This design comes from an exercise in tuning for small area, a short achievable clock period and few clock cycles per item on the open sky130 flow, not from production work. At most, simulation tests tie the RTL to the original design; equivalence was not proved. Not every run is shown, and edits may drop behaviour that the tests do not exercise. Only the layout flow was run in runs 1 to 3 and 15; the RTL was not checked for function there. No activity file was given, so power comes from the tool's default toggle rates.

==> flow/design.v, too long to show whole: its modules and the start of the top module <==
// module mult32x32_arith: 2453 lines
// module mult32x32_xn: 6 lines
// module mult32x32_bsel: 6 lines
// module mult32x32_fa: 7 lines
// module mult32x32_ha: 7 lines
// module mult32x32_fsm: 8 lines
// module mult32x32: 20 lines
module mult32x32 (
    input logic clk,             
    input logic reset,           
    input logic start,           
    input logic [31:0] a,        
    input logic [31:0] b,        
    output logic busy,           
    output logic [63:0] product  
);
  // ...
==> flow/flow/run.sh <==
#!/bin/bash
# Standard ORFS layout, with a plain buffer on each port and a tighter
# setup target for repair_timing.
set -euo pipefail
export BUFFER_PORTS_ARGS="-buffer_cell sky130_fd_sc_hd__buf_2"
export SETUP_SLACK_MARGIN=5.5
bash standard.sh > standard.log 2>&1
==> flow/standard.sh <==
#!/bin/bash
# synth_recipe.tcl (not shown) runs the flow's synth.tcl, then flattens the netlist and writes it again
# the make line also repeats each setting of config.mk as NAME=value (left out here)
make -C /OpenROAD-flow-scripts/flow DESIGN_CONFIG=/design/flow/config.mk WORK_HOME=/design/flow/orfs CLKGATE_MAP_FILE= SYNTH_SCRIPT=/design/flow/synth_recipe.tcl "${@:-finish}"
==> flow/config.mk <==
export PLATFORM = sky130hd
export DESIGN_NAME = mult32x32
export DESIGN_NICKNAME = mult32x32
export VERILOG_FILES = /design/flow/design.v
export SDC_FILE = /design/flow/constraint.sdc
export NUM_CORES = 4
export LEC_CHECK = 0
export CAP_MARGIN = 20
export CORE_MARGIN = 2
export CORE_UTILIZATION = 40
export SLEW_MARGIN = 20
export SYNTH_HIERARCHICAL = 1
export SYNTH_MINIMUM_KEEP_SIZE = 0
==> flow/constraint.sdc <==
create_clock -name core_clock -period 12.0 [get_ports {clk}]
set_input_delay 2.4000 -clock core_clock [delete_from_list [all_inputs] [get_ports {clk}]]
set_output_delay 2.4000 -clock core_clock [all_outputs]
set_load 0.01 [all_outputs]
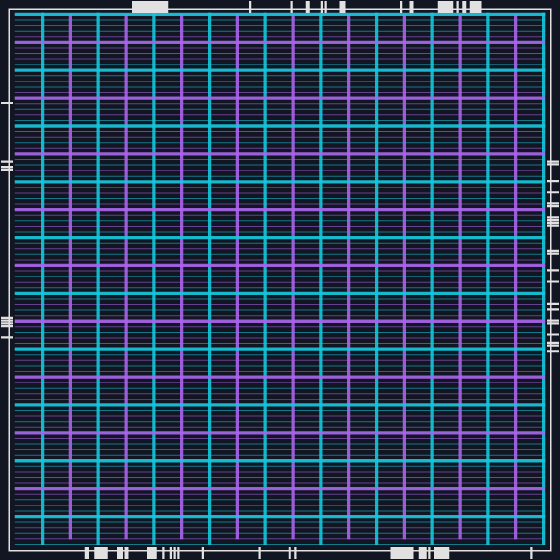
Figure 1: run 1, floorplan with the power grid.
Pins as bars on the die edge.
legend:
  purple:
    net: VDD
  cyan:
    net: VSS
rows: 95
met5 straps: 19
Chip Height: 263 um
peak supply drop: 157 uV
floorplan die width: 263 um

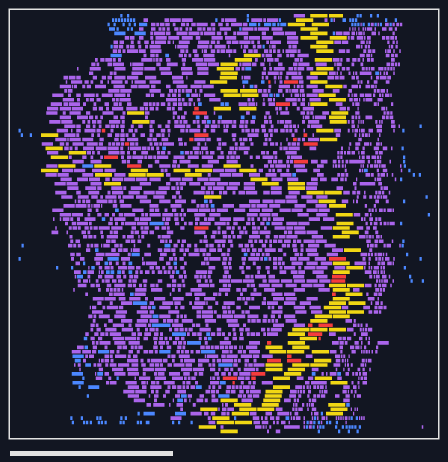
Figure 2: run 1, placed cells, one color a class.
The bar under the picture is 100 um long.
legend:
  yellow:
    class: flip-flops
    cells: 128
  red:
    class: clock drivers and dummy loads
    cells: 32
  purple:
    class: all other logic
    cells: 2,379
  blue:
    class: other buffers and delay cells
    cells: 216
core region area: 66,800 sq um
final design instance area without fill: 30,600 sq um
Finished Core Util: 0.458
row count: 95
sequential share of cell area: 0.126

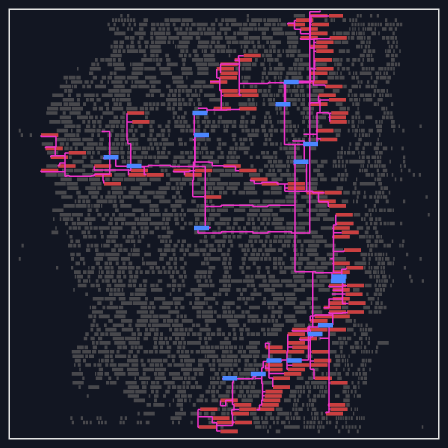
Figure 3: run 1, clock network drawn from the DEF.
legend:
  blue:
    item: cells driving clock nets
    count: 17
  red:
    item: flip-flops
    count: 128
  magenta:
    item: clock wires
    length: 2,070 um
routed clock nets: 18
latest clock arrival within the worst-skew pair: 450 ps
Power Clock: 0.000502 W
power share of the clock group: 0.053
setup skew after layout: 0 ps

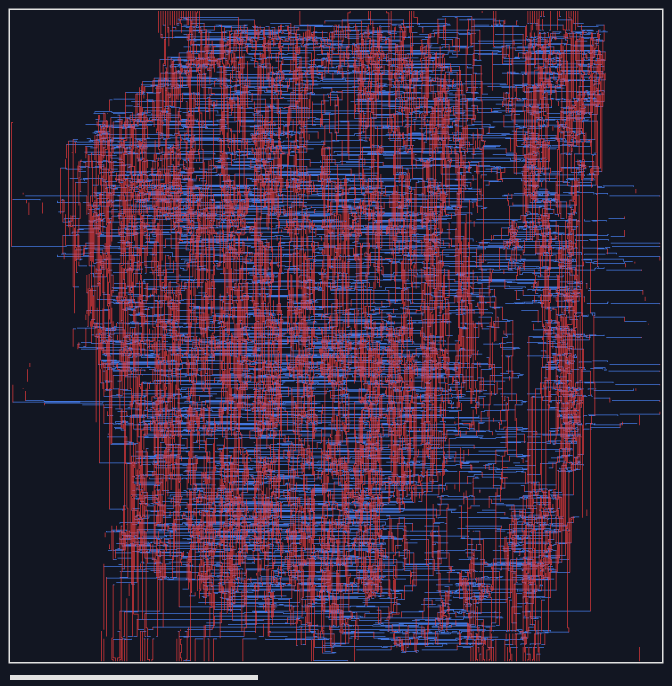
Figure 4: run 1, wiring by layer.
The bar under the picture is 100 um long. Two of the layers only.
legend:
  blue:
    layer: met1
    wire_length: 40.0 mm
  red:
    layer: met2
    wire_length: 44.1 mm
global-route total usage across every layer: 0.293
Post-Route WL: 103 mm
DR WL/cell: 28.5 um
total vias in the final route: 23.2k

==> summary.txt, run 1 <==
Input/output buffers: 130
Signed area change from the synthesized netlist to the final layout: 13.7%
CP arrival: 6670 ps
Proportion of synthesized area in mux cells: 0.00223
Leading cell type in the layout, fill and taps excluded: xnor2_1
Transition time of the tightest slew-check pin: 1020 ps
Total inserted antenna cells: 0
Final hold violation count: 0
Total grt overflow: 0
Routed via count divided by cell count: 6.41
Leading cell types in the layout, fill and taps excluded: xnor2_1, o22ai_1, fa_1
Number of global-route vias before repair: 23.6k
Longest Clk Path Bufs: 2
Number of buffers created by CTS: 17
Largest stage delay on the critical path: 750 ps
Starting DRC count in detailed routing: 2,862
Pin count of the biggest net entering global routing: 72
DP Worst Slack: 4300 ps
CTS tree: done
Simple-gate portion of the synthesized area: 0.0576
Number of enable-type register cells in the synthesized netlist: 127
Crit-path max FO: 38
Number of clock sinks: 128
Max-Slew Margin vs Limit: 0.323
Result of the run: complete, no violations
Antenna violations before repair: 6
## run 1: per-stage QoR
step,total power (W),area [sq um],utilization
6_report,0.00944,30600,0.458
5_1_grt,0.0104,30600,0.458
4_1_cts,0.00934,30000,0.449
3_5_place_dp,0.00877,29000,0.434
3_3_place_gp,0.00858,29000,0.434
2_1_floorplan,0.00615,27000,-
## run 1: Yosys cell counts, types with 7 or more instances
cell / n / area (sq um)
a21o_1: 40 / 300
a21oi_1: 88 / 440
a31oi_1: 11 / 68.8
and2_1: 25 / 156
and3_1: 7 / 43.8
clkbuf_1: 28 / 105
edfxtp_1: 127 / 3810
fa_1: 469 / 9390
ha_1: 130 / 1630
inv_1: 106 / 398
nand2_1: 73 / 274
nand2b_1: 23 / 144
nand3_1: 13 / 65.1
nand4_1: 19 / 119
nor2_1: 96 / 360
nor2b_1: 23 / 144
nor3_1: 29 / 145
o21a_1: 11 / 82.6
o21ai_0: 29 / 145
o21ai_1: 11 / 55.1
o21bai_1: 9 / 67.6
o22ai_1: 529 / 3310
o31ai_1: 7 / 52.6
xnor2_1: 541 / 4740
xor2_1: 25 / 219
## run 1: timing repair
action,CTS,global route
pin swaps,5,4
endpoints found under the hold margin,0,0
gates resized for setup,54,53
setup endpoints to repair,75,63
gates cloned,8,8
setup buffers,13,22
hold buffers,0,0
## run 1: cells by family after synthesis
kind of cell             Yosys count
other                              1
adder cells (fa/ha/maj)          599
AND/OR/NAND/NOR                  321
buffers and inverters            142
XOR/XNOR                         566
AO/OA/AOI/OAI                    771
multiplexers                       6
flip-flops                       128
## run 1: layout make-up
cell class	instances	area, sq um	area share
inverters	106	435	0.0142
repair buffers	216	1690	0.0553
repair inverters	6	37.5	0.00123
clock inverters	15	136	0.00446
clock buffers	17	425	0.0139
flip-flops and latches	128	3840	0.126
multi-input cells	2267	22900	0.750
well taps	873	1090	0.0357
## run 1: report_power, final
| group | internal, W | switching (W) |
|---|---|---|
| Combinational | 0.00322 | 0.00441 |
| Sequential | 0.00116 | 0.000149 |
| Clock | 0.000286 | 0.000216 |
| Total | 0.00466 | 0.00478 |
## run 1: layer usage
layer / GRT usage / up-vias / share of wire
met3: 0.0888 / 318 / 0.13
met1: 0.391 / 11600 / 0.39
met2: 0.433 / 1583 / 0.43
met5: 0 / - / 0.00054
met4: 0.142 / 8 / 0.059
li1: - / 9760 / -
==> inputs of run 2 (changes only) <==
==> flow/flow/run.sh (replaced) <==
#!/bin/bash
# Standard ORFS layout, with a plain buffer on each port and a tighter
# setup target for repair_timing.
set -euo pipefail
export BUFFER_PORTS_ARGS="-buffer_cell sky130_fd_sc_hd__buf_2"
export SETUP_SLACK_MARGIN=6.0
bash standard.sh > standard.log 2>&1
==> summary.txt, run 2 <==
Result of the run: complete, no violations
Die outline area: 69,300 sq um
Total inserted antenna cells: 0
Final hold violation count: 0
Clock slew at reported path FFs: 60 ps
Register bit total from synthesis: 128
CTS tree: done
Total grt overflow: 0
Antenna violations before repair: 2
Routed via count divided by cell count: 6.55
Top cell type's share of synthesized area: 0.349
Number of enable-type register cells in the synthesized netlist: 127
Final design instance area without fill: 35,100 sq um
Critical path required time: 12,200 ps
Commonest cells post-synth: xnor2_1, o22ai_1, fa_1
Finished Core Util: 0.526
Average size of a mapped cell: 10.6 sq um
Max-Slew Margin vs Limit: 0.399
Number of buffers created by CTS: 17
Library cell with the largest summed area after synthesis: fa_1
Starting DRC count in detailed routing: 3,010
Fraction of final layout cells sized beyond drive strength 1: 0.279
Transition time of the tightest slew-check pin: 901 ps
Global-route total usage across every layer: 0.328
Most instantiated library cell after synthesis: xnor2_1
Number of global-route vias before repair: 25.2k
Signed area change from the synthesized netlist to the final layout: 30.7%
Setup violations, final: 0
Number of clock sinks: 128
Floorplan die width: 263 um
Most used flip-flop cell after synthesis: edfxtp_1
Placed Area: 29,400 sq um
Pin count of the biggest net entering global routing: 69
Leading cell types in the layout, fill and taps excluded: xnor2_1, o22ai_1, fa_1
Chip Height: 263 um
Longest Clk Path Bufs: 2
Crit-path max FO: 7
Input/output buffers: 130
Peak supply drop: 178 uV
Setup skew after layout: 0 ps
Core region area: 66,800 sq um
Leading cell types by total area after synthesis: fa_1, xnor2_1, edfxtp_1, o22ai_1, ha_1
DP HPWL: 77.8 mm
CP arrival: 6450 ps
Leading cell type in the layout, fill and taps excluded: xnor2_1
Post-Route WL: 117 mm
Num ports: 132
Number of hold buffers added after CTS: 0
Row count: 95
[run 2: logic make-up after synthesis]
kind of cell / synth area share
adders and majority gates: 0.410
muxes: 0.00223
AOI/OAI and AO/OA: 0.183
buffers and inverters: 0.0203
xor gates and xnor gates: 0.184
and+or+nand+nor: 0.0576
other: 0.000139
DFF: 0.143
[run 2: power breakdown]
part	switching [W]	internal, W	total [W]
Combinational	0.00465	0.00366	0.00831
Sequential	0.000178	0.00116	0.00133
Clock	0.000230	0.000328	0.000558
[run 2: timing repair]
item                       CTS  global route
setup endpoints to repair  118            84
setup buffers              134            86
hold endpoints to repair     0             0
pin swaps                   62           110
gates resized for setup    252           203
cloned                      42             3
[run 2: critical path: stages]
cell and delay, ps:
buf_12 100, buf_12 130, buf_12 140, nor2b_4 400, a21oi_4 120, buf_12 170
o22ai_4 120, fa_1 430, fa_1 570, fa_2 460, fa_2 370, fa_2 570
fa_1 440
[run 2: per-stage QoR]
step	hold slack, ps	setup WS [ps]	std cells	power [W]
3_5_place_dp	800	4330	3539	0.00886
3_3_place_gp	787	4410	3539	0.00862
6_report	787	5750	3836	0.0102
4_1_cts	815	5910	3747	0.00977
2_1_floorplan	846	5670	2534	0.00622
5_1_grt	851	5720	3836	0.0111
[run 2: layout make-up]
cell class	count	area, sq um
clock buffers	17	425
clock inverters	15	181
fillers	5809	31700
inverters	106	484
multi-input cells	2271	24800
flip-flops and latches	128	3840
well taps	873	1090
repair buffers	412	4180
repair inverters	14	100
[run 2: routing by layer]
layer / wire, um / vias to the layer above / track usage
met5: 23 / - / 0
met4: 7950 / 4 / 0.171
met3: 15200 / 465 / 0.0923
met2: 49800 / 2047 / 0.487
met1: 44600 / 12400 / 0.435
li1: - / 10200 / -
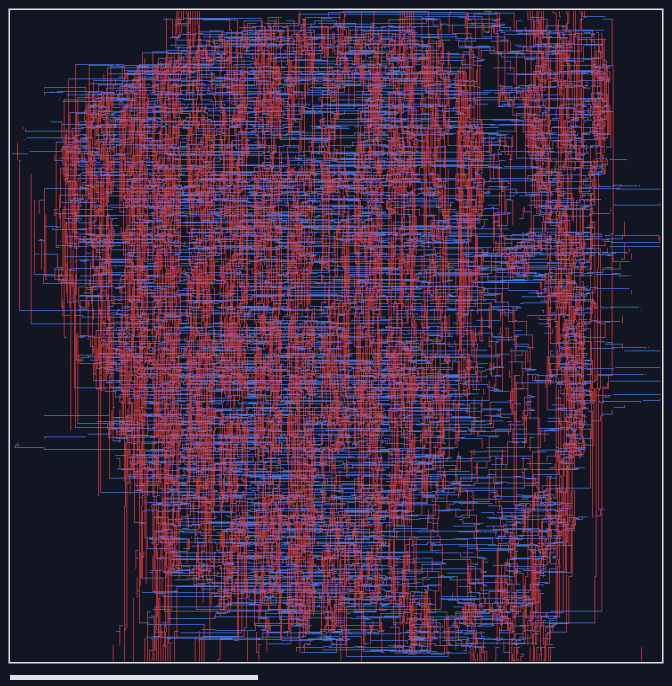
Figure 5: run 2, wiring by layer.
The bar under the picture is 100 um long. Two of the layers only.
legend:
  red:
    layer: met2
    wire_length: 49.8 mm
  blue:
    layer: met1
    wire_length: 44.6 mm
DR WL/cell: 30.6 um
total vias in the final route: 25.1k

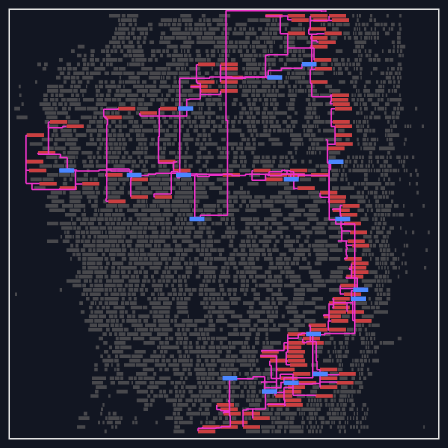
Figure 6: run 2, clock network drawn from the DEF.
legend:
  red:
    item: flip-flops
    count: 128
  blue:
    item: cells driving clock nets
    count: 17
  magenta:
    item: clock wires
    length: 2,310 um
routed clock nets: 18
latest clock arrival within the worst-skew pair: 470 ps
power share of the clock group: 0.055
Power Clock: 0.000558 W

==> inputs of run 3 (changes only) <==
==> flow/flow/run.sh (replaced) <==
#!/bin/bash
# Standard ORFS layout, with a plain buffer on each port and a tighter
# setup target for repair_timing.
set -euo pipefail
export BUFFER_PORTS_ARGS="-buffer_cell sky130_fd_sc_hd__buf_2"
export SETUP_SLACK_MARGIN=5.75
bash standard.sh > standard.log 2>&1
==> summary.txt, run 3 <==
Floorplan die width: 263 um
Routed via count divided by cell count: 6.47
Most instantiated library cell after synthesis: xnor2_1
Longest Clk Path Bufs: 2
Clock slew at reported path FFs: 60 ps
Cell count after placement: 3,535
Cell breakdown of the critical path: clkbuf_4 -> buf_12 -> ha_2 -> clkinvlp_4 -> buf_4 -> o22ai_1 -> ha_1 -> fa_1 -> fa_1 -> fa_1 -> fa_1
Largest stage delay on the critical path: 580 ps
Path length in cells of the critical path: 11
Met1 layer wirelength in the final routing: 42.1 mm
Max-Slew Margin vs Limit: 0.414
Average size of a mapped cell: 10.6 sq um
Leading cell type in the layout, fill and taps excluded: xnor2_1
Chip Height: 263 um
CTS tree: done
Latest clock arrival within the worst-skew pair: 460 ps
Gate family responsible for the most delay along the worst path: adder cells
Highest layer used for signal routing: met5
Transition time of the tightest slew-check pin: 879 ps
Leading cell types in the layout, fill and taps excluded: xnor2_1, o22ai_1, fa_1
Input/output buffers: 130
Register bit total from synthesis: 128
Num ports: 132
Antenna violations before repair: 5
Peak supply drop: 174 uV
Result of the run: complete, no violations
Library cell with the largest summed area after synthesis: fa_1
Met2 Wirelength: 47.9 mm
Dominant cell type by count on the critical path: fa_1
Pin count of the biggest net entering global routing: 62
Critical path required time: 12,190 ps
Crit-path max FO: 12
Setup skew after layout: 0 ps
Signed area change from the synthesized netlist to the final layout: 21.4%
Number of enable-type register cells in the synthesized netlist: 127
Total grt overflow: 0
Fraction of final layout cells sized beyond drive strength 1: 0.193
Leading cell types by total area after synthesis: fa_1, xnor2_1, edfxtp_1, o22ai_1, ha_1
Number of global-route vias before repair: 24.1k
Worst hold slack: 811 ps
Starting DRC count in detailed routing: 3,091
Number of clock sinks: 128
Core region area: 66,800 sq um
Row count: 95
Die outline area: 69,300 sq um
Layout fillers: 6,076
Worst path buffer plus inverter count: 4
Commonest cells post-synth: xnor2_1, o22ai_1, fa_1
DP HPWL: 79.2 mm
-- run 3: cell counts after synthesis --
No cell type changed its count.
-- run 3: repair_timing --
item	CTS	global route
pin swaps	11	27
setup buffers	61	71
resized for setup	119	94
cloned	25	16
setup endpoints to repair	88	74
-- run 3: metal layers --
layer | track usage | vias up
met5 | 0 | -
met4 | 0.149 | 4
met3 | 0.0873 | 415
met2 | 0.464 | 1794
met1 | 0.403 | 12000
li1 | - | 9989
-- run 3: report_power, final --
| part | total [W] | internal (W) | switching (W) |
|---|---|---|---|
| sequential | 0.00131 | 0.00115 | 0.000156 |
| combinational | 0.00806 | 0.00344 | 0.00462 |
| clock | 0.000531 | 0.000307 | 0.000224 |
-- run 3: cell type report --
cell class / instances / area (sq um) / share of cell area
Antenna cell: 2 / 5.00 / 0.000153
Clock buffer: 17 / 425 / 0.0130
Clock inverter: 15 / 160 / 0.00491
Inverter: 106 / 480 / 0.0147
Multi-Input combinational cell: 2273 / 23600 / 0.724
Sequential cell: 128 / 3840 / 0.118
Tap cell: 873 / 1090 / 0.0335
Timing Repair Buffer: 313 / 2880 / 0.0883
Timing Repair inverter: 15 / 110 / 0.00337
-- run 3: metrics by stage --
| stage | setup slack (ps) | power (W) | area [sq um] |
|---|---|---|---|
| detailed placement | 4410 | 0.00893 | 29200 |
| global route | 5680 | 0.0108 | 32600 |
| global placement | 4520 | 0.00874 | 29200 |
| finish | 5690 | 0.00990 | 32600 |
| CTS | 5680 | 0.00964 | 31300 |
| floorplan | 5670 | 0.00619 | 27400 |
-- run 3: worst reg2reg max path: stages (launching register included) --
cell     delay, ps
dfrtp_1        370
buf_4          220
or2_2          320
-- run 3: kinds of logic (layout without fill, tap and decap cells) --
group / count (synthesis) / after routing / synth area share
AO/OA/AOI/OAI: 771 / 780 / 0.183
adder cells (fa/ha/maj): 599 / 599 / 0.410
XOR/XNOR: 566 / 566 / 0.184
AND/OR/NAND/NOR: 321 / 321 / 0.0576
buffers and inverters: 142 / 466 / 0.0203
flip-flops: 128 / 128 / 0.143
multiplexers: 6 / 6 / 0.00223
other: 1 / 3 / 0.000139
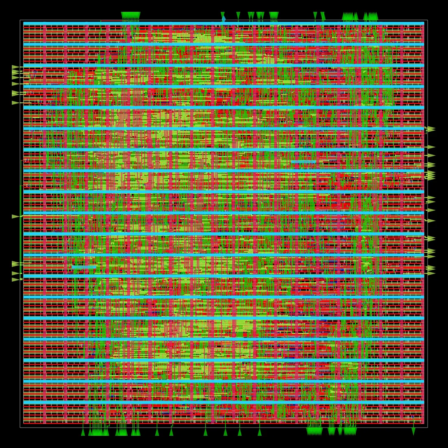
Figure 7: run 3, the whole layout, all layers.
Finished Core Util: 0.489
final design instance area without fill: 32,600 sq um
Post-Route WL: 111 mm

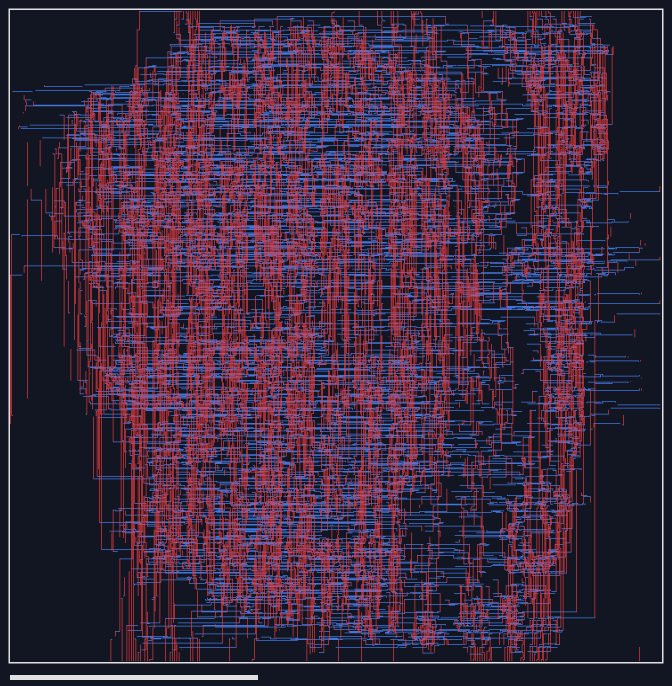
Figure 8: run 3, wiring by layer.
The bar under the picture is 100 um long. Two of the layers only.
legend:
  red:
    layer: met2
    wire_length: 47.9 mm
  blue:
    layer: met1
    wire_length: 42.1 mm
DR WL/cell: 29.5 um
global-route total usage across every layer: 0.306
total vias in the final route: 24.2k

==> inputs of run 4 (changes only) <==
--- a/flow/design.v
+++ b/flow/design.v
@@ -6,84 +6,100 @@
     input logic upd_prod,         
     output logic [63:0] product   
 );
-logic one0, two0, neg0;
+logic neg0;
 logic [32:0] xn0;
-logic onen0, twon0, sgn0;
+logic sgn0;
+logic onen0, twon0;
 logic [32:0] pp0;
 logic [32:0] x0;
-logic one1, two1, neg1;
+logic neg1;
 logic [32:0] xn1;
-logic onen1, twon1, sgn1;
+logic sgn1;
+logic onen1, twon1;
 logic [32:0] pp1;
 logic [32:0] x1;
-logic one2, two2, neg2;
+logic neg2;
 logic [32:0] xn2;
-logic onen2, twon2, sgn2;
+logic sgn2;
+logic onen2, twon2;
 logic [32:0] pp2;
 logic [32:0] x2;
-logic one3, two3, neg3;
+logic neg3;
 logic [32:0] xn3;
-logic onen3, twon3, sgn3;
+logic sgn3;
+logic onen3, twon3;
 logic [32:0] pp3;
 logic [32:0] x3;
-logic one4, two4, neg4;
+logic neg4;
 logic [32:0] xn4;
-logic onen4, twon4, sgn4;
+logic sgn4;
+logic onen4, twon4;
 logic [32:0] pp4;
 logic [32:0] x4;
-logic one5, two5, neg5;
+logic neg5;
 logic [32:0] xn5;
-logic onen5, twon5, sgn5;
+logic sgn5;
+logic onen5, twon5;
 logic [32:0] pp5;
 logic [32:0] x5;
-logic one6, two6, neg6;
+logic neg6;
 logic [32:0] xn6;
-logic onen6, twon6, sgn6;
+logic sgn6;
+logic onen6, twon6;
 logic [32:0] pp6;
 logic [32:0] x6;
-logic one7, two7, neg7;
+logic neg7;
 logic [32:0] xn7;
-logic onen7, twon7, sgn7;
+logic sgn7;
+logic onen7, twon7;
 logic [32:0] pp7;
 logic [32:0] x7;
-logic one8, two8, neg8;
+logic neg8;
 logic [32:0] xn8;
-logic onen8, twon8, sgn8;
+logic sgn8;
+logic onen8, twon8;
 logic [32:0] pp8;
 logic [32:0] x8;
-logic one9, two9, neg9;
+logic neg9;
 logic [32:0] xn9;
-logic onen9, twon9, sgn9;
+logic sgn9;
+logic onen9, twon9;
 logic [32:0] pp9;
 logic [32:0] x9;
-logic one10, two10, neg10;
+logic neg10;
 logic [32:0] xn10;
-logic onen10, twon10, sgn10;
+logic sgn10;
+logic onen10, twon10;
 logic [32:0] pp10;
 logic [32:0] x10;
-logic one11, two11, neg11;
+logic neg11;
 logic [32:0] xn11;
-logic onen11, twon11, sgn11;
+logic sgn11;
+logic onen11, twon11;
 logic [32:0] pp11;
 logic [32:0] x11;
-logic one12, two12, neg12;
+logic neg12;
 logic [32:0] xn12;
-logic onen12, twon12, sgn12;
+logic sgn12;
+logic onen12, twon12;
 logic [32:0] pp12;
 logic [32:0] x12;
-logic one13, two13, neg13;
+logic neg13;
 logic [32:0] xn13;
-logic onen13, twon13, sgn13;
+logic sgn13;
+logic onen13, twon13;
 logic [32:0] pp13;
 logic [32:0] x13;
-logic one14, two14, neg14;
+logic neg14;
 logic [32:0] xn14;
-logic onen14, twon14, sgn14;
+logic sgn14;
+logic onen14, twon14;
 logic [32:0] pp14;
 logic [32:0] x14;
-logic one15, two15, neg15;
+logic neg15;
 logic [32:0] xn15;
-logic onen15, twon15, sgn15;
+logic sgn15;
+logic onen15, twon15;
 logic [32:0] pp15;
 logic [32:0] x15;
 logic s1, c2;
@@ -615,12 +631,10 @@
 logic [63:0] sum_d, carry_d;
 logic [63:0] sum_q, carry_q;
 logic valid;
-assign one0 = b[0] ^ 1'b0;
-assign two0 = (b[1] & ~b[0] & ~1'b0) | (~b[1] & b[0] & 1'b0);
 assign neg0 = b[1] & ~(b[0] & 1'b0);
-assign onen0 = ~one0;
-assign twon0 = ~two0;
 assign sgn0 = ~b[1];
+mult32x32_xn eo0 (.a(b[0]), .s(1'b0), .y(onen0));
+mult32x32_twon et0 (.b2(b[1]), .b1(b[0]), .b0(1'b0), .y(twon0));
 mult32x32_xn x0_0 (.a(a[0]), .s(b[1]), .y(xn0[0]));
 mult32x32_xn x0_1 (.a(a[1]), .s(b[1]), .y(xn0[1]));
 mult32x32_xn x0_2 (.a(a[2]), .s(b[1]), .y(xn0[2]));
@@ -687,12 +701,10 @@
 mult32x32_bsel p0_30 (.onen(onen0), .twon(twon0), .xn0(xn0[30]), .xn1(xn0[29]), .pp(pp0[30]));
 mult32x32_bsel p0_31 (.onen(onen0), .twon(twon0), .xn0(xn0[31]), .xn1(xn0[30]), .pp(pp0[31]));
 mult32x32_bsel p0_32 (.onen(onen0), .twon(twon0), .xn0(xn0[32]), .xn1(xn0[31]), .pp(pp0[32]));
-assign one1 = b[2] ^ b[1];
-assign two1 = (b[3] & ~b[2] & ~b[1]) | (~b[3] & b[2] & b[1]);
 assign neg1 = b[3] & ~(b[2] & b[1]);
-assign onen1 = ~one1;
-assign twon1 = ~two1;
 assign sgn1 = ~b[3];
+mult32x32_xn eo1 (.a(b[2]), .s(b[1]), .y(onen1));
+mult32x32_twon et1 (.b2(b[3]), .b1(b[2]), .b0(b[1]), .y(twon1));
 mult32x32_xn x1_0 (.a(a[0]), .s(b[3]), .y(xn1[0]));
 mult32x32_xn x1_1 (.a(a[1]), .s(b[3]), .y(xn1[1]));
 mult32x32_xn x1_2 (.a(a[2]), .s(b[3]), .y(xn1[2]));
@@ -759,12 +771,10 @@
 mult32x32_bsel p1_30 (.onen(onen1), .twon(twon1), .xn0(xn1[30]), .xn1(xn1[29]), .pp(pp1[30]));
 mult32x32_bsel p1_31 (.onen(onen1), .twon(twon1), .xn0(xn1[31]), .xn1(xn1[30]), .pp(pp1[31]));
 mult32x32_bsel p1_32 (.onen(onen1), .twon(twon1), .xn0(xn1[32]), .xn1(xn1[31]), .pp(pp1[32]));
-assign one2 = b[4] ^ b[3];
-assign two2 = (b[5] & ~b[4] & ~b[3]) | (~b[5] & b[4] & b[3]);
 assign neg2 = b[5] & ~(b[4] & b[3]);
-assign onen2 = ~one2;
-assign twon2 = ~two2;
 assign sgn2 = ~b[5];
+mult32x32_xn eo2 (.a(b[4]), .s(b[3]), .y(onen2));
+mult32x32_twon et2 (.b2(b[5]), .b1(b[4]), .b0(b[3]), .y(twon2));
 mult32x32_xn x2_0 (.a(a[0]), .s(b[5]), .y(xn2[0]));
 mult32x32_xn x2_1 (.a(a[1]), .s(b[5]), .y(xn2[1]));
 mult32x32_xn x2_2 (.a(a[2]), .s(b[5]), .y(xn2[2]));
@@ -831,12 +841,10 @@
 mult32x32_bsel p2_30 (.onen(onen2), .twon(twon2), .xn0(xn2[30]), .xn1(xn2[29]), .pp(pp2[30]));
 mult32x32_bsel p2_31 (.onen(onen2), .twon(twon2), .xn0(xn2[31]), .xn1(xn2[30]), .pp(pp2[31]));
 mult32x32_bsel p2_32 (.onen(onen2), .twon(twon2), .xn0(xn2[32]), .xn1(xn2[31]), .pp(pp2[32]));
-assign one3 = b[6] ^ b[5];
-assign two3 = (b[7] & ~b[6] & ~b[5]) | (~b[7] & b[6] & b[5]);
 assign neg3 = b[7] & ~(b[6] & b[5]);
-assign onen3 = ~one3;
-assign twon3 = ~two3;
 assign sgn3 = ~b[7];
+mult32x32_xn eo3 (.a(b[6]), .s(b[5]), .y(onen3));
+mult32x32_twon et3 (.b2(b[7]), .b1(b[6]), .b0(b[5]), .y(twon3));
 mult32x32_xn x3_0 (.a(a[0]), .s(b[7]), .y(xn3[0]));
 mult32x32_xn x3_1 (.a(a[1]), .s(b[7]), .y(xn3[1]));
 mult32x32_xn x3_2 (.a(a[2]), .s(b[7]), .y(xn3[2]));
@@ -903,12 +911,10 @@
 mult32x32_bsel p3_30 (.onen(onen3), .twon(twon3), .xn0(xn3[30]), .xn1(xn3[29]), .pp(pp3[30]));
 mult32x32_bsel p3_31 (.onen(onen3), .twon(twon3), .xn0(xn3[31]), .xn1(xn3[30]), .pp(pp3[31]));
 mult32x32_bsel p3_32 (.onen(onen3), .twon(twon3), .xn0(xn3[32]), .xn1(xn3[31]), .pp(pp3[32]));
-assign one4 = b[8] ^ b[7];
-assign two4 = (b[9] & ~b[8] & ~b[7]) | (~b[9] & b[8] & b[7]);
 assign neg4 = b[9] & ~(b[8] & b[7]);
-assign onen4 = ~one4;
-assign twon4 = ~two4;
 assign sgn4 = ~b[9];
+mult32x32_xn eo4 (.a(b[8]), .s(b[7]), .y(onen4));
+mult32x32_twon et4 (.b2(b[9]), .b1(b[8]), .b0(b[7]), .y(twon4));
 mult32x32_xn x4_0 (.a(a[0]), .s(b[9]), .y(xn4[0]));
 mult32x32_xn x4_1 (.a(a[1]), .s(b[9]), .y(xn4[1]));
 mult32x32_xn x4_2 (.a(a[2]), .s(b[9]), .y(xn4[2]));
@@ -975,12 +981,10 @@
 mult32x32_bsel p4_30 (.onen(onen4), .twon(twon4), .xn0(xn4[30]), .xn1(xn4[29]), .pp(pp4[30]));
 mult32x32_bsel p4_31 (.onen(onen4), .twon(twon4), .xn0(xn4[31]), .xn1(xn4[30]), .pp(pp4[31]));
 mult32x32_bsel p4_32 (.onen(onen4), .twon(twon4), .xn0(xn4[32]), .xn1(xn4[31]), .pp(pp4[32]));
-assign one5 = b[10] ^ b[9];
-assign two5 = (b[11] & ~b[10] & ~b[9]) | (~b[11] & b[10] & b[9]);
 assign neg5 = b[11] & ~(b[10] & b[9]);
-assign onen5 = ~one5;
-assign twon5 = ~two5;
 assign sgn5 = ~b[11];
+mult32x32_xn eo5 (.a(b[10]), .s(b[9]), .y(onen5));
+mult32x32_twon et5 (.b2(b[11]), .b1(b[10]), .b0(b[9]), .y(twon5));
 mult32x32_xn x5_0 (.a(a[0]), .s(b[11]), .y(xn5[0]));
 mult32x32_xn x5_1 (.a(a[1]), .s(b[11]), .y(xn5[1]));
 mult32x32_xn x5_2 (.a(a[2]), .s(b[11]), .y(xn5[2]));
@@ -1047,12 +1051,10 @@
 mult32x32_bsel p5_30 (.onen(onen5), .twon(twon5), .xn0(xn5[30]), .xn1(xn5[29]), .pp(pp5[30]));
 mult32x32_bsel p5_31 (.onen(onen5), .twon(twon5), .xn0(xn5[31]), .xn1(xn5[30]), .pp(pp5[31]));
 mult32x32_bsel p5_32 (.onen(onen5), .twon(twon5), .xn0(xn5[32]), .xn1(xn5[31]), .pp(pp5[32]));
-assign one6 = b[12] ^ b[11];
-assign two6 = (b[13] & ~b[12] & ~b[11]) | (~b[13] & b[12] & b[11]);
 assign neg6 = b[13] & ~(b[12] & b[11]);
-assign onen6 = ~one6;
-assign twon6 = ~two6;
 assign sgn6 = ~b[13];
+mult32x32_xn eo6 (.a(b[12]), .s(b[11]), .y(onen6));
+mult32x32_twon et6 (.b2(b[13]), .b1(b[12]), .b0(b[11]), .y(twon6));
 mult32x32_xn x6_0 (.a(a[0]), .s(b[13]), .y(xn6[0]));
 mult32x32_xn x6_1 (.a(a[1]), .s(b[13]), .y(xn6[1]));
 mult32x32_xn x6_2 (.a(a[2]), .s(b[13]), .y(xn6[2]));
@@ -1119,12 +1121,10 @@
 mult32x32_bsel p6_30 (.onen(onen6), .twon(twon6), .xn0(xn6[30]), .xn1(xn6[29]), .pp(pp6[30]));
 mult32x32_bsel p6_31 (.onen(onen6), .twon(twon6), .xn0(xn6[31]), .xn1(xn6[30]), .pp(pp6[31]));
 mult32x32_bsel p6_32 (.onen(onen6), .twon(twon6), .xn0(xn6[32]), .xn1(xn6[31]), .pp(pp6[32]));
-assign one7 = b[14] ^ b[13];
-assign two7 = (b[15] & ~b[14] & ~b[13]) | (~b[15] & b[14] & b[13]);
 assign neg7 = b[15] & ~(b[14] & b[13]);
-assign onen7 = ~one7;
-assign twon7 = ~two7;
 assign sgn7 = ~b[15];
+mult32x32_xn eo7 (.a(b[14]), .s(b[13]), .y(onen7));
+mult32x32_twon et7 (.b2(b[15]), .b1(b[14]), .b0(b[13]), .y(twon7));
 mult32x32_xn x7_0 (.a(a[0]), .s(b[15]), .y(xn7[0]));
 mult32x32_xn x7_1 (.a(a[1]), .s(b[15]), .y(xn7[1]));
 mult32x32_xn x7_2 (.a(a[2]), .s(b[15]), .y(xn7[2]));
@@ -1191,12 +1191,10 @@
 mult32x32_bsel p7_30 (.onen(onen7), .twon(twon7), .xn0(xn7[30]), .xn1(xn7[29]), .pp(pp7[30]));
 mult32x32_bsel p7_31 (.onen(onen7), .twon(twon7), .xn0(xn7[31]), .xn1(xn7[30]), .pp(pp7[31]));
 mult32x32_bsel p7_32 (.onen(onen7), .twon(twon7), .xn0(xn7[32]), .xn1(xn7[31]), .pp(pp7[32]));
-assign one8 = b[16] ^ b[15];
-assign two8 = (b[17] & ~b[16] & ~b[15]) | (~b[17] & b[16] & b[15]);
 assign neg8 = b[17] & ~(b[16] & b[15]);
-assign onen8 = ~one8;
-assign twon8 = ~two8;
 assign sgn8 = ~b[17];
+mult32x32_xn eo8 (.a(b[16]), .s(b[15]), .y(onen8));
+mult32x32_twon et8 (.b2(b[17]), .b1(b[16]), .b0(b[15]), .y(twon8));
 mult32x32_xn x8_0 (.a(a[0]), .s(b[17]), .y(xn8[0]));
 mult32x32_xn x8_1 (.a(a[1]), .s(b[17]), .y(xn8[1]));
 mult32x32_xn x8_2 (.a(a[2]), .s(b[17]), .y(xn8[2]));
@@ -1263,12 +1261,10 @@
 mult32x32_bsel p8_30 (.onen(onen8), .twon(twon8), .xn0(xn8[30]), .xn1(xn8[29]), .pp(pp8[30]));
 mult32x32_bsel p8_31 (.onen(onen8), .twon(twon8), .xn0(xn8[31]), .xn1(xn8[30]), .pp(pp8[31]));
 mult32x32_bsel p8_32 (.onen(onen8), .twon(twon8), .xn0(xn8[32]), .xn1(xn8[31]), .pp(pp8[32]));
-assign one9 = b[18] ^ b[17];
-assign two9 = (b[19] & ~b[18] & ~b[17]) | (~b[19] & b[18] & b[17]);
 assign neg9 = b[19] & ~(b[18] & b[17]);
-assign onen9 = ~one9;
-assign twon9 = ~two9;
 assign sgn9 = ~b[19];
+mult32x32_xn eo9 (.a(b[18]), .s(b[17]), .y(onen9));
+mult32x32_twon et9 (.b2(b[19]), .b1(b[18]), .b0(b[17]), .y(twon9));
 mult32x32_xn x9_0 (.a(a[0]), .s(b[19]), .y(xn9[0]));
 mult32x32_xn x9_1 (.a(a[1]), .s(b[19]), .y(xn9[1]));
 mult32x32_xn x9_2 (.a(a[2]), .s(b[19]), .y(xn9[2]));
@@ -1335,12 +1331,10 @@
 mult32x32_bsel p9_30 (.onen(onen9), .twon(twon9), .xn0(xn9[30]), .xn1(xn9[29]), .pp(pp9[30]));
 mult32x32_bsel p9_31 (.onen(onen9), .twon(twon9), .xn0(xn9[31]), .xn1(xn9[30]), .pp(pp9[31]));
 mult32x32_bsel p9_32 (.onen(onen9), .twon(twon9), .xn0(xn9[32]), .xn1(xn9[31]), .pp(pp9[32]));
-assign one10 = b[20] ^ b[19];
-assign two10 = (b[21] & ~b[20] & ~b[19]) | (~b[21] & b[20] & b[19]);
 assign neg10 = b[21] & ~(b[20] & b[19]);
-assign onen10 = ~one10;
-assign twon10 = ~two10;
 assign sgn10 = ~b[21];
+mult32x32_xn eo10 (.a(b[20]), .s(b[19]), .y(onen10));
+mult32x32_twon et10 (.b2(b[21]), .b1(b[20]), .b0(b[19]), .y(twon10));
 mult32x32_xn x10_0 (.a(a[0]), .s(b[21]), .y(xn10[0]));
 mult32x32_xn x10_1 (.a(a[1]), .s(b[21]), .y(xn10[1]));
 mult32x32_xn x10_2 (.a(a[2]), .s(b[21]), .y(xn10[2]));
@@ -1407,12 +1401,10 @@
 mult32x32_bsel p10_30 (.onen(onen10), .twon(twon10), .xn0(xn10[30]), .xn1(xn10[29]), .pp(pp10[30]));
 mult32x32_bsel p10_31 (.onen(onen10), .twon(twon10), .xn0(xn10[31]), .xn1(xn10[30]), .pp(pp10[31]));
 mult32x32_bsel p10_32 (.onen(onen10), .twon(twon10), .xn0(xn10[32]), .xn1(xn10[31]), .pp(pp10[32]));
-assign one11 = b[22] ^ b[21];
-assign two11 = (b[23] & ~b[22] & ~b[21]) | (~b[23] & b[22] & b[21]);
 assign neg11 = b[23] & ~(b[22] & b[21]);
-assign onen11 = ~one11;
-assign twon11 = ~two11;
 assign sgn11 = ~b[23];
+mult32x32_xn eo11 (.a(b[22]), .s(b[21]), .y(onen11));
+mult32x32_twon et11 (.b2(b[23]), .b1(b[22]), .b0(b[21]), .y(twon11));
 mult32x32_xn x11_0 (.a(a[0]), .s(b[23]), .y(xn11[0]));
 mult32x32_xn x11_1 (.a(a[1]), .s(b[23]), .y(xn11[1]));
 mult32x32_xn x11_2 (.a(a[2]), .s(b[23]), .y(xn11[2]));
@@ -1479,12 +1471,10 @@
 mult32x32_bsel p11_30 (.onen(onen11), .twon(twon11), .xn0(xn11[30]), .xn1(xn11[29]), .pp(pp11[30]));
 mult32x32_bsel p11_31 (.onen(onen11), .twon(twon11), .xn0(xn11[31]), .xn1(xn11[30]), .pp(pp11[31]));
 mult32x32_bsel p11_32 (.onen(onen11), .twon(twon11), .xn0(xn11[32]), .xn1(xn11[31]), .pp(pp11[32]));
-assign one12 = b[24] ^ b[23];
-assign two12 = (b[25] & ~b[24] & ~b[23]) | (~b[25] & b[24] & b[23]);
 assign neg12 = b[25] & ~(b[24] & b[23]);
-assign onen12 = ~one12;
-assign twon12 = ~two12;
 assign sgn12 = ~b[25];
+mult32x32_xn eo12 (.a(b[24]), .s(b[23]), .y(onen12));
+mult32x32_twon et12 (.b2(b[25]), .b1(b[24]), .b0(b[23]), .y(twon12));
 mult32x32_xn x12_0 (.a(a[0]), .s(b[25]), .y(xn12[0]));
 mult32x32_xn x12_1 (.a(a[1]), .s(b[25]), .y(xn12[1]));
 mult32x32_xn x12_2 (.a(a[2]), .s(b[25]), .y(xn12[2]));
@@ -1551,12 +1541,10 @@
 mult32x32_bsel p12_30 (.onen(onen12), .twon(twon12), .xn0(xn12[30]), .xn1(xn12[29]), .pp(pp12[30]));
 mult32x32_bsel p12_31 (.onen(onen12), .twon(twon12), .xn0(xn12[31]), .xn1(xn12[30]), .pp(pp12[31]));
 mult32x32_bsel p12_32 (.onen(onen12), .twon(twon12), .xn0(xn12[32]), .xn1(xn12[31]), .pp(pp12[32]));
-assign one13 = b[26] ^ b[25];
-assign two13 = (b[27] & ~b[26] & ~b[25]) | (~b[27] & b[26] & b[25]);
 assign neg13 = b[27] & ~(b[26] & b[25]);
-assign onen13 = ~one13;
-assign twon13 = ~two13;
 assign sgn13 = ~b[27];
+mult32x32_xn eo13 (.a(b[26]), .s(b[25]), .y(onen13));
+mult32x32_twon et13 (.b2(b[27]), .b1(b[26]), .b0(b[25]), .y(twon13));
 mult32x32_xn x13_0 (.a(a[0]), .s(b[27]), .y(xn13[0]));
 mult32x32_xn x13_1 (.a(a[1]), .s(b[27]), .y(xn13[1]));
 mult32x32_xn x13_2 (.a(a[2]), .s(b[27]), .y(xn13[2]));
@@ -1623,12 +1611,10 @@
 mult32x32_bsel p13_30 (.onen(onen13), .twon(twon13), .xn0(xn13[30]), .xn1(xn13[29]), .pp(pp13[30]));
 mult32x32_bsel p13_31 (.onen(onen13), .twon(twon13), .xn0(xn13[31]), .xn1(xn13[30]), .pp(pp13[31]));
 mult32x32_bsel p13_32 (.onen(onen13), .twon(twon13), .xn0(xn13[32]), .xn1(xn13[31]), .pp(pp13[32]));
-assign one14 = b[28] ^ b[27];
-assign two14 = (b[29] & ~b[28] & ~b[27]) | (~b[29] & b[28] & b[27]);
 assign neg14 = b[29] & ~(b[28] & b[27]);
-assign onen14 = ~one14;
-assign twon14 = ~two14;
 assign sgn14 = ~b[29];
+mult32x32_xn eo14 (.a(b[28]), .s(b[27]), .y(onen14));
+mult32x32_twon et14 (.b2(b[29]), .b1(b[28]), .b0(b[27]), .y(twon14));
 mult32x32_xn x14_0 (.a(a[0]), .s(b[29]), .y(xn14[0]));
 mult32x32_xn x14_1 (.a(a[1]), .s(b[29]), .y(xn14[1]));
 mult32x32_xn x14_2 (.a(a[2]), .s(b[29]), .y(xn14[2]));
@@ -1695,12 +1681,10 @@
 mult32x32_bsel p14_30 (.onen(onen14), .twon(twon14), .xn0(xn14[30]), .xn1(xn14[29]), .pp(pp14[30]));
 mult32x32_bsel p14_31 (.onen(onen14), .twon(twon14), .xn0(xn14[31]), .xn1(xn14[30]), .pp(pp14[31]));
 mult32x32_bsel p14_32 (.onen(onen14), .twon(twon14), .xn0(xn14[32]), .xn1(xn14[31]), .pp(pp14[32]));
-assign one15 = b[30] ^ b[29];
-assign two15 = (b[31] & ~b[30] & ~b[29]) | (~b[31] & b[30] & b[29]);
 assign neg15 = b[31] & ~(b[30] & b[29]);
-assign onen15 = ~one15;
-assign twon15 = ~two15;
 assign sgn15 = ~b[31];
+mult32x32_xn eo15 (.a(b[30]), .s(b[29]), .y(onen15));
+mult32x32_twon et15 (.b2(b[31]), .b1(b[30]), .b0(b[29]), .y(twon15));
 mult32x32_xn x15_0 (.a(a[0]), .s(b[31]), .y(xn15[0]));
 mult32x32_xn x15_1 (.a(a[1]), .s(b[31]), .y(xn15[1]));
 mult32x32_xn x15_2 (.a(a[2]), .s(b[31]), .y(xn15[2]));
@@ -2463,6 +2447,12 @@
 );
 assign pp = ~((onen | xn0) & (twon | xn1));
 endmodule
+module mult32x32_twon (
+    input logic b2, b1, b0,
+    output logic y
+);
+assign y = ~((b2 & ~b1 & ~b0) | (~b2 & b1 & b0));
+endmodule
 module mult32x32_fa (
     input logic x, y, z,
     output logic s, c
==> flow/flow/run.sh (replaced) <==
#!/bin/bash
# Standard ORFS layout, with a plain buffer on each port and a tighter
# setup target for repair_timing.
set -euo pipefail
export BUFFER_PORTS_ARGS="-buffer_cell sky130_fd_sc_hd__buf_2"
export SETUP_SLACK_MARGIN=5.25
bash standard.sh > standard.log 2>&1
==> summary.txt, run 4 <==
Transition time of the tightest slew-check pin: 994 ps
Routed via count divided by cell count: 6.42
Starting DRC count in detailed routing: 2,827
Number of buffers created by CTS: 17
Layout fillers: 6,195
Fraction of final layout cells sized beyond drive strength 1: 0.103
Num ports: 132
Share of synthesized cell area in full adder, half adder and majority cells: 0.405
Longest Clk Path Bufs: 2
Setup skew after layout: 0 ps
Number of enable-type register cells in the synthesized netlist: 127
Peak supply drop: 157 uV
Average size of a mapped cell: 10.8 sq um
Footprint of the multi-input gates: 22,700 sq um
Max-Slew Margin vs Limit: 0.337
Input/output buffers: 130
DP Worst Slack: 4530 ps
Library cell with the largest summed area after synthesis: fa_1
Proportion of total power due to net switching: 0.497
Result of the run: complete, no violations
Crit-path max FO: 40
Met1 global-route usage: 0.415
Global routing usage on met3: 0.0759
Number of global-route vias before repair: 23.3k
Critical-path cell with the highest stage delay: fa_1
Leading cell types by total area after synthesis: fa_1, xnor2_1, edfxtp_1, o22ai_1, ha_1
Commonest cells post-synth: xnor2_1, o22ai_1, fa_1
Global-route total usage across every layer: 0.299
DP HPWL: 78.4 mm
Share of total power in sequential cells: 0.134
Clock slew at reported path FFs: 60 ps
Setup violations, final: 0
Pin count of the biggest net entering global routing: 72
Cell breakdown of the critical path: buf_2 -> buf_6 -> nor3b_1 -> a21oi_2 -> buf_4 -> o22ai_1 -> fa_1 -> fa_1 -> fa_1 -> fa_1 -> fa_1 -> fa_1
Most Crowded Layer GR: met2
Total vias in the final route: 22.7k
Signed area change from the synthesized netlist to the final layout: 10.8%
Antenna violations before repair: 2
DR WL/cell: 29.3 um
Critical path required time: 12,210 ps
Met2 Resource Use GR: 0.442
Most instantiated library cell after synthesis: xnor2_1
Sw Pwr: 0.00475 W
Row count: 94
Total grt overflow: 0
Testbench counts for the RTL of run 4, summed over its fixed seeds: cycles 3,200, items 3,200.
run 4: critical path: cells and delay by family:
kind	cells	cell delay (ps)
adder cells (fa/ha/maj)	6	3000
AND/OR/NAND/NOR	1	140
AO/OA/AOI/OAI	2	340
buffers and inverters	3	890
run 4: repair_timing:
item                                    in CTS  in global routing
gates resized for setup                      5                 11
hold buffers                                 0                  0
gates cloned                                 0                  0
buffers inserted                             0                  8
hold endpoints to repair                     0                  0
pin swaps                                    0                  1
endpoints found under the setup margin      25                 30
run 4: power by group through the flow:
stage / Clock, W / Combinational, W / Sequential, W
after floorplan: 0 / 0.00500 / 0.00121
after global placement: 0 / 0.00741 / 0.00128
after detailed placement: 0 / 0.00764 / 0.00128
after CTS: 0.000556 / 0.00766 / 0.00127
after global routing: 0.000573 / 0.00862 / 0.00129
final: 0.000553 / 0.00773 / 0.00128
run 4: logic make-up after synthesis:
logic type,after synthesis
AO/OA/AOI/OAI,754
adder cells (fa/ha/maj),584
XOR/XNOR,583
AND/OR/NAND/NOR,316
flip-flops,128
buffers and inverters,111
multiplexers,5
other,2
run 4: per-layer routing:
metal  share of wire  wire, um
met3            0.11     11700
met5         0.00095        99
met1            0.41     42400
met4           0.044      4530
met2            0.43     44900
run 4: cell type report:
type / instances / share of cell area
inverter: 79 / 0.0100
antenna: 1 / 0.0000844
sequential: 128 / 0.130
timing repair buffer: 185 / 0.0383
tap: 864 / 0.0365
clock buffer: 19 / 0.0146
multi-input combinational: 2246 / 0.765
clock inverter: 13 / 0.00549
run 4: through the flow:
step / instance area (sq um) / utilization / hold WS [ps] / total power, W
global placement: 28900 / 0.438 / 1220 / 0.00869
floorplan: 26900 / - / 829 / 0.00620
detailed placement: 28900 / 0.438 / 1250 / 0.00892
global route: 29600 / 0.449 / 1320 / 0.0105
CTS: 29500 / 0.447 / 1260 / 0.00949
finish: 29600 / 0.449 / 1250 / 0.00956
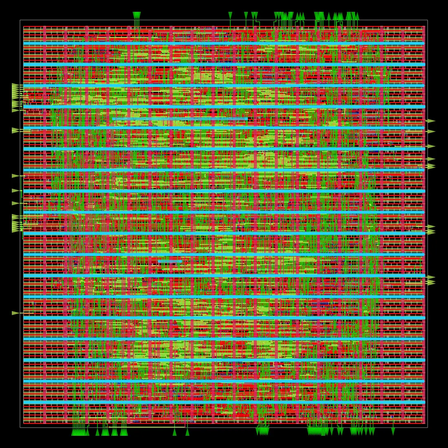
Figure 9: run 4, the whole layout, all layers.
die outline area: 68,900 sq um
Post-Route WL: 104 mm
final design instance area without fill: 29,600 sq um
Chip Height: 263 um

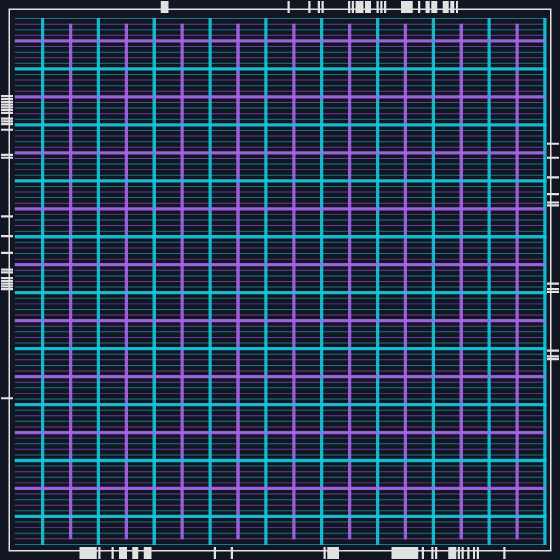
Figure 10: run 4, floorplan with the power grid.
Pins as bars on the die edge.
legend:
  purple:
    net: VDD
  cyan:
    net: VSS
met5 straps: 18
met4 straps: 19
rows: 94
signal pins: 132
met1 rails: 95
floorplan die width: 263 um
core region area: 66,000 sq um

==> inputs of run 5 (changes only) <==
==> flow/flow/run.sh (replaced) <==
#!/bin/bash
# Standard ORFS layout, with a plain buffer on each port and a tighter
# setup target for repair_timing.
set -euo pipefail
export BUFFER_PORTS_ARGS="-buffer_cell sky130_fd_sc_hd__buf_2"
export SETUP_SLACK_MARGIN=5.75
bash standard.sh > standard.log 2>&1
==> summary.txt, run 5 <==
Result of the run: complete, no violations
Setup skew after layout: 0 ps
Register bit total from synthesis: 128
Input/output buffers: 130
DP Worst Slack: 4560 ps
Synthesized-area fraction occupied by xor and xnor cells: 0.191
Largest family of logic cells by synthesized area: adder cells
Num ports: 132
Longest Clk Path Bufs: 2
Max-Slew Margin vs Limit: 0.282
Latest clock arrival within the worst-skew pair: 450 ps
Global-route total usage across every layer: 0.295
Most instantiated library cell after synthesis: xnor2_1
Leading cell types by total area after synthesis: fa_1, xnor2_1, edfxtp_1, o22ai_1, ha_1
Core region area: 66,000 sq um
CP arrival: 6390 ps
Clock slew at reported path FFs: 60 ps
DR WL/cell: 29.3 um
Antenna violations before repair: 8
Floorplan die width: 263 um
Average size of a mapped cell: 10.8 sq um
Die outline area: 68,900 sq um
Signed area change from the synthesized netlist to the final layout: 19.2%
Setup violations, final: 0
Starting DRC count in detailed routing: 3,138
Commonest cells post-synth: xnor2_1, o22ai_1, fa_1
Routed via count divided by cell count: 6.52
Fraction of final layout cells sized beyond drive strength 1: 0.167
Number of buffers created by CTS: 17
Number of global-route vias before repair: 23.7k
Critical path required time: 12,170 ps
Number of enable-type register cells in the synthesized netlist: 127
run 5: cell counts after synthesis:
No cell type changed its count.
run 5: cell families (layout without fill, tap and decap cells):
logic type / count (synthesis) / after routing
AOI/OAI and AO/OA: 754 / 758
adders and majority gates: 584 / 584
xor gates and xnor gates: 583 / 585
and+or+nand+nor: 316 / 316
DFF: 128 / 128
buffers and inverters: 111 / 358
muxes: 5 / 5
other: 2 / 5
run 5: area by class of cell:
| class | instances | area [sq um] |
|---|---|---|
| fill | 5909 | 34100 |
| inverter | 79 | 297 |
| clock buffer | 19 | 433 |
| clock inverter | 13 | 141 |
| multi-input combinational | 2252 | 23700 |
| timing repair buffer | 247 | 2400 |
| antenna | 1 | 2.50 |
| tap | 864 | 1080 |
| sequential | 128 | 3840 |
run 5: layer usage:
| metal | up-vias | part of all wire | GRT usage | wire (um) |
|---|---|---|---|---|
| met5 | - | 0.00026 | 0 | 27 |
| met4 | 4 | 0.059 | 0.148 | 6260 |
| met3 | 344 | 0.13 | 0.0858 | 13800 |
| met2 | 1705 | 0.42 | 0.431 | 44400 |
| met1 | 11800 | 0.39 | 0.399 | 41000 |
| li1 | 9662 | - | - | - |
run 5: worst max-delay path: stages:
cell and delay, ps:
buf_2 590, xnor2_1 280, o22ai_1 150, ha_1 340, fa_1 500, fa_1 550
fa_1 460, fa_2 610, fa_1 470
run 5: power by group:
group	leakage [nW]	switching, W	total [W]	internal (W)
clock network	0.273	0.000217	0.000523	0.000306
registers	1.25	0.000129	0.00129	0.00116
logic	10.2	0.00470	0.00828	0.00357
run 5: what timing repair did:
action	in CTS	in global routing
endpoints found under the hold margin	0	0
pin swaps	15	26
setup buffers	20	32
gates resized for setup	86	91
endpoints found under the setup margin	79	63
gates cloned	10	14
run 5: per-stage QoR:
step / cell area (sq um) / hold slack (ps) / total power (W) / std cells
after floorplan: 27400 / 829 / 0.00625 / 2485
after global placement: 29400 / 1240 / 0.00901 / 3494
after detailed placement: 29400 / 1260 / 0.00922 / 3494
after CTS: 30800 / 1260 / 0.00983 / 3556
after global routing: 31900 / 1320 / 0.0110 / 3603
final: 31900 / 1210 / 0.0101 / 3603
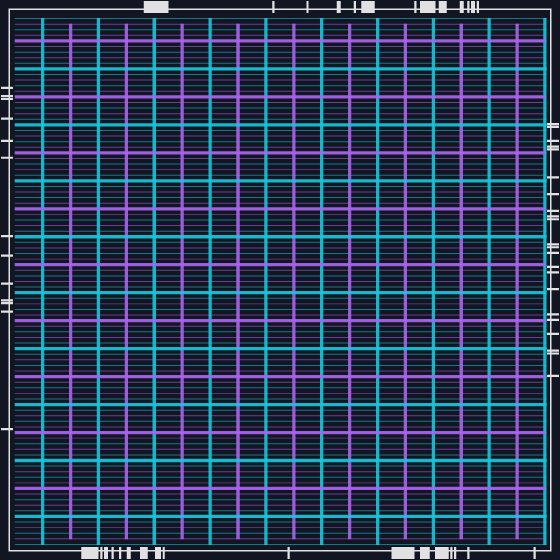
Figure 11: run 5, floorplan with the power grid.
Pins as bars on the die edge.
legend:
  cyan:
    net: VSS
  purple:
    net: VDD
signal pins: 132
met5 straps: 18
met1 rails: 95
rows: 94
met4 straps: 19
peak supply drop: 203 uV

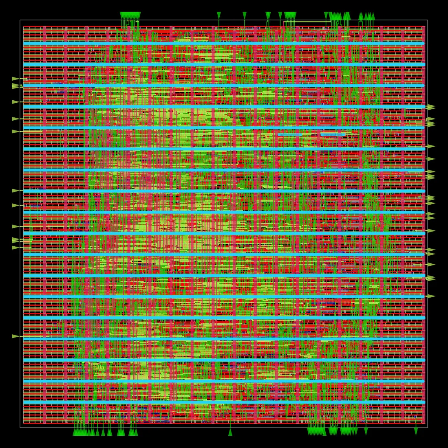
Figure 12: run 5, the whole layout, all layers.
Post-Route WL: 106 mm
final design instance area without fill: 31,900 sq um
Finished Core Util: 0.483
filler-free cell count of the finished design: 3,603
row count: 94

==> inputs of run 6 (changes only) <==
==> flow/flow/run.sh (replaced) <==
#!/bin/bash
# Standard ORFS layout, with a plain buffer on each port and a tighter
# setup target for repair_timing.
set -euo pipefail
export BUFFER_PORTS_ARGS="-buffer_cell sky130_fd_sc_hd__buf_2"
export SETUP_SLACK_MARGIN=5.5
bash standard.sh > standard.log 2>&1
==> summary.txt, run 6 <==
Setup slack after layout: 5580 ps
Result of the run: complete, no violations
Cell-internal power: 0.00484 W
CTS tree: done
Most used flip-flop cell after synthesis: edfxtp_1
Most Crowded Layer GR: met2
Crit-path max FO: 36
Synthesized-area fraction occupied by ao, oa, aoi and oai cells: 0.181
Simple-gate portion of the synthesized area: 0.0614
Post-layout power: 0.00976 W
Global routing usage on met3: 0.0774
Die outline area: 68,900 sq um
Clock slew at reported path FFs: 60 ps
Power share of the clock group: 0.050
Met2 Resource Use GR: 0.424
Leading cell types by total area after synthesis: fa_1, xnor2_1, edfxtp_1, o22ai_1, ha_1
Top cell type's share of synthesized area: 0.351
Leading cell types in the layout, fill and taps excluded: xnor2_1, o22ai_1, fa_1
Proportion of total power due to net switching: 0.504
Largest family of logic cells by synthesized area: adder cells
Number of buffers created by CTS: 17
Final hold violation count: 0
Pin count of the biggest net entering global routing: 72
Commonest cells post-synth: xnor2_1, o22ai_1, fa_1
Total vias in the final route: 22.6k
Longest Clk Path Bufs: 2
Max-Slew Margin vs Limit: 0.293
Global-route total usage across every layer: 0.284
Share of synthesized cell area in full adder, half adder and majority cells: 0.405
Floorplan die width: 263 um
-- run 6: changes by cell type in the layout (fill, tap and decap cells not counted), sizes merged --
cell      before  now
clkinv         7    5
bufinv         2    0
buf          216  189
clkinvlp       3    4
clkbuf        46   19
bufbuf         4    0
inv           80   85
xnor2        558  557
diode          1    2
-- run 6: logic make-up (layout without fill, tap and decap cells) --
group	Yosys count	in the layout
and+or+nand+nor	316	316
xor gates and xnor gates	583	584
DFF	128	128
buffers and inverters	111	302
other	2	6
adders and majority gates	584	584
AOI/OAI and AO/OA	754	758
muxes	5	5
-- run 6: layout make-up --
type	count	area, sq um
diodes	2	5.00
clock buffers	17	425
clock inverters	15	128
fillers	6144	35800
inverters	79	297
multi-input cells	2251	23100
flip-flops and latches	128	3840
well taps	864	1080
repair buffers	191	1330
-- run 6: repair_timing --
action,in CTS,in global routing
pin swaps,5,5
setup buffers,11,5
cloned,5,0
endpoints found under the setup margin,62,53
resized for setup,35,39
hold endpoints to repair,0,0
-- run 6: power by group through the flow --
| stage | logic [W] | registers [W] | clock network (W) |
|---|---|---|---|
| 5_1_grt | 0.00883 | 0.00129 | 0.000519 |
| 3_3_place_gp | 0.00762 | 0.00128 | 0 |
| 3_5_place_dp | 0.00783 | 0.00128 | 0 |
| 6_report | 0.00799 | 0.00127 | 0.000493 |
| 2_1_floorplan | 0.00500 | 0.00121 | 0 |
| 4_1_cts | 0.00787 | 0.00127 | 0.000502 |
-- run 6: critical path: stages --
cell and delay (ps):
buf_2 250, buf_6 450, inv_1 220, o22ai_1 330
fa_1 490, fa_1 530, fa_1 450, fa_1 440
fa_1 550, fa_1 420
-- run 6: through the flow --
stage / cells / hold slack (ps) / area, sq um / utilization
floorplan: 2485 / 829 / 27100 / -
global placement: 3492 / 1220 / 29100 / 0.441
detailed placement: 3492 / 1240 / 29100 / 0.441
CTS: 3540 / 1260 / 30000 / 0.454
global route: 3545 / 1320 / 30200 / 0.457
finish: 3547 / 1210 / 30200 / 0.457
-- run 6: metal layers --
| layer | share of wire | wire length [um] |
|---|---|---|
| met1 | 0.41 | 40500 |
| met2 | 0.43 | 42400 |
| met3 | 0.11 | 11200 |
| met4 | 0.044 | 4300 |
| met5 | 0.00038 | 37 |
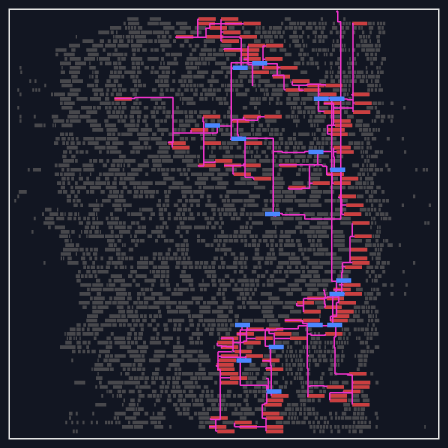
Figure 13: run 6, clock network drawn from the DEF.
legend:
  blue:
    item: cells driving clock nets
    count: 17
  magenta:
    item: clock wires
    length: 2,020 um
  red:
    item: flip-flops
    count: 128
routed clock nets: 18
latest clock arrival within the worst-skew pair: 440 ps
Power Clock: 0.000493 W

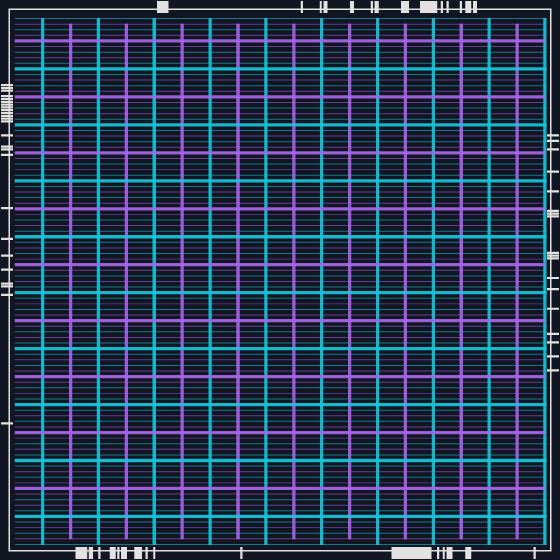
Figure 14: run 6, floorplan with the power grid.
Pins as bars on the die edge.
legend:
  cyan:
    net: VSS
  purple:
    net: VDD
met1 rails: 95
met4 straps: 19
met5 straps: 18
signal pins: 132
peak supply drop: 215 uV

==> inputs of run 7 (changes only) <==
--- a/flow/config.mk
+++ b/flow/config.mk
@@ -11,3 +11,4 @@
 export SLEW_MARGIN = 20
 export SYNTH_HIERARCHICAL = 1
 export SYNTH_MINIMUM_KEEP_SIZE = 0
+export TNS_END_PERCENT = 30
==> summary.txt, run 7 <==
Leading cell type in the layout, fill and taps excluded: xnor2_1
Largest stage delay on the critical path: 570 ps
Transition time of the tightest slew-check pin: 1060 ps
Die outline area: 68,900 sq um
Commonest cells post-synth: xnor2_1, o22ai_1, fa_1
Core region area: 66,000 sq um
Number of global-route vias before repair: 23.1k
Combinational group share of total power: 0.819
Starting DRC count in detailed routing: 2,696
Fraction of final layout cells sized beyond drive strength 1: 0.113
Leading cell types in the layout, fill and taps excluded: xnor2_1, o22ai_1, fa_1
Crit-path max FO: 41
Share of total power in sequential cells: 0.131
Dominant cell type by count on the critical path: fa_1
DP Worst Slack: 4580 ps
Leading cell types by total area after synthesis: fa_1, xnor2_1, edfxtp_1, o22ai_1, ha_1
CTS tree: done
Cell-internal power: 0.00483 W
Result of the run: complete, no violations
DP HPWL: 73.9 mm
Library cell with the largest summed area after synthesis: fa_1
Routed via count divided by cell count: 6.36
Antenna violations before repair: 6
Longest Clk Path Bufs: 2
Final hold violation count: 0
Max-Slew Margin vs Limit: 0.292
Proportion of total power due to net switching: 0.504
-- run 7: cell counts after synthesis --
Identical to the previous run, type by type.
-- run 7: through the flow --
step,hold WS [ps],instances,util,cell area [sq um],total power (W)
after detailed placement,1240,3492,0.441,29100,0.00910
after global placement,1220,3492,0.441,29100,0.00889
final,1200,3544,0.457,30100,0.00974
after CTS,1260,3540,0.454,30000,0.00964
after floorplan,829,2485,-,27100,0.00621
after global routing,1320,3543,0.456,30100,0.0106
-- run 7: power groups by stage --
| stage | clock network (W) | logic, W | registers, W |
|---|---|---|---|
| 5_1_grt | 0.000519 | 0.00882 | 0.00129 |
| 3_3_place_gp | 0 | 0.00762 | 0.00128 |
| 6_report | 0.000494 | 0.00797 | 0.00127 |
| 4_1_cts | 0.000502 | 0.00787 | 0.00127 |
| 3_5_place_dp | 0 | 0.00783 | 0.00128 |
| 2_1_floorplan | 0 | 0.00500 | 0.00121 |
-- run 7: final cells by class --
class	instances	area, sq um
Antenna cell	1	2.50
Clock buffer	17	425
Clock inverter	15	128
Fill cell	6147	35900
Inverter	79	297
Multi-Input combinational cell	2251	23000
Sequential cell	128	3840
Tap cell	864	1080
Timing Repair Buffer	189	1310
-- run 7: cell families (layout without fill, tap and decap cells) --
group | count (synthesis) | count (layout) | share of synthesized area
AOI/OAI and AO/OA | 754 | 758 | 0.181
xor gates and xnor gates | 583 | 584 | 0.191
adders and majority gates | 584 | 584 | 0.405
buffers and inverters | 111 | 300 | 0.0159
DFF | 128 | 128 | 0.144
muxes | 5 | 5 | 0.00187
other | 2 | 5 | 0.000281
and+or+nand+nor | 316 | 316 | 0.0614
-- run 7: what timing repair did --
item	CTS	global route
setup endpoints to repair	62	53
resized for setup	35	34
pin swaps	5	1
setup buffers	11	3
gates cloned	5	0
-- run 7: per-layer routing --
metal	GRT usage	part of all wire	up-vias
li1	-	-	9543
met2	0.424	0.43	1373
met3	0.0774	0.11	223
met1	0.391	0.41	11400
met4	0.113	0.042	6
met5	0	0.00038	-
-- run 7: critical path, delay by kind of cell --
| family | cells | cell delay [ps] |
|---|---|---|
| AO/OA/AOI/OAI | 2 | 530 |
| adder cells (fa/ha/maj) | 5 | 2610 |
| buffers and inverters | 3 | 630 |
| AND/OR/NAND/NOR | 1 | 410 |
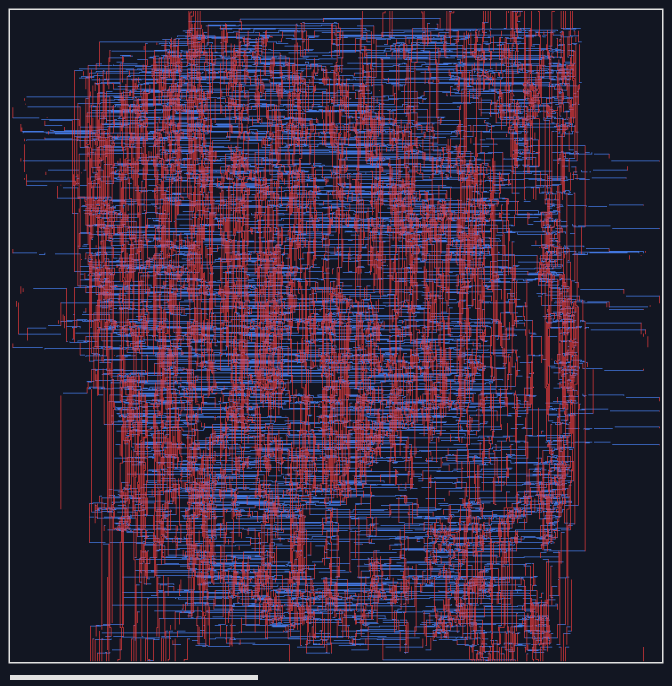
Figure 15: run 7, wiring by layer.
The bar under the picture is 100 um long. Two of the layers only.
legend:
  blue:
    layer: met1
    wire_length: 40.6 mm
  red:
    layer: met2
    wire_length: 42.5 mm
global-route total usage across every layer: 0.284
DR WL/cell: 27.8 um
total vias in the final route: 22.5k
Post-Route WL: 98.6 mm

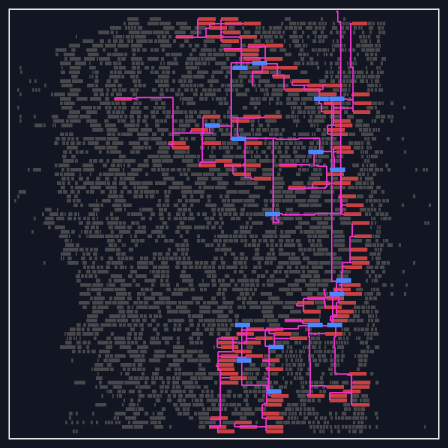
Figure 16: run 7, clock network drawn from the DEF.
legend:
  magenta:
    item: clock wires
    length: 2,050 um
  red:
    item: flip-flops
    count: 128
  blue:
    item: cells driving clock nets
    count: 17
routed clock nets: 18
latest clock arrival within the worst-skew pair: 450 ps
power share of the clock group: 0.051
Power Clock: 0.000494 W

==> inputs of run 8 (changes only) <==
--- a/flow/config.mk
+++ b/flow/config.mk
@@ -8,7 +8,7 @@
 export CAP_MARGIN = 20
 export CORE_MARGIN = 2
 export CORE_UTILIZATION = 40
+export GPL_ROUTABILITY_DRIVEN = 0
 export SLEW_MARGIN = 20
 export SYNTH_HIERARCHICAL = 1
 export SYNTH_MINIMUM_KEEP_SIZE = 0
-export TNS_END_PERCENT = 30
==> summary.txt, run 8 <==
Result of the run: complete, no violations
Leading cell types by total area after synthesis: fa_1, xnor2_1, edfxtp_1, o22ai_1, ha_1
Setup violations, final: 0
Starting DRC count in detailed routing: 2,417
DP HPWL: 73.0 mm
Signed area change from the synthesized netlist to the final layout: 12.9%
Cell breakdown of the critical path: buf_2 -> clkbuf_8 -> nor3b_4 -> buf_4 -> a21oi_4 -> o22ai_1 -> fa_1 -> fa_1 -> fa_1 -> fa_1 -> fa_1
Die outline area: 68,900 sq um
Number of global-route vias before repair: 23.5k
Proportion of total power due to net switching: 0.498
Total grt overflow: 0
Setup skew after layout: 0 ps
Most instantiated library cell after synthesis: xnor2_1
Largest stage delay on the critical path: 580 ps
Crit-path max FO: 40
Input/output buffers: 130
Peak supply drop: 159 uV
Num ports: 132
Max-Slew Margin vs Limit: 0.233
Transition time of the tightest slew-check pin: 1140 ps
Sw Pwr: 0.00484 W
Cell count after placement: 3,491
Commonest cells post-synth: xnor2_1, o22ai_1, fa_1
Antenna violations before repair: 1
Core region area: 66,000 sq um
Register bit total from synthesis: 128
Critical path required time: 12,160 ps
Number of enable-type register cells in the synthesized netlist: 127
Combinational group share of total power: 0.813
CP arrival: 6590 ps
Final hold violation count: 0
Leading cell type in the layout, fill and taps excluded: xnor2_1
Leading cell types in the layout, fill and taps excluded: xnor2_1, o22ai_1, fa_1
CTS tree: done
Cell-internal power: 0.00488 W
Number of clock sinks: 128
Chip Height: 263 um
Pin count of the biggest net entering global routing: 72
Filler-free cell count of the finished design: 3,548
Row count: 94
Gate family responsible for the most delay along the worst path: adder cells
Longest Clk Path Bufs: 2
==> run 8: metrics by stage <==
step	hold WS (ps)	setup slack, ps	total power, W	area (sq um)	utilization
finish	1200	5580	0.00972	30200	0.458
global route	1310	5480	0.0106	30200	0.458
CTS	1240	5500	0.00961	30000	0.454
detailed placement	1230	4370	0.00904	29100	0.440
global placement	1200	4420	0.00878	29100	0.440
floorplan	829	5500	0.00621	27100	-
==> run 8: power by group through the flow <==
stage               registers (W)  clock network, W  logic, W
detailed placement        0.00128                 0   0.00776
finish                    0.00128          0.000537   0.00790
CTS                       0.00128          0.000546   0.00779
global route              0.00130          0.000560   0.00876
global placement          0.00128                 0   0.00749
floorplan                 0.00121                 0   0.00500
==> run 8: repair_timing <==
action | 4_1_cts | 5_1_grt
hold endpoints to repair | 0 | 0
cloned | 5 | 1
endpoints found under the setup margin | 68 | 41
buffers inserted | 9 | 10
hold buffers | 0 | 0
pin swaps | 6 | 5
gates resized for setup | 42 | 33
==> run 8: cell families after synthesis <==
| kind of cell | after synthesis | share of synthesized area |
|---|---|---|
| AO/OA/AOI/OAI | 754 | 0.181 |
| adder cells (fa/ha/maj) | 584 | 0.405 |
| XOR/XNOR | 583 | 0.191 |
| AND/OR/NAND/NOR | 316 | 0.0614 |
| flip-flops | 128 | 0.144 |
| buffers and inverters | 111 | 0.0159 |
| multiplexers | 5 | 0.00187 |
| other | 2 | 0.000281 |
==> run 8: layout make-up <==
class | count | area, sq um
Clock buffer | 17 | 425
Clock inverter | 15 | 170
Fill cell | 6110 | 35800
Inverter | 79 | 297
Multi-Input combinational cell | 2252 | 23100
Sequential cell | 128 | 3840
Tap cell | 864 | 1080
Timing Repair Buffer | 193 | 1310
==> run 8: metal layers <==
layer / vias up / GRT usage / wire length (um)
met4: 0 / 0.126 / 4900
met2: 1472 / 0.427 / 42300
met3: 249 / 0.0856 / 12300
li1: 9554 / - / -
met5: - / 0 / 0
met1: 11400 / 0.377 / 38700
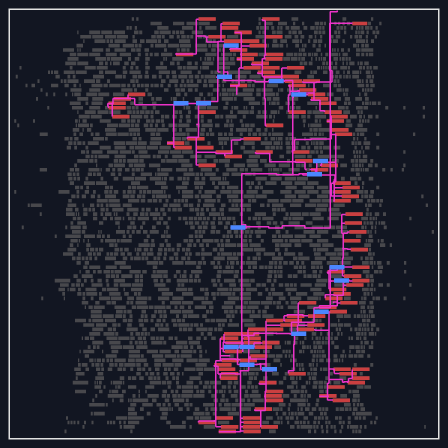
Figure 17: run 8, clock network drawn from the DEF.
legend:
  blue:
    item: cells driving clock nets
    count: 17
  magenta:
    item: clock wires
    length: 2,170 um
  red:
    item: flip-flops
    count: 128
routed clock nets: 18
Power Clock: 0.000537 W
power share of the clock group: 0.055

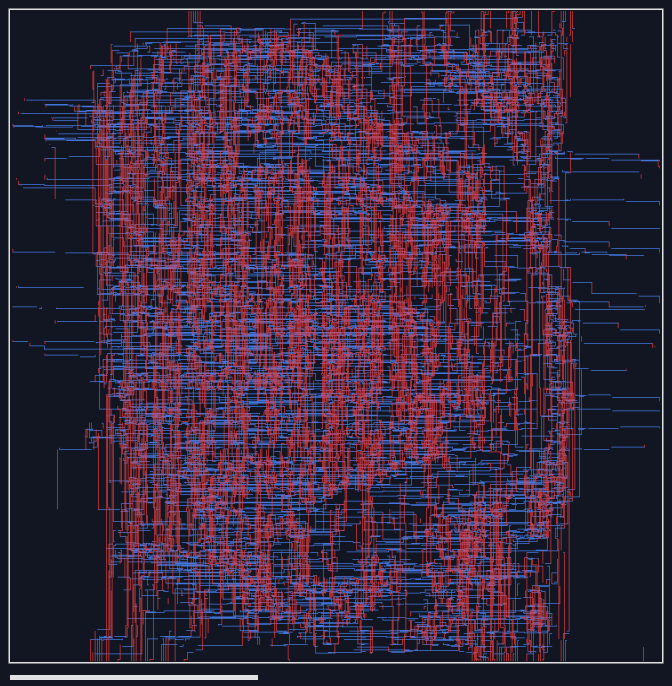
Figure 18: run 8, wiring by layer.
The bar under the picture is 100 um long. Two of the layers only.
legend:
  blue:
    layer: met1
    wire_length: 38.7 mm
  red:
    layer: met2
    wire_length: 42.3 mm
Post-Route WL: 98.1 mm
total vias in the final route: 22.6k
global-route total usage across every layer: 0.283
DR WL/cell: 27.6 um

==> inputs of run 9 (changes only) <==
==> flow/flow/run.sh (replaced) <==
#!/bin/bash
# Standard ORFS layout, with a plain buffer on each port and a tighter
# setup target for repair_timing.
set -euo pipefail
export BUFFER_PORTS_ARGS="-buffer_cell sky130_fd_sc_hd__buf_4"
export SETUP_SLACK_MARGIN=5.5
bash standard.sh > standard.log 2>&1
--- a/flow/config.mk
+++ b/flow/config.mk
@@ -8,7 +8,6 @@
 export CAP_MARGIN = 20
 export CORE_MARGIN = 2
 export CORE_UTILIZATION = 40
-export GPL_ROUTABILITY_DRIVEN = 0
 export SLEW_MARGIN = 20
 export SYNTH_HIERARCHICAL = 1
 export SYNTH_MINIMUM_KEEP_SIZE = 0
==> summary.txt, run 9 <==
Result of the run: complete, no violations
Antenna violations before repair: 6
Starting DRC count in detailed routing: 2,508
Commonest cells post-synth: xnor2_1, o22ai_1, fa_1
Fraction of final layout cells sized beyond drive strength 1: 0.111
Peak supply drop: 222 uV
DP HPWL: 77.8 mm
Register bit total from synthesis: 128
Library cell with the largest summed area after synthesis: fa_1
Critical-path cell with the highest stage delay: fa_1
Crit-path max FO: 41
Pin count of the biggest net entering global routing: 72
Clock slew at reported path FFs: 60 ps
Longest Clk Path Bufs: 2
Transition time of the tightest slew-check pin: 1050 ps
Number of clock sinks: 128
Cell breakdown of the critical path: clkbuf_8 -> nor3b_4 -> a21oi_4 -> buf_4 -> o22ai_1 -> ha_1 -> fa_1 -> fa_1 -> fa_1 -> fa_1 -> fa_1
Dominant cell type by count on the critical path: fa_1
Critical path required time: 12,190 ps
Average size of a mapped cell: 10.8 sq um
Worst path buffer plus inverter count: 2
CTS tree: done
Leading cell type in the layout, fill and taps excluded: xnor2_1
Chip Height: 263 um
Number of global-route vias before repair: 23.3k
Floorplan die width: 263 um
Max-Slew Margin vs Limit: 0.294
Leading cell types in the layout, fill and taps excluded: xnor2_1, o22ai_1, fa_1
CP arrival: 6650 ps
Path length in cells of the critical path: 11
Setup skew after layout: 0 ps
Most instantiated library cell after synthesis: xnor2_1
Input/output buffers: 130
Layout fillers: 6,100
Setup violations, final: 0
Number of enable-type register cells in the synthesized netlist: 127
Gate family responsible for the most delay along the worst path: adder cells
Most used flip-flop cell after synthesis: edfxtp_1
Final hold violation count: 0
Latest clock arrival within the worst-skew pair: 440 ps
[run 9: kinds of logic (layout without fill, tap and decap cells)]
logic type	count (synthesis)	in the layout	synth area share
xor+xnor	583	587	0.191
buf+inv	111	289	0.0159
flops	128	128	0.144
mux	5	5	0.00187
other cells	2	4	0.000281
fa+ha+maj	584	584	0.405
compound gates	754	763	0.181
simple gates	316	316	0.0614
[run 9: metal layers]
layer | wire length, um | global-route usage | vias to the layer above
li1 | - | - | 9548
met1 | 41500 | 0.398 | 11300
met2 | 43300 | 0.438 | 1495
met4 | 5740 | 0.142 | 4
met3 | 12500 | 0.0890 | 288
met5 | 27 | 0 | -
[run 9: timing repair]
item,in CTS,in global routing
gates cloned,8,5
setup endpoints to repair,56,52
endpoints found under the hold margin,0,0
setup buffers,13,11
hold buffers,0,0
resized for setup,25,30
pin swaps,6,10
[run 9: per-stage QoR]
step | setup WS (ps) | utilization | cell area (sq um) | power [W] | std cells
after floorplan | 5500 | - | 27100 | 0.00621 | 2485
after global placement | 4670 | 0.443 | 29200 | 0.00916 | 3471
after detailed placement | 4620 | 0.443 | 29200 | 0.00940 | 3471
after CTS | 5500 | 0.457 | 30200 | 0.0100 | 3524
after global routing | 5450 | 0.462 | 30500 | 0.0110 | 3540
final | 5540 | 0.462 | 30500 | 0.0101 | 3540
[run 9: area by class of cell]
class,instances,area (sq um),share of cell area
Clock buffer,18,429,0.0141
Clock inverter,14,178,0.00583
Inverter,79,297,0.00973
Multi-Input combinational cell,2259,23200,0.761
Sequential cell,128,3840,0.126
Tap cell,864,1080,0.0355
Timing Repair Buffer,178,1470,0.0483
[run 9: power by group]
| group | switching, W | internal [W] | total [W] |
|---|---|---|---|
| logic | 0.00460 | 0.00362 | 0.00821 |
| clock network | 0.000228 | 0.000331 | 0.000558 |
| registers | 0.000140 | 0.00116 | 0.00130 |
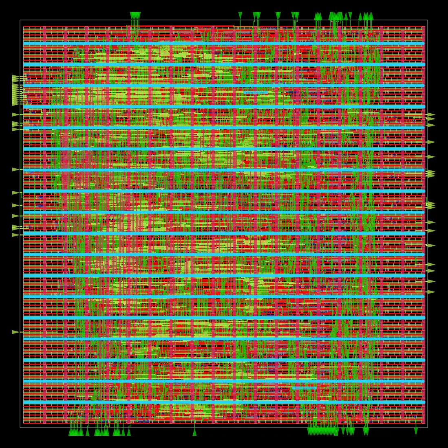
Figure 19: run 9, the whole layout, all layers.
num ports: 132
Finished Core Util: 0.462
final design instance area without fill: 30,500 sq um

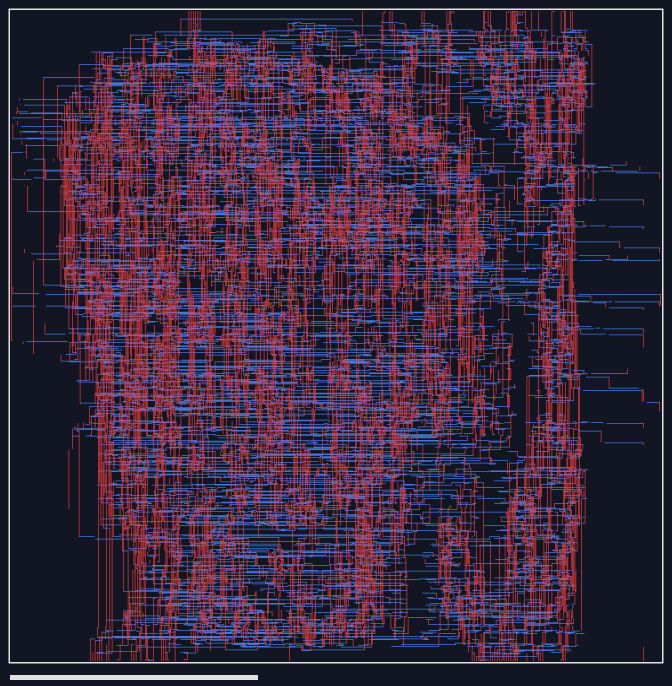
Figure 20: run 9, wiring by layer.
The bar under the picture is 100 um long. Two of the layers only.
legend:
  blue:
    layer: met1
    wire_length: 41.5 mm
  red:
    layer: met2
    wire_length: 43.3 mm
total vias in the final route: 22.7k
Post-Route WL: 103 mm
global-route total usage across every layer: 0.296
DR WL/cell: 29.1 um

==> inputs of run 10 (changes only) <==
==> flow/flow/run.sh (replaced) <==
#!/bin/bash
# Standard ORFS layout, with a plain buffer on each port and a tighter
# setup target for repair_timing.
set -euo pipefail
export BUFFER_PORTS_ARGS="-buffer_cell sky130_fd_sc_hd__buf_1"
export SETUP_SLACK_MARGIN=5.5
bash standard.sh > standard.log 2>&1
==> summary.txt, run 10 <==
Post-layout power: 0.00975 W
Global-route wire length before repair: 152 mm
Proportion of total power due to net switching: 0.508
Leading cell types in the layout, fill and taps excluded: xnor2_1, o22ai_1, fa_1
Max-Slew Margin vs Limit: 0.339
Result of the run: complete, no violations
Register-to-Register Path Depth: 1
Register bit total from synthesis: 128
Layout fillers: 6,135
Antenna violations before repair: 7
Peak supply drop: 193 uV
Number of hold buffers added after CTS: 0
DR WL/cell: 28.6 um
Leading cell types by total area after synthesis: fa_1, xnor2_1, edfxtp_1, o22ai_1, ha_1
Static power due to leakage: 11.1 nW
Top cell type's share of synthesized area: 0.351
Post-Route WL: 103 mm
Chip Height: 263 um
Number of enable-type register cells in the synthesized netlist: 127
DP HPWL: 77.2 mm
Commonest cells post-synth: xnor2_1, o22ai_1, fa_1
Clock slew at reported path FFs: 60 ps
Floorplan die width: 263 um
Number of clock sinks: 128
Setup violations, final: 0
Final hold violation count: 0
Global-route total usage across every layer: 0.295
Die outline area: 68,900 sq um
Cell depth of the worst hold path: 1
Library cell with the largest summed area after synthesis: fa_1
Critical path required time: 12,170 ps
Cell-internal power: 0.00479 W
Longest Clk Path Bufs: 2
Most instantiated library cell after synthesis: xnor2_1
Transition time of the tightest slew-check pin: 986 ps
Input/output buffers: 130
Row count: 94
Core region area: 66,000 sq um
Setup skew after layout: 0 ps
Total inserted antenna cells: 0
Pin count of the biggest net entering global routing: 73
Number of buffers created by CTS: 17
Final worst-path cycle share: 0.539
Total grt overflow: 0
Fraction of final layout cells sized beyond drive strength 1: 0.0977
CP arrival: 6640 ps
RSZ-0062 raised after global routing: true
Crit-path max FO: 41
Total vias in the final route: 22.8k
Num ports: 132
Leading cell type in the layout, fill and taps excluded: xnor2_1
Power share of the clock group: 0.055
Share of total power in sequential cells: 0.131
Combinational group share of total power: 0.814
Signed area change from the synthesized netlist to the final layout: 14.8%
CTS tree: done
Starting DRC count in detailed routing: 2,439
[run 10: timing repair]
action / in CTS / in global routing
gates cloned: 18 / 2
pin swaps: 18 / 5
gates resized for setup: 53 / 60
endpoints found under the setup margin: 69 / 56
setup buffers: 26 / 7
[run 10: area by class of cell]
type,instances,area (sq um),share of cell area
well taps,864,1080,0.0352
clock buffers,17,425,0.0139
inverters,79,297,0.00966
clock inverters,15,168,0.00546
flip-flops and latches,128,3840,0.125
repair buffers,228,1470,0.0479
multi-input cells,2266,23400,0.763
[run 10: power by group through the flow]
stage / sequential [W] / clock [W] / combinational (W)
after detailed placement: 0.00129 / 0 / 0.00772
after global routing: 0.00130 / 0.000555 / 0.00883
after global placement: 0.00129 / 0 / 0.00756
after CTS: 0.00128 / 0.000539 / 0.00780
final: 0.00128 / 0.000532 / 0.00794
after floorplan: 0.00121 / 0 / 0.00500
[run 10: critical path, cell delays in order]
cell      delay (ps)
clkbuf_2         100
buf_12           190
nor2b_2          230
a21oi_4          390
o22ai_1          210
fa_1             660
fa_1             470
fa_1             510
fa_1             430
fa_1             560
fa_1             450
[run 10: logic make-up after synthesis]
logic type | after synthesis | share of synthesized area
fa+ha+maj | 584 | 0.405
mux | 5 | 0.00187
buf+inv | 111 | 0.0159
other cells | 2 | 0.000281
compound gates | 754 | 0.181
simple gates | 316 | 0.0614
flops | 128 | 0.144
xor+xnor | 583 | 0.191
[run 10: per-stage QoR]
step	util	worst slack, ps	hold slack (ps)	cells	cell area (sq um)
3_3_place_gp	0.441	4560	1210	3512	29100
5_1_grt	0.465	5470	1340	3597	30700
4_1_cts	0.460	5460	1260	3588	30400
6_report	0.465	5530	1240	3597	30700
2_1_floorplan	-	5500	829	2485	27100
3_5_place_dp	0.441	4520	1250	3512	29100
[run 10: layer usage]
metal,global-route usage,vias to the layer above,part of all wire
met5,0,-,0.00053
met1,0.403,11400,0.41
met3,0.0972,240,0.12
met2,0.435,1422,0.42
met4,0.110,8,0.043
li1,-,9670,-
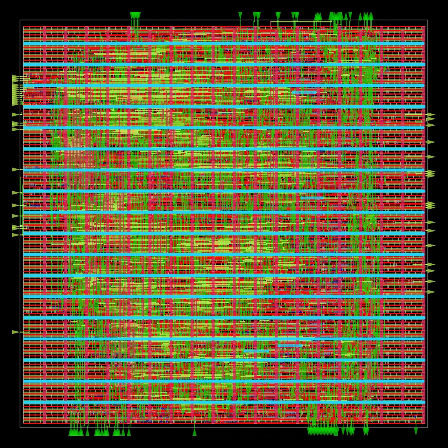
Figure 21: run 10, the whole layout, all layers.
Finished Core Util: 0.465
filler-free cell count of the finished design: 3,597

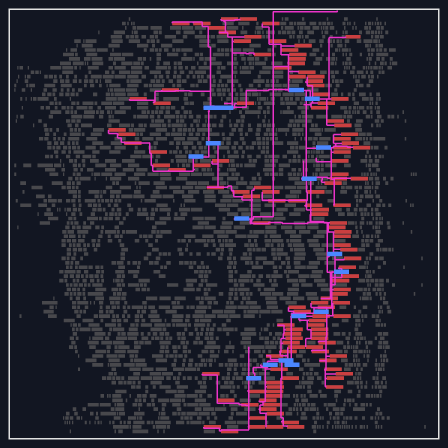
Figure 22: run 10, clock network drawn from the DEF.
legend:
  magenta:
    item: clock wires
    length: 2,040 um
  blue:
    item: cells driving clock nets
    count: 17
  red:
    item: flip-flops
    count: 128
routed clock nets: 18
latest clock arrival within the worst-skew pair: 440 ps
Power Clock: 0.000532 W

==> inputs of run 11 (changes only) <==
==> flow/flow/run.sh (replaced) <==
#!/bin/bash
# Standard ORFS layout, with a plain buffer on each port and a tighter
# setup target for repair_timing.
set -euo pipefail
export BUFFER_PORTS_ARGS="-buffer_cell sky130_fd_sc_hd__buf_2"
export SETUP_SLACK_MARGIN=5.5
bash standard.sh > standard.log 2>&1
--- a/flow/config.mk
+++ b/flow/config.mk
@@ -8,6 +8,7 @@
 export CAP_MARGIN = 20
 export CORE_MARGIN = 2
 export CORE_UTILIZATION = 40
+export CTS_BUF_LIST = sky130_fd_sc_hd__clkbuf_4 sky130_fd_sc_hd__clkbuf_8
 export SLEW_MARGIN = 20
 export SYNTH_HIERARCHICAL = 1
 export SYNTH_MINIMUM_KEEP_SIZE = 0
==> summary.txt, run 11 <==
Input/output buffers: 130
Max-Slew Margin vs Limit: 0.329
Leading cell type in the layout, fill and taps excluded: xnor2_1
Antenna violations before repair: 5
Starting DRC count in detailed routing: 2,747
DR WL/cell: 27.8 um
Fraction of final layout cells sized beyond drive strength 1: 0.114
CP arrival: 6630 ps
Signed area change from the synthesized netlist to the final layout: 12.0%
Most instantiated library cell after synthesis: xnor2_1
Top cell type's share of synthesized area: 0.351
Transition time of the tightest slew-check pin: 1000 ps
Total grt overflow: 0
Remaining routing DRC violations: 0
Chip Height: 263 um
Library cell with the largest summed area after synthesis: fa_1
Row count: 94
Routed via count divided by cell count: 6.36
Leading cell types by total area after synthesis: fa_1, xnor2_1, edfxtp_1, o22ai_1, ha_1
Commonest cells post-synth: xnor2_1, o22ai_1, fa_1
Final hold violation count: 0
Cell breakdown of the critical path: buf_2 -> clkbuf_8 -> nor3b_4 -> a21oi_4 -> buf_12 -> o22ai_1 -> fa_1 -> fa_1 -> fa_1 -> fa_1 -> fa_1
Leading cell types in the layout, fill and taps excluded: xnor2_1, o22ai_1, fa_1
Core region area: 66,000 sq um
Cell depth of the worst hold path: 1
Longest Clk Path Bufs: 2
Peak supply drop: 197 uV
Register-to-Register Path Depth: 1
Final worst-path cycle share: 0.536
DP HPWL: 73.9 mm
Crit-path max FO: 40
Total vias in the final route: 22.6k
Global-route wire length before repair: 148 mm
Critical path required time: 12,190 ps
CTS tree: done
Most used flip-flop cell after synthesis: edfxtp_1
Static power due to leakage: 11.0 nW
Pin count of the biggest net entering global routing: 72
Setup violations, final: 0
Number of clock sinks: 128
Num ports: 132
Register bit total from synthesis: 128
RSZ-0062 raised after global routing: true
Number of global-route vias before repair: 23.1k
Setup skew after layout: 0 ps
Dominant cell type by count on the critical path: fa_1
Clock slew at reported path FFs: 90 ps
Floorplan die width: 263 um
Critical-path cell with the highest stage delay: fa_1
Result of the run: complete, no violations
==> run 11: cell counts after synthesis <==
No cell type changed its count.
==> run 11: repair_timing <==
action / CTS / global route
endpoints found under the setup margin: 59 / 50
pin swaps: 5 / 7
setup buffers: 11 / 7
gates cloned: 4 / 1
hold buffers: 0 / 0
resized for setup: 25 / 41
==> run 11: layout make-up <==
cell class	count	area (sq um)
diodes	2	5.00
inverters	79	297
flip-flops and latches	128	3840
multi-input cells	2251	23100
clock buffers	17	234
clock inverters	15	128
well taps	864	1080
fillers	6164	36000
repair buffers	193	1330
==> run 11: power by group <==
group,switching (W),total [W],internal (W)
registers,0.000112,0.00127,0.00116
clock network,0.000207,0.000355,0.000148
logic,0.00456,0.00797,0.00341
==> run 11: kinds of logic (layout without fill, tap and decap cells) <==
group                      count (synthesis)  after routing  synth area share
muxes                                      5              5           0.00187
other                                      2              6          0.000281
adders and majority gates                584            584             0.405
xor gates and xnor gates                 583            584             0.191
and+or+nand+nor                          316            316            0.0614
DFF                                      128            128             0.144
buffers and inverters                    111            304            0.0159
AOI/OAI and AO/OA                        754            758             0.181
==> run 11: metal layers <==
metal / routed length, um / track usage / part of all wire / vias up
met5: 24 / 0 / 0.00024 / -
met4: 3710 / 0.101 / 0.038 / 4
met1: 40500 / 0.394 / 0.41 / 11300
met2: 43000 / 0.428 / 0.44 / 1452
met3: 11300 / 0.0726 / 0.12 / 207
li1: - / - / - / 9544
==> run 11: per-stage QoR <==
stage | utilization | power [W] | instances | hold slack (ps) | setup WS, ps
floorplan | - | 0.00621 | 2485 | 829 | 5500
finish | 0.454 | 0.00959 | 3549 | 1210 | 5560
global route | 0.454 | 0.0105 | 3548 | 1320 | 5490
detailed placement | 0.441 | 0.00910 | 3492 | 1240 | 4580
global placement | 0.441 | 0.00889 | 3492 | 1220 | 4640
CTS | 0.450 | 0.00951 | 3539 | 1260 | 5500
==> run 11: worst max-delay path: cells and delay by family <==
kind	cells	cell delay, ps
AOI/OAI and AO/OA	2	360
adders and majority gates	5	2640
buffers and inverters	3	690
and+or+nand+nor	1	480
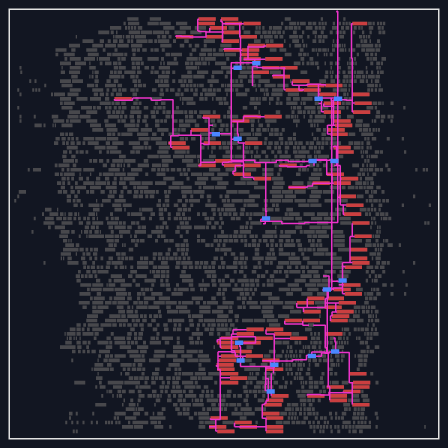
Figure 23: run 11, clock network drawn from the DEF.
legend:
  magenta:
    item: clock wires
    length: 2,030 um
  red:
    item: flip-flops
    count: 128
  blue:
    item: cells driving clock nets
    count: 17
routed clock nets: 18
latest clock arrival within the worst-skew pair: 490 ps
power share of the clock group: 0.037

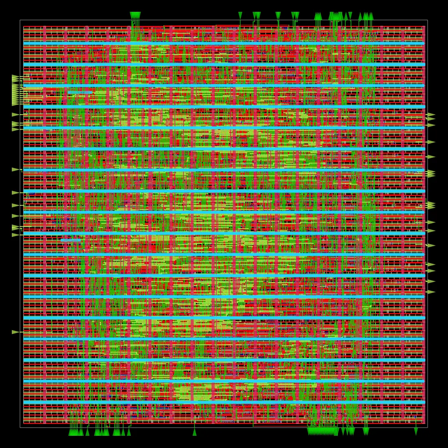
Figure 24: run 11, the whole layout, all layers.
final design instance area without fill: 30,000 sq um
filler-free cell count of the finished design: 3,549
Finished Core Util: 0.454
Post-Route WL: 98.5 mm

==> inputs of run 12 (changes only) <==
--- a/flow/config.mk
+++ b/flow/config.mk
@@ -9,6 +9,7 @@
 export CORE_MARGIN = 2
 export CORE_UTILIZATION = 40
 export CTS_BUF_LIST = sky130_fd_sc_hd__clkbuf_4 sky130_fd_sc_hd__clkbuf_8
+export PLACE_DENSITY = 0.8
 export SLEW_MARGIN = 20
 export SYNTH_HIERARCHICAL = 1
 export SYNTH_MINIMUM_KEEP_SIZE = 0
==> summary.txt, run 12 <==
Result of the run: complete, no violations
Crit-path max FO: 40
RSZ-0062 raised after global routing: true
Total grt overflow: 0
Longest Clk Path Bufs: 2
CTS tree: done
Routed via count divided by cell count: 6.50
Signed area change from the synthesized netlist to the final layout: 12.7%
Global-route wire length before repair: 144 mm
Number of global-route vias before repair: 23.2k
Final worst-path cycle share: 0.539
Most used flip-flop cell after synthesis: edfxtp_1
Number of buffers created by CTS: 17
Finished Core Util: 0.457
DP Worst Slack: 4450 ps
Static power due to leakage: 11.1 nW
Final hold violation count: 0
Clock slew at reported path FFs: 80 ps
Commonest cells post-synth: xnor2_1, o22ai_1, fa_1
Cell depth of the worst hold path: 1
Antenna violations before repair: 5
Leading cell types in the layout, fill and taps excluded: xnor2_1, o22ai_1, fa_1
Starting DRC count in detailed routing: 3,382
Leading cell type in the layout, fill and taps excluded: xnor2_1
Chip Height: 263 um
DP HPWL: 70.5 mm
CP arrival: 6720 ps
Input/output buffers: 130
Number of clock sinks: 128
Library cell with the largest summed area after synthesis: fa_1
Pin count of the biggest net entering global routing: 72
Num ports: 132
Fraction of final layout cells sized beyond drive strength 1: 0.121
Floorplan die width: 263 um
Leading cell types by total area after synthesis: fa_1, xnor2_1, edfxtp_1, o22ai_1, ha_1
Number of hold buffers added after CTS: 0
Register-to-Register Path Depth: 1
Most instantiated library cell after synthesis: xnor2_1
Total vias in the final route: 23.1k
Register bit total from synthesis: 128
Placed Area: 29,000 sq um
Post-synth cell types: 67
Layout fillers: 5,935
Average size of a mapped cell: 10.8 sq um
Worst hold slack: 1200 ps
Core region area: 66,000 sq um
Setup violations, final: 0
Latest clock arrival within the worst-skew pair: 510 ps
Die outline area: 68,900 sq um
Number of enable-type register cells in the synthesized netlist: 127
Critical path required time: 12,250 ps
Transition time of the tightest slew-check pin: 931 ps
Max-Slew Margin vs Limit: 0.376
## run 12: cell counts after synthesis
Identical to the previous run, type by type.
## run 12: metrics by stage
step	power, W	cells
floorplan	0.00621	2485
global placement	0.00842	3483
detailed placement	0.00875	3483
CTS	0.00920	3546
global route	0.0102	3560
finish	0.00936	3560
## run 12: area by class of cell
cell class	instances	area (sq um)	share of cell area
Multi-Input combinational cell	2260	23200	0.769
Timing Repair Buffer	196	1330	0.0441
Clock inverter	15	175	0.00581
Inverter	79	297	0.00983
Sequential cell	128	3840	0.127
Antenna cell	1	2.50	0.0000830
Tap cell	864	1080	0.0359
Clock buffer	17	234	0.00776
## run 12: logic make-up after synthesis
kind of cell,synth area share
other cells,0.000281
buf+inv,0.0159
simple gates,0.0614
compound gates,0.181
xor+xnor,0.191
mux,0.00187
fa+ha+maj,0.405
flops,0.144
## run 12: repair_timing
item | 4_1_cts | 5_1_grt
cloned | 11 | 3
gates resized for setup | 27 | 47
setup buffers | 20 | 9
setup endpoints to repair | 57 | 40
pin swaps | 14 | 10
## run 12: power breakdown
| group | total [W] | internal (W) | switching, W |
|---|---|---|---|
| Combinational | 0.00769 | 0.00332 | 0.00436 |
| Clock | 0.000407 | 0.000191 | 0.000216 |
| Sequential | 0.00126 | 0.00116 | 0.000104 |
| Total | 0.00936 | 0.00467 | 0.00468 |
## run 12: critical path: stages
cell      delay (ps)
buf_2             80
clkbuf_8         370
nor3b_4          420
a21oi_4          110
buf_4            170
o22ai_1          350
ha_1             290
fa_1             490
fa_1             480
fa_1             500
fa_1             590
fa_1             430
## run 12: per-layer routing
layer,vias to the layer above,global-route usage,routed length [um]
li1,9595,-,-
met1,11200,0.346,34600
met2,1924,0.409,40800
met3,446,0.0947,13700
met4,4,0.158,6870
met5,-,0,29
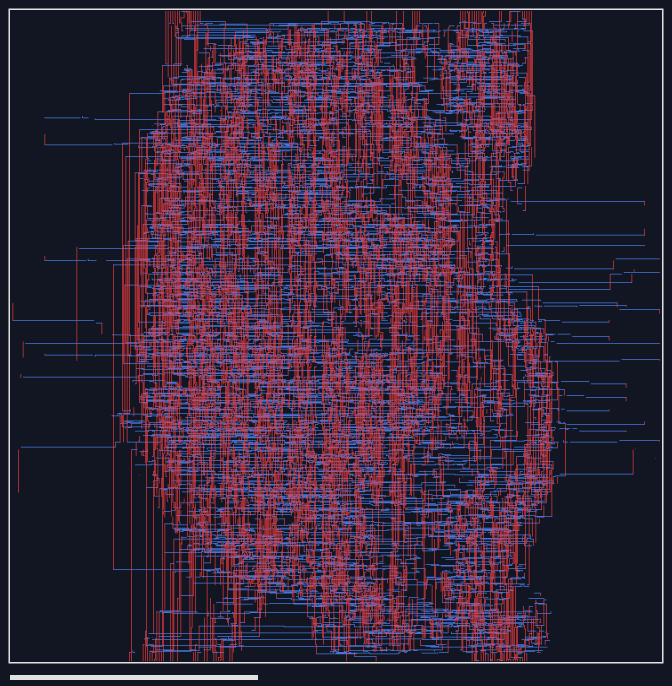
Figure 25: run 12, wiring by layer.
The bar under the picture is 100 um long. Two of the layers only.
legend:
  red:
    layer: met2
    wire_length: 40.8 mm
  blue:
    layer: met1
    wire_length: 34.6 mm
DR WL/cell: 27.0 um
global-route total usage across every layer: 0.274

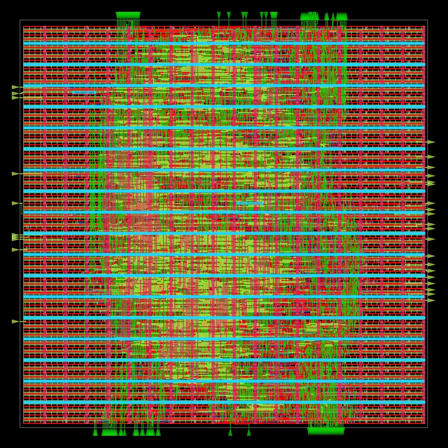
Figure 26: run 12, the whole layout, all layers.
Post-Route WL: 96.0 mm
final design instance area without fill: 30,200 sq um
filler-free cell count of the finished design: 3,560

==> inputs of run 13 (changes only) <==
==> flow/flow/run.sh (replaced) <==
#!/bin/bash
# Standard ORFS layout, with a plain buffer on each port and a tighter
# setup target for repair_timing.
set -euo pipefail
export BUFFER_PORTS_ARGS="-buffer_cell sky130_fd_sc_hd__buf_2"
export SETUP_SLACK_MARGIN=5.4
bash standard.sh > standard.log 2>&1
--- a/flow/config.mk
+++ b/flow/config.mk
@@ -9,7 +9,6 @@
 export CORE_MARGIN = 2
 export CORE_UTILIZATION = 40
 export CTS_BUF_LIST = sky130_fd_sc_hd__clkbuf_4 sky130_fd_sc_hd__clkbuf_8
-export PLACE_DENSITY = 0.8
 export SLEW_MARGIN = 20
 export SYNTH_HIERARCHICAL = 1
 export SYNTH_MINIMUM_KEEP_SIZE = 0
==> summary.txt, run 13 <==
Result of the run: complete, no violations
Cell count after placement: 3,498
Number of global-route vias before repair: 23.3k
Fraction of final layout cells sized beyond drive strength 1: 0.109
Signed area change from the synthesized netlist to the final layout: 11.1%
Final hold violation count: 0
Routed via count divided by cell count: 6.41
Final worst-path cycle share: 0.546
Cell breakdown of the critical path: ha_1 -> ha_2 -> a2111oi_4 -> o31ai_2 -> a311oi_2 -> buf_4 -> nor4_2 -> nor3_2 -> nand2_2 -> a31oi_4 -> o21ai_2 -> a211oi_2 -> mux2i_1 -> buf_2
Largest stage delay on the critical path: 400 ps
Setup violations, final: 0
Number of clock sinks: 128
Most used flip-flop cell after synthesis: edfxtp_1
Global-route wire length before repair: 151 mm
Number of buffers created by CTS: 17
Transition time of the tightest slew-check pin: 958 ps
Static power due to leakage: 10.9 nW
Global-route total usage across every layer: 0.290
Core region area: 66,000 sq um
Crit-path max FO: 4
Total vias in the final route: 22.7k
Remaining routing DRC violations: 0
CTS tree: done
Number of hold buffers added after CTS: 0
Longest Clk Path Bufs: 2
Most instantiated library cell after synthesis: xnor2_1
Pin count of the biggest net entering global routing: 72
-- run 13: cell count changes in the layout (fill, tap and decap cells not counted), moves of 3 or more --
cell / delta
nor2b_1: +7
nor3b_4: -6
a21oi_4: -4
buf_6: +3
clkinv_2: +4
buf_12: -5
xnor2_4: -6
buf_4: -3
inv_6: -3
inv_8: -3
nor3b_1: +6
a21oi_2: -3
nor2b_2: -6
-- run 13: what timing repair did --
item / 4_1_cts / 5_1_grt
endpoints found under the setup margin: 48 / 43
setup buffers: 6 / 3
hold endpoints to repair: 0 / 0
cloned: 2 / 0
pin swaps: 5 / 6
resized for setup: 18 / 26
-- run 13: report_power, final --
| group | switching, W | total (W) | internal [W] |
|---|---|---|---|
| clock | 0.000209 | 0.000434 | 0.000225 |
| sequential | 0.000124 | 0.00128 | 0.00116 |
| combinational | 0.00450 | 0.00785 | 0.00335 |
| total | 0.00483 | 0.00956 | 0.00473 |
-- run 13: final cells by class --
type	instances	area (sq um)
Sequential cell	128	3840
Timing Repair Buffer	190	1210
Tap cell	864	1080
Antenna cell	1	2.50
Clock inverter	15	190
Inverter	79	297
Fill cell	6164	36300
Clock buffer	17	234
Multi-Input combinational cell	2248	22900
-- run 13: critical path, delay by kind of cell (launching register included) --
family,cells,cell delay [ps]
AOI/OAI and AO/OA,6,1530
buffers and inverters,2,350
adders and majority gates,2,490
muxes,1,250
and+or+nand+nor,3,620
DFF,1,380
-- run 13: metal layers --
layer,global-route usage,vias up,share of wire
li1,-,9530,-
met1,0.400,11500,0.40
met2,0.432,1445,0.43
met3,0.0730,260,0.12
met4,0.123,6,0.048
met5,0,-,0.00043
-- run 13: metrics by stage --
stage,cell area (sq um),power (W)
global route,29700,0.0105
finish,29700,0.00956
detailed placement,29000,0.00903
CTS,29600,0.00950
floorplan,27000,0.00620
global placement,29000,0.00881
-- run 13: cell families after synthesis --
kind of cell / synth area share
compound gates: 0.181
xor+xnor: 0.191
fa+ha+maj: 0.405
buf+inv: 0.0159
flops: 0.144
mux: 0.00187
other cells: 0.000281
simple gates: 0.0614
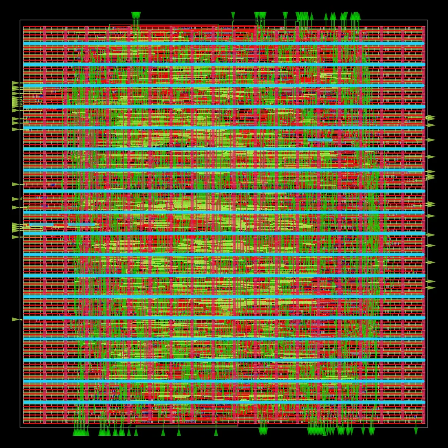
Figure 27: run 13, the whole layout, all layers.
Finished Core Util: 0.450
final design instance area without fill: 29,700 sq um
filler-free cell count of the finished design: 3,542
Post-Route WL: 100 mm

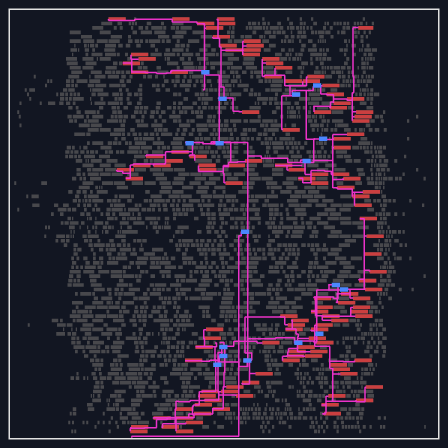
Figure 28: run 13, clock network drawn from the DEF.
legend:
  magenta:
    item: clock wires
    length: 2,380 um
  red:
    item: flip-flops
    count: 128
  blue:
    item: cells driving clock nets
    count: 17
routed clock nets: 18
latest clock arrival within the worst-skew pair: 500 ps
Power Clock: 0.000434 W

==> inputs of run 14 (changes only) <==
==> flow/flow/run.sh (replaced) <==
#!/bin/bash
# Standard ORFS layout, with a plain buffer on each port and a tighter
# setup target for repair_timing.
set -euo pipefail
export BUFFER_PORTS_ARGS="-buffer_cell sky130_fd_sc_hd__buf_2"
export SETUP_SLACK_MARGIN=5.6
bash standard.sh > standard.log 2>&1
==> summary.txt, run 14 <==
Final hold violation count: 0
Peak supply drop: 237 uV
Static power due to leakage: 11.0 nW
Final worst-path cycle share: 0.529
Num ports: 132
Register-to-Register Path Depth: 1
Max-Slew Margin vs Limit: 0.376
Commonest cells post-synth: xnor2_1, o22ai_1, fa_1
Remaining routing DRC violations: 0
Average size of a mapped cell: 10.8 sq um
Most instantiated library cell after synthesis: xnor2_1
Die outline area: 68,900 sq um
Fraction of final layout cells sized beyond drive strength 1: 0.119
Input/output buffers: 130
Pin count of the biggest net entering global routing: 72
Post-synth cell types: 67
DP Worst Slack: 4550 ps
RSZ-0062 raised after global routing: true
Transition time of the tightest slew-check pin: 936 ps
Critical path required time: 12,230 ps
Leading cell types in the layout, fill and taps excluded: xnor2_1, o22ai_1, fa_1
Routed via count divided by cell count: 6.35
Top cell type's share of synthesized area: 0.351
Starting DRC count in detailed routing: 2,556
Setup slack after layout: 5650 ps
Global-route wire length before repair: 149 mm
Latest clock arrival within the worst-skew pair: 480 ps
Core region area: 66,000 sq um
Library cell with the largest summed area after synthesis: fa_1
Result of the run: complete, no violations
DR WL/cell: 28.1 um
Number of global-route vias before repair: 23.5k
Row count: 94
Setup violations, final: 0
Total grt overflow: 0
DP HPWL: 74.8 mm
Leading cell type in the layout, fill and taps excluded: xnor2_1
Crit-path max FO: 33
Post-layout power: 0.00974 W
CP arrival: 6580 ps
run 14: cell counts after synthesis:
No cell type changed its count.
run 14: worst max-delay path: stages:
cell and delay (ps):
buf_2 180, buf_12 230, nor3b_2 260, a21oi_4 40
buf_6 210, o22ai_1 340, fa_1 490, fa_1 550
fa_1 450, fa_1 430, fa_1 540, fa_1 410
run 14: cell families (layout without fill, tap and decap cells):
kind of cell | after synthesis | in the layout | synth area share
AOI/OAI and AO/OA | 754 | 755 | 0.181
adders and majority gates | 584 | 584 | 0.405
xor gates and xnor gates | 583 | 583 | 0.191
and+or+nand+nor | 316 | 316 | 0.0614
DFF | 128 | 128 | 0.144
buffers and inverters | 111 | 307 | 0.0159
muxes | 5 | 5 | 0.00187
other | 2 | 6 | 0.000281
run 14: layout make-up:
class	instances	area, sq um	area share
antenna	2	5.00	0.000166
sequential	128	3840	0.128
multi-input combinational	2247	23100	0.766
clock inverter	14	111	0.00370
tap	864	1080	0.0359
timing repair buffer	196	1460	0.0485
clock buffer	18	241	0.00802
inverter	79	297	0.00985
run 14: timing repair:
item | 4_1_cts | 5_1_grt
endpoints found under the setup margin | 61 | 45
pin swaps | 6 | 4
setup buffers | 8 | 4
hold endpoints to repair | 0 | 0
cloned | 1 | 4
resized for setup | 42 | 49
run 14: layer usage:
| layer | track usage | part of all wire | wire length [um] |
|---|---|---|---|
| met5 | 0 | 0.00016 | 16 |
| met4 | 0.117 | 0.042 | 4180 |
| met3 | 0.0822 | 0.11 | 11200 |
| met2 | 0.426 | 0.44 | 43400 |
| met1 | 0.390 | 0.41 | 41000 |
run 14: per-stage QoR:
| step | instance area [sq um] | hold slack, ps | utilization | instances |
|---|---|---|---|---|
| 2_1_floorplan | 27200 | 829 | - | 2485 |
| 3_3_place_gp | 29100 | 1200 | 0.442 | 3497 |
| 3_5_place_dp | 29100 | 1240 | 0.442 | 3497 |
| 4_1_cts | 29800 | 1250 | 0.451 | 3538 |
| 5_1_grt | 30100 | 1330 | 0.456 | 3547 |
| 6_report | 30100 | 1210 | 0.456 | 3548 |
run 14: power breakdown:
part / switching, W / leakage (nW) / internal, W / total (W)
Combinational: 0.00466 / 9.62 / 0.00345 / 0.00810
Sequential: 0.000123 / 1.25 / 0.00116 / 0.00128
Clock: 0.000204 / 0.174 / 0.000148 / 0.000352
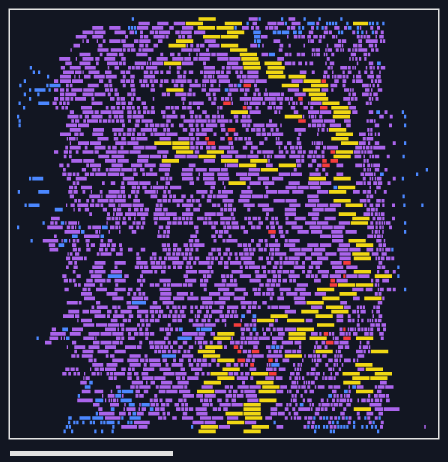
Figure 29: run 14, placed cells, one color a class.
The bar under the picture is 100 um long.
legend:
  yellow:
    class: flip-flops
    cells: 128
  blue:
    class: other buffers and delay cells
    cells: 196
  purple:
    class: all other logic
    cells: 2,326
  red:
    class: clock drivers and dummy loads
    cells: 32
final design instance area without fill: 30,100 sq um
sequential share of cell area: 0.128
Finished Core Util: 0.456

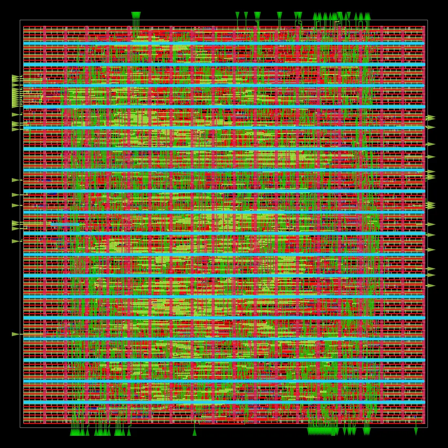
Figure 30: run 14, the whole layout, all layers.
filler-free cell count of the finished design: 3,548
Post-Route WL: 99.9 mm

==> run 15: too many edits to list; what changed since run 14 <==
flow/design.v: 2497 -> 2857 lines; modules unchanged: 7
  mult32x32_arith: edited, 2437 -> 2785 lines
  mult32x32_x2: new, 6 lines
  mult32x32_mj: new, 6 lines
==> module mult32x32_x2 as of run 15 <==
module mult32x32_x2 (
    input logic x, y,
    output logic s
);
assign s = x ^ y;
endmodule
==> module mult32x32_mj as of run 15 <==
module mult32x32_mj (
    input logic x, y, z,
    output logic c
);
assign c = (x & y) | (x & z) | (y & z);
endmodule
--- a/flow/flow/run.sh
+++ b/flow/flow/run.sh
@@ -4,4 +4,4 @@
 set -euo pipefail
 export BUFFER_PORTS_ARGS="-buffer_cell sky130_fd_sc_hd__buf_2"
-export SETUP_SLACK_MARGIN=5.6
+export SETUP_SLACK_MARGIN=5.5
 bash standard.sh > standard.log 2>&1
--- a/flow/config.mk
+++ b/flow/config.mk
@@ -9,5 +9,4 @@
 export CORE_MARGIN = 2
 export CORE_UTILIZATION = 40
-export CTS_BUF_LIST = sky130_fd_sc_hd__clkbuf_4 sky130_fd_sc_hd__clkbuf_8
 export SLEW_MARGIN = 20
 export SYNTH_HIERARCHICAL = 1
==> summary.txt, run 15 <==
Library cell with the largest summed area after synthesis: fa_1
Number of clock sinks: 128
Clock slew at reported path FFs: 60 ps
Remaining routing DRC violations: 0
CP arrival: 6610 ps
Met3 routed wirelength: 11.2 mm
Signed area change from the synthesized netlist to the final layout: 11.0%
Starting DRC count in detailed routing: 2,831
Number of buffers created by CTS: 17
Number of global-route vias before repair: 23.7k
Leading cell type in the layout, fill and taps excluded: xnor2_1
Latest clock arrival within the worst-skew pair: 450 ps
Global-route wire length before repair: 154 mm
Fraction of final layout cells sized beyond drive strength 1: 0.137
Register bit total from synthesis: 128
Share of synthesized cell area in full adder, half adder and majority cells: 0.353
Top cell type's share of synthesized area: 0.255
CTS tree: done
Total grt overflow: 0
Final design instance area without fill: 30,800 sq um
Met1 layer wirelength in the final routing: 44.2 mm
Synthesized-area fraction occupied by xor and xnor cells: 0.257
Register-to-Register Path Depth: 1
Post-layout power: 0.0107 W
Commonest cells post-synth: xnor2_1, o22ai_1, fa_1
Critical path required time: 12,200 ps
Leading cell types by total area after synthesis: fa_1, xnor2_1, edfxtp_1, o22ai_1, xor2_1
Static power due to leakage: 11.5 nW
Proportion of synthesized area in mux cells: 0.00180
Die outline area: 71,500 sq um
Post-synth cell types: 68
Cell count after placement: 3,792
Result of the run: complete, no violations
Most instantiated library cell after synthesis: xnor2_1
Longest Clk Path Bufs: 2
Transition time of the tightest slew-check pin: 1010 ps
Number of enable-type register cells in the synthesized netlist: 127
Num ports: 132
Worst hold slack: 1250 ps
## run 15: cell count changes after synthesis, sizes merged
cell	change
xor2	+232
fa	-116
maj3	+115
## run 15: critical path, stage by stage
cell     delay, ps
buf_2           80
buf_4          480
nor3b_1        290
a21oi_2         50
buf_4          250
o22ai_1        540
ha_1           370
fa_1           460
fa_1           530
fa_1           460
maj3_2         340
xor2_1         170
xor2_1         140
## run 15: repair_timing
| item | CTS | global route |
|---|---|---|
| hold buffers | 0 | 0 |
| setup endpoints to repair | 36 | 31 |
| gates resized for setup | 12 | 21 |
| pin swaps | 1 | 7 |
| hold endpoints to repair | 0 | 0 |
| buffers inserted | 3 | 3 |
## run 15: routing by layer
metal | up-vias | global-route usage
li1 | 10300 | -
met1 | 11900 | 0.413
met2 | 1458 | 0.428
met3 | 209 | 0.0645
met4 | 0 | 0.0987
met5 | - | 0
## run 15: final cells by class
cell class | instances | area [sq um]
fill | 6515 | 37800
antenna | 1 | 2.50
sequential | 128 | 3840
tap | 931 | 1160
clock buffer | 17 | 425
timing repair buffer | 183 | 1110
clock inverter | 14 | 158
multi-input combinational | 2477 | 23800
inverter | 79 | 297
## run 15: metrics by stage
stage	setup slack, ps	util
final	5580	0.449
after global routing	5470	0.449
after CTS	5500	0.447
after detailed placement	4750	0.437
after global placement	4810	0.437
after floorplan	5520	-
## run 15: power by group
group	total, W	switching [W]	internal (W)	leakage (nW)
combinational	0.00888	0.00501	0.00387	9.99
clock	0.000538	0.000231	0.000307	0.277
sequential	0.00126	0.000105	0.00116	1.25
## run 15: logic make-up (layout without fill, tap and decap cells)
| group | Yosys count | count (layout) |
|---|---|---|
| XOR/XNOR | 815 | 815 |
| AO/OA/AOI/OAI | 754 | 754 |
| adder cells (fa/ha/maj) | 583 | 583 |
| AND/OR/NAND/NOR | 316 | 316 |
| flip-flops | 128 | 128 |
| buffers and inverters | 111 | 293 |
| multiplexers | 5 | 5 |
| other | 2 | 5 |
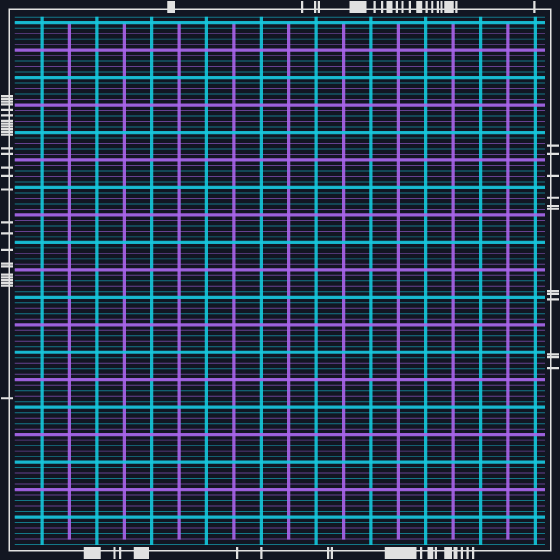
Figure 31: run 15, floorplan with the power grid.
Pins as bars on the die edge.
legend:
  purple:
    net: VDD
  cyan:
    net: VSS
signal pins: 132
rows: 96
core region area: 68,600 sq um
peak supply drop: 193 uV
floorplan die width: 267 um

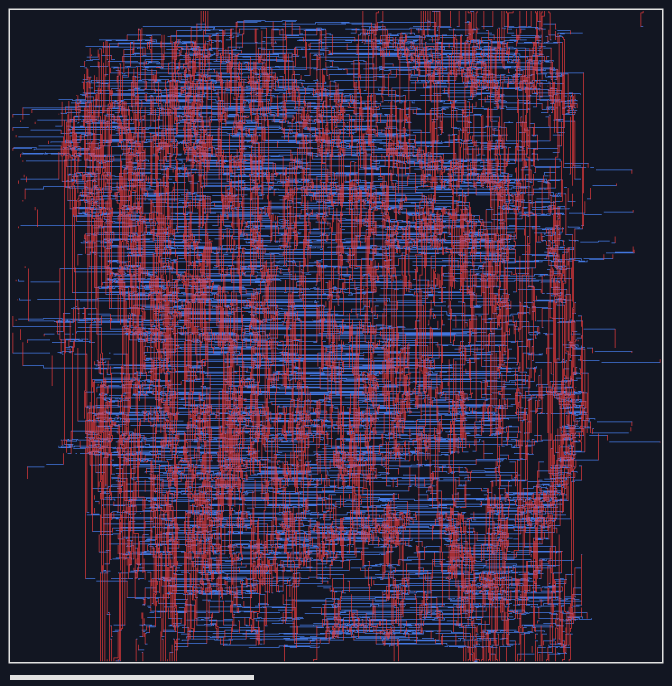
Figure 32: run 15, wiring by layer.
The bar under the picture is 100 um long. Two of the layers only.
legend:
  blue:
    layer: met1
    wire_length: 44.2 mm
  red:
    layer: met2
    wire_length: 43.9 mm
DR WL/cell: 26.9 um
total vias in the final route: 23.9k
Post-Route WL: 103 mm
global-route total usage across every layer: 0.289


==> notes/layouts.md <==
Pictures saved along the way, in no particular order.

Clock network drawn from the DEF.
Plate I
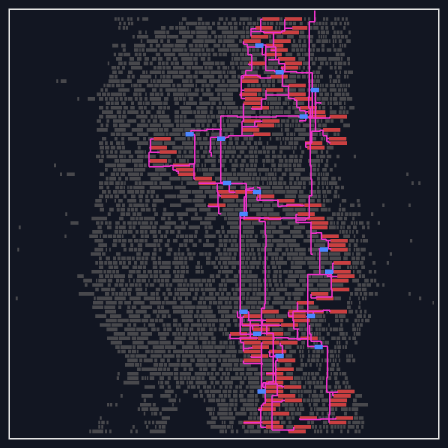
Plate II
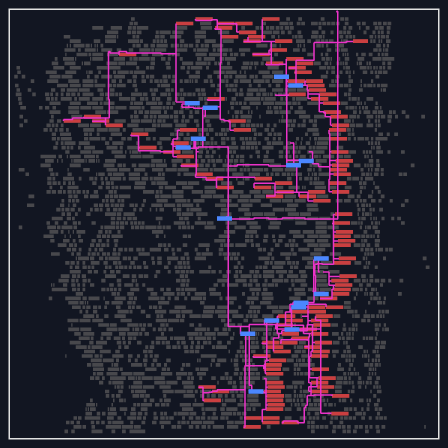
Plate III
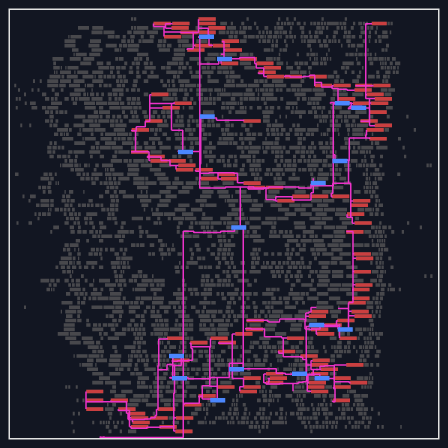
| from | picture |
|---|---|
| run 9 | Plate II |
| run 4 | Plate III |
| run 12 | Plate I |

Key to Plate II:
legend:
  red:
    item: flip-flops
    count: 128
  magenta:
    item: clock wires
    length: 2,260 um
  blue:
    item: cells driving clock nets
    count: 17
routed clock nets: 18

==> port drivers added, routing unchanged <==
How much do the figures lean on ideal ports? The routed layouts below were timed once more, with nothing changed but the port constraints.
Step 1 sets driving cells, clkbuf_16 on the clock port and buf_2 on the other inputs (assumed; they add their load-dependent delay and slew).
Step 2 times the ports against the registers' clock, not the clock port: input delays grow and output delays shrink by t, the midpoint of the rising clock arrivals with the driver on.
Slacks: ideal / step 1 / step 2; pairs: ideal / step 1.
run | t, ns | setup WS [ns] | worst hold slack (ns)
run 1 | 0.514 | 5.516 / 5.560 / 5.046 | 0.778 / 0.778 / 0.778
run 2 | 0.532 | 5.750 / 5.763 / 5.231 | 0.787 / 0.787 / 0.787
run 3 | 0.516 | 5.685 / 5.701 / 5.185 | 0.811 / 0.811 / 0.811
run 4 | 0.528 | 5.394 / 5.382 / 4.868 | 1.247 / 1.247 / 1.247
run 5 | 0.502 | 5.777 / 5.775 / 5.303 | 1.215 / 1.215 / 1.215
run 6 | 0.497 | 5.576 / 5.553 / 5.105 | 1.209 / 1.209 / 1.209
run 7 | 0.503 | 5.557 / 5.572 / 5.081 | 1.205 / 1.205 / 1.205
run 8 | 0.504 | 5.577 / 5.614 / 5.110 | 1.199 / 1.199 / 1.199
run 9 | 0.503 | 5.537 / 5.556 / 5.053 | 1.263 / 1.263 / 1.263
run 10 | 0.491 | 5.528 / 5.562 / 5.070 | 1.241 / 1.241 / 1.241
run 11 | 0.545 | 5.563 / 5.592 / 5.047 | 1.215 / 1.215 / 1.215
run 12 | 0.559 | 5.536 / 5.543 / 4.984 | 1.201 / 1.201 / 1.201
run 13 | 0.557 | 5.451 / 5.400 / 4.962 | 1.233 / 1.233 / 1.233
run 14 | 0.536 | 5.650 / 5.680 / 5.144 | 1.212 / 1.212 / 1.212
run 15 | 0.508 | 5.583 / 5.556 / 5.109 | 1.253 / 1.253 / 1.253
After both steps setup and hold are still met in every run listed. The setup slack of run 12, which loses most, moves by +0.007 ns with the drivers and by -0.552 ns with both steps.
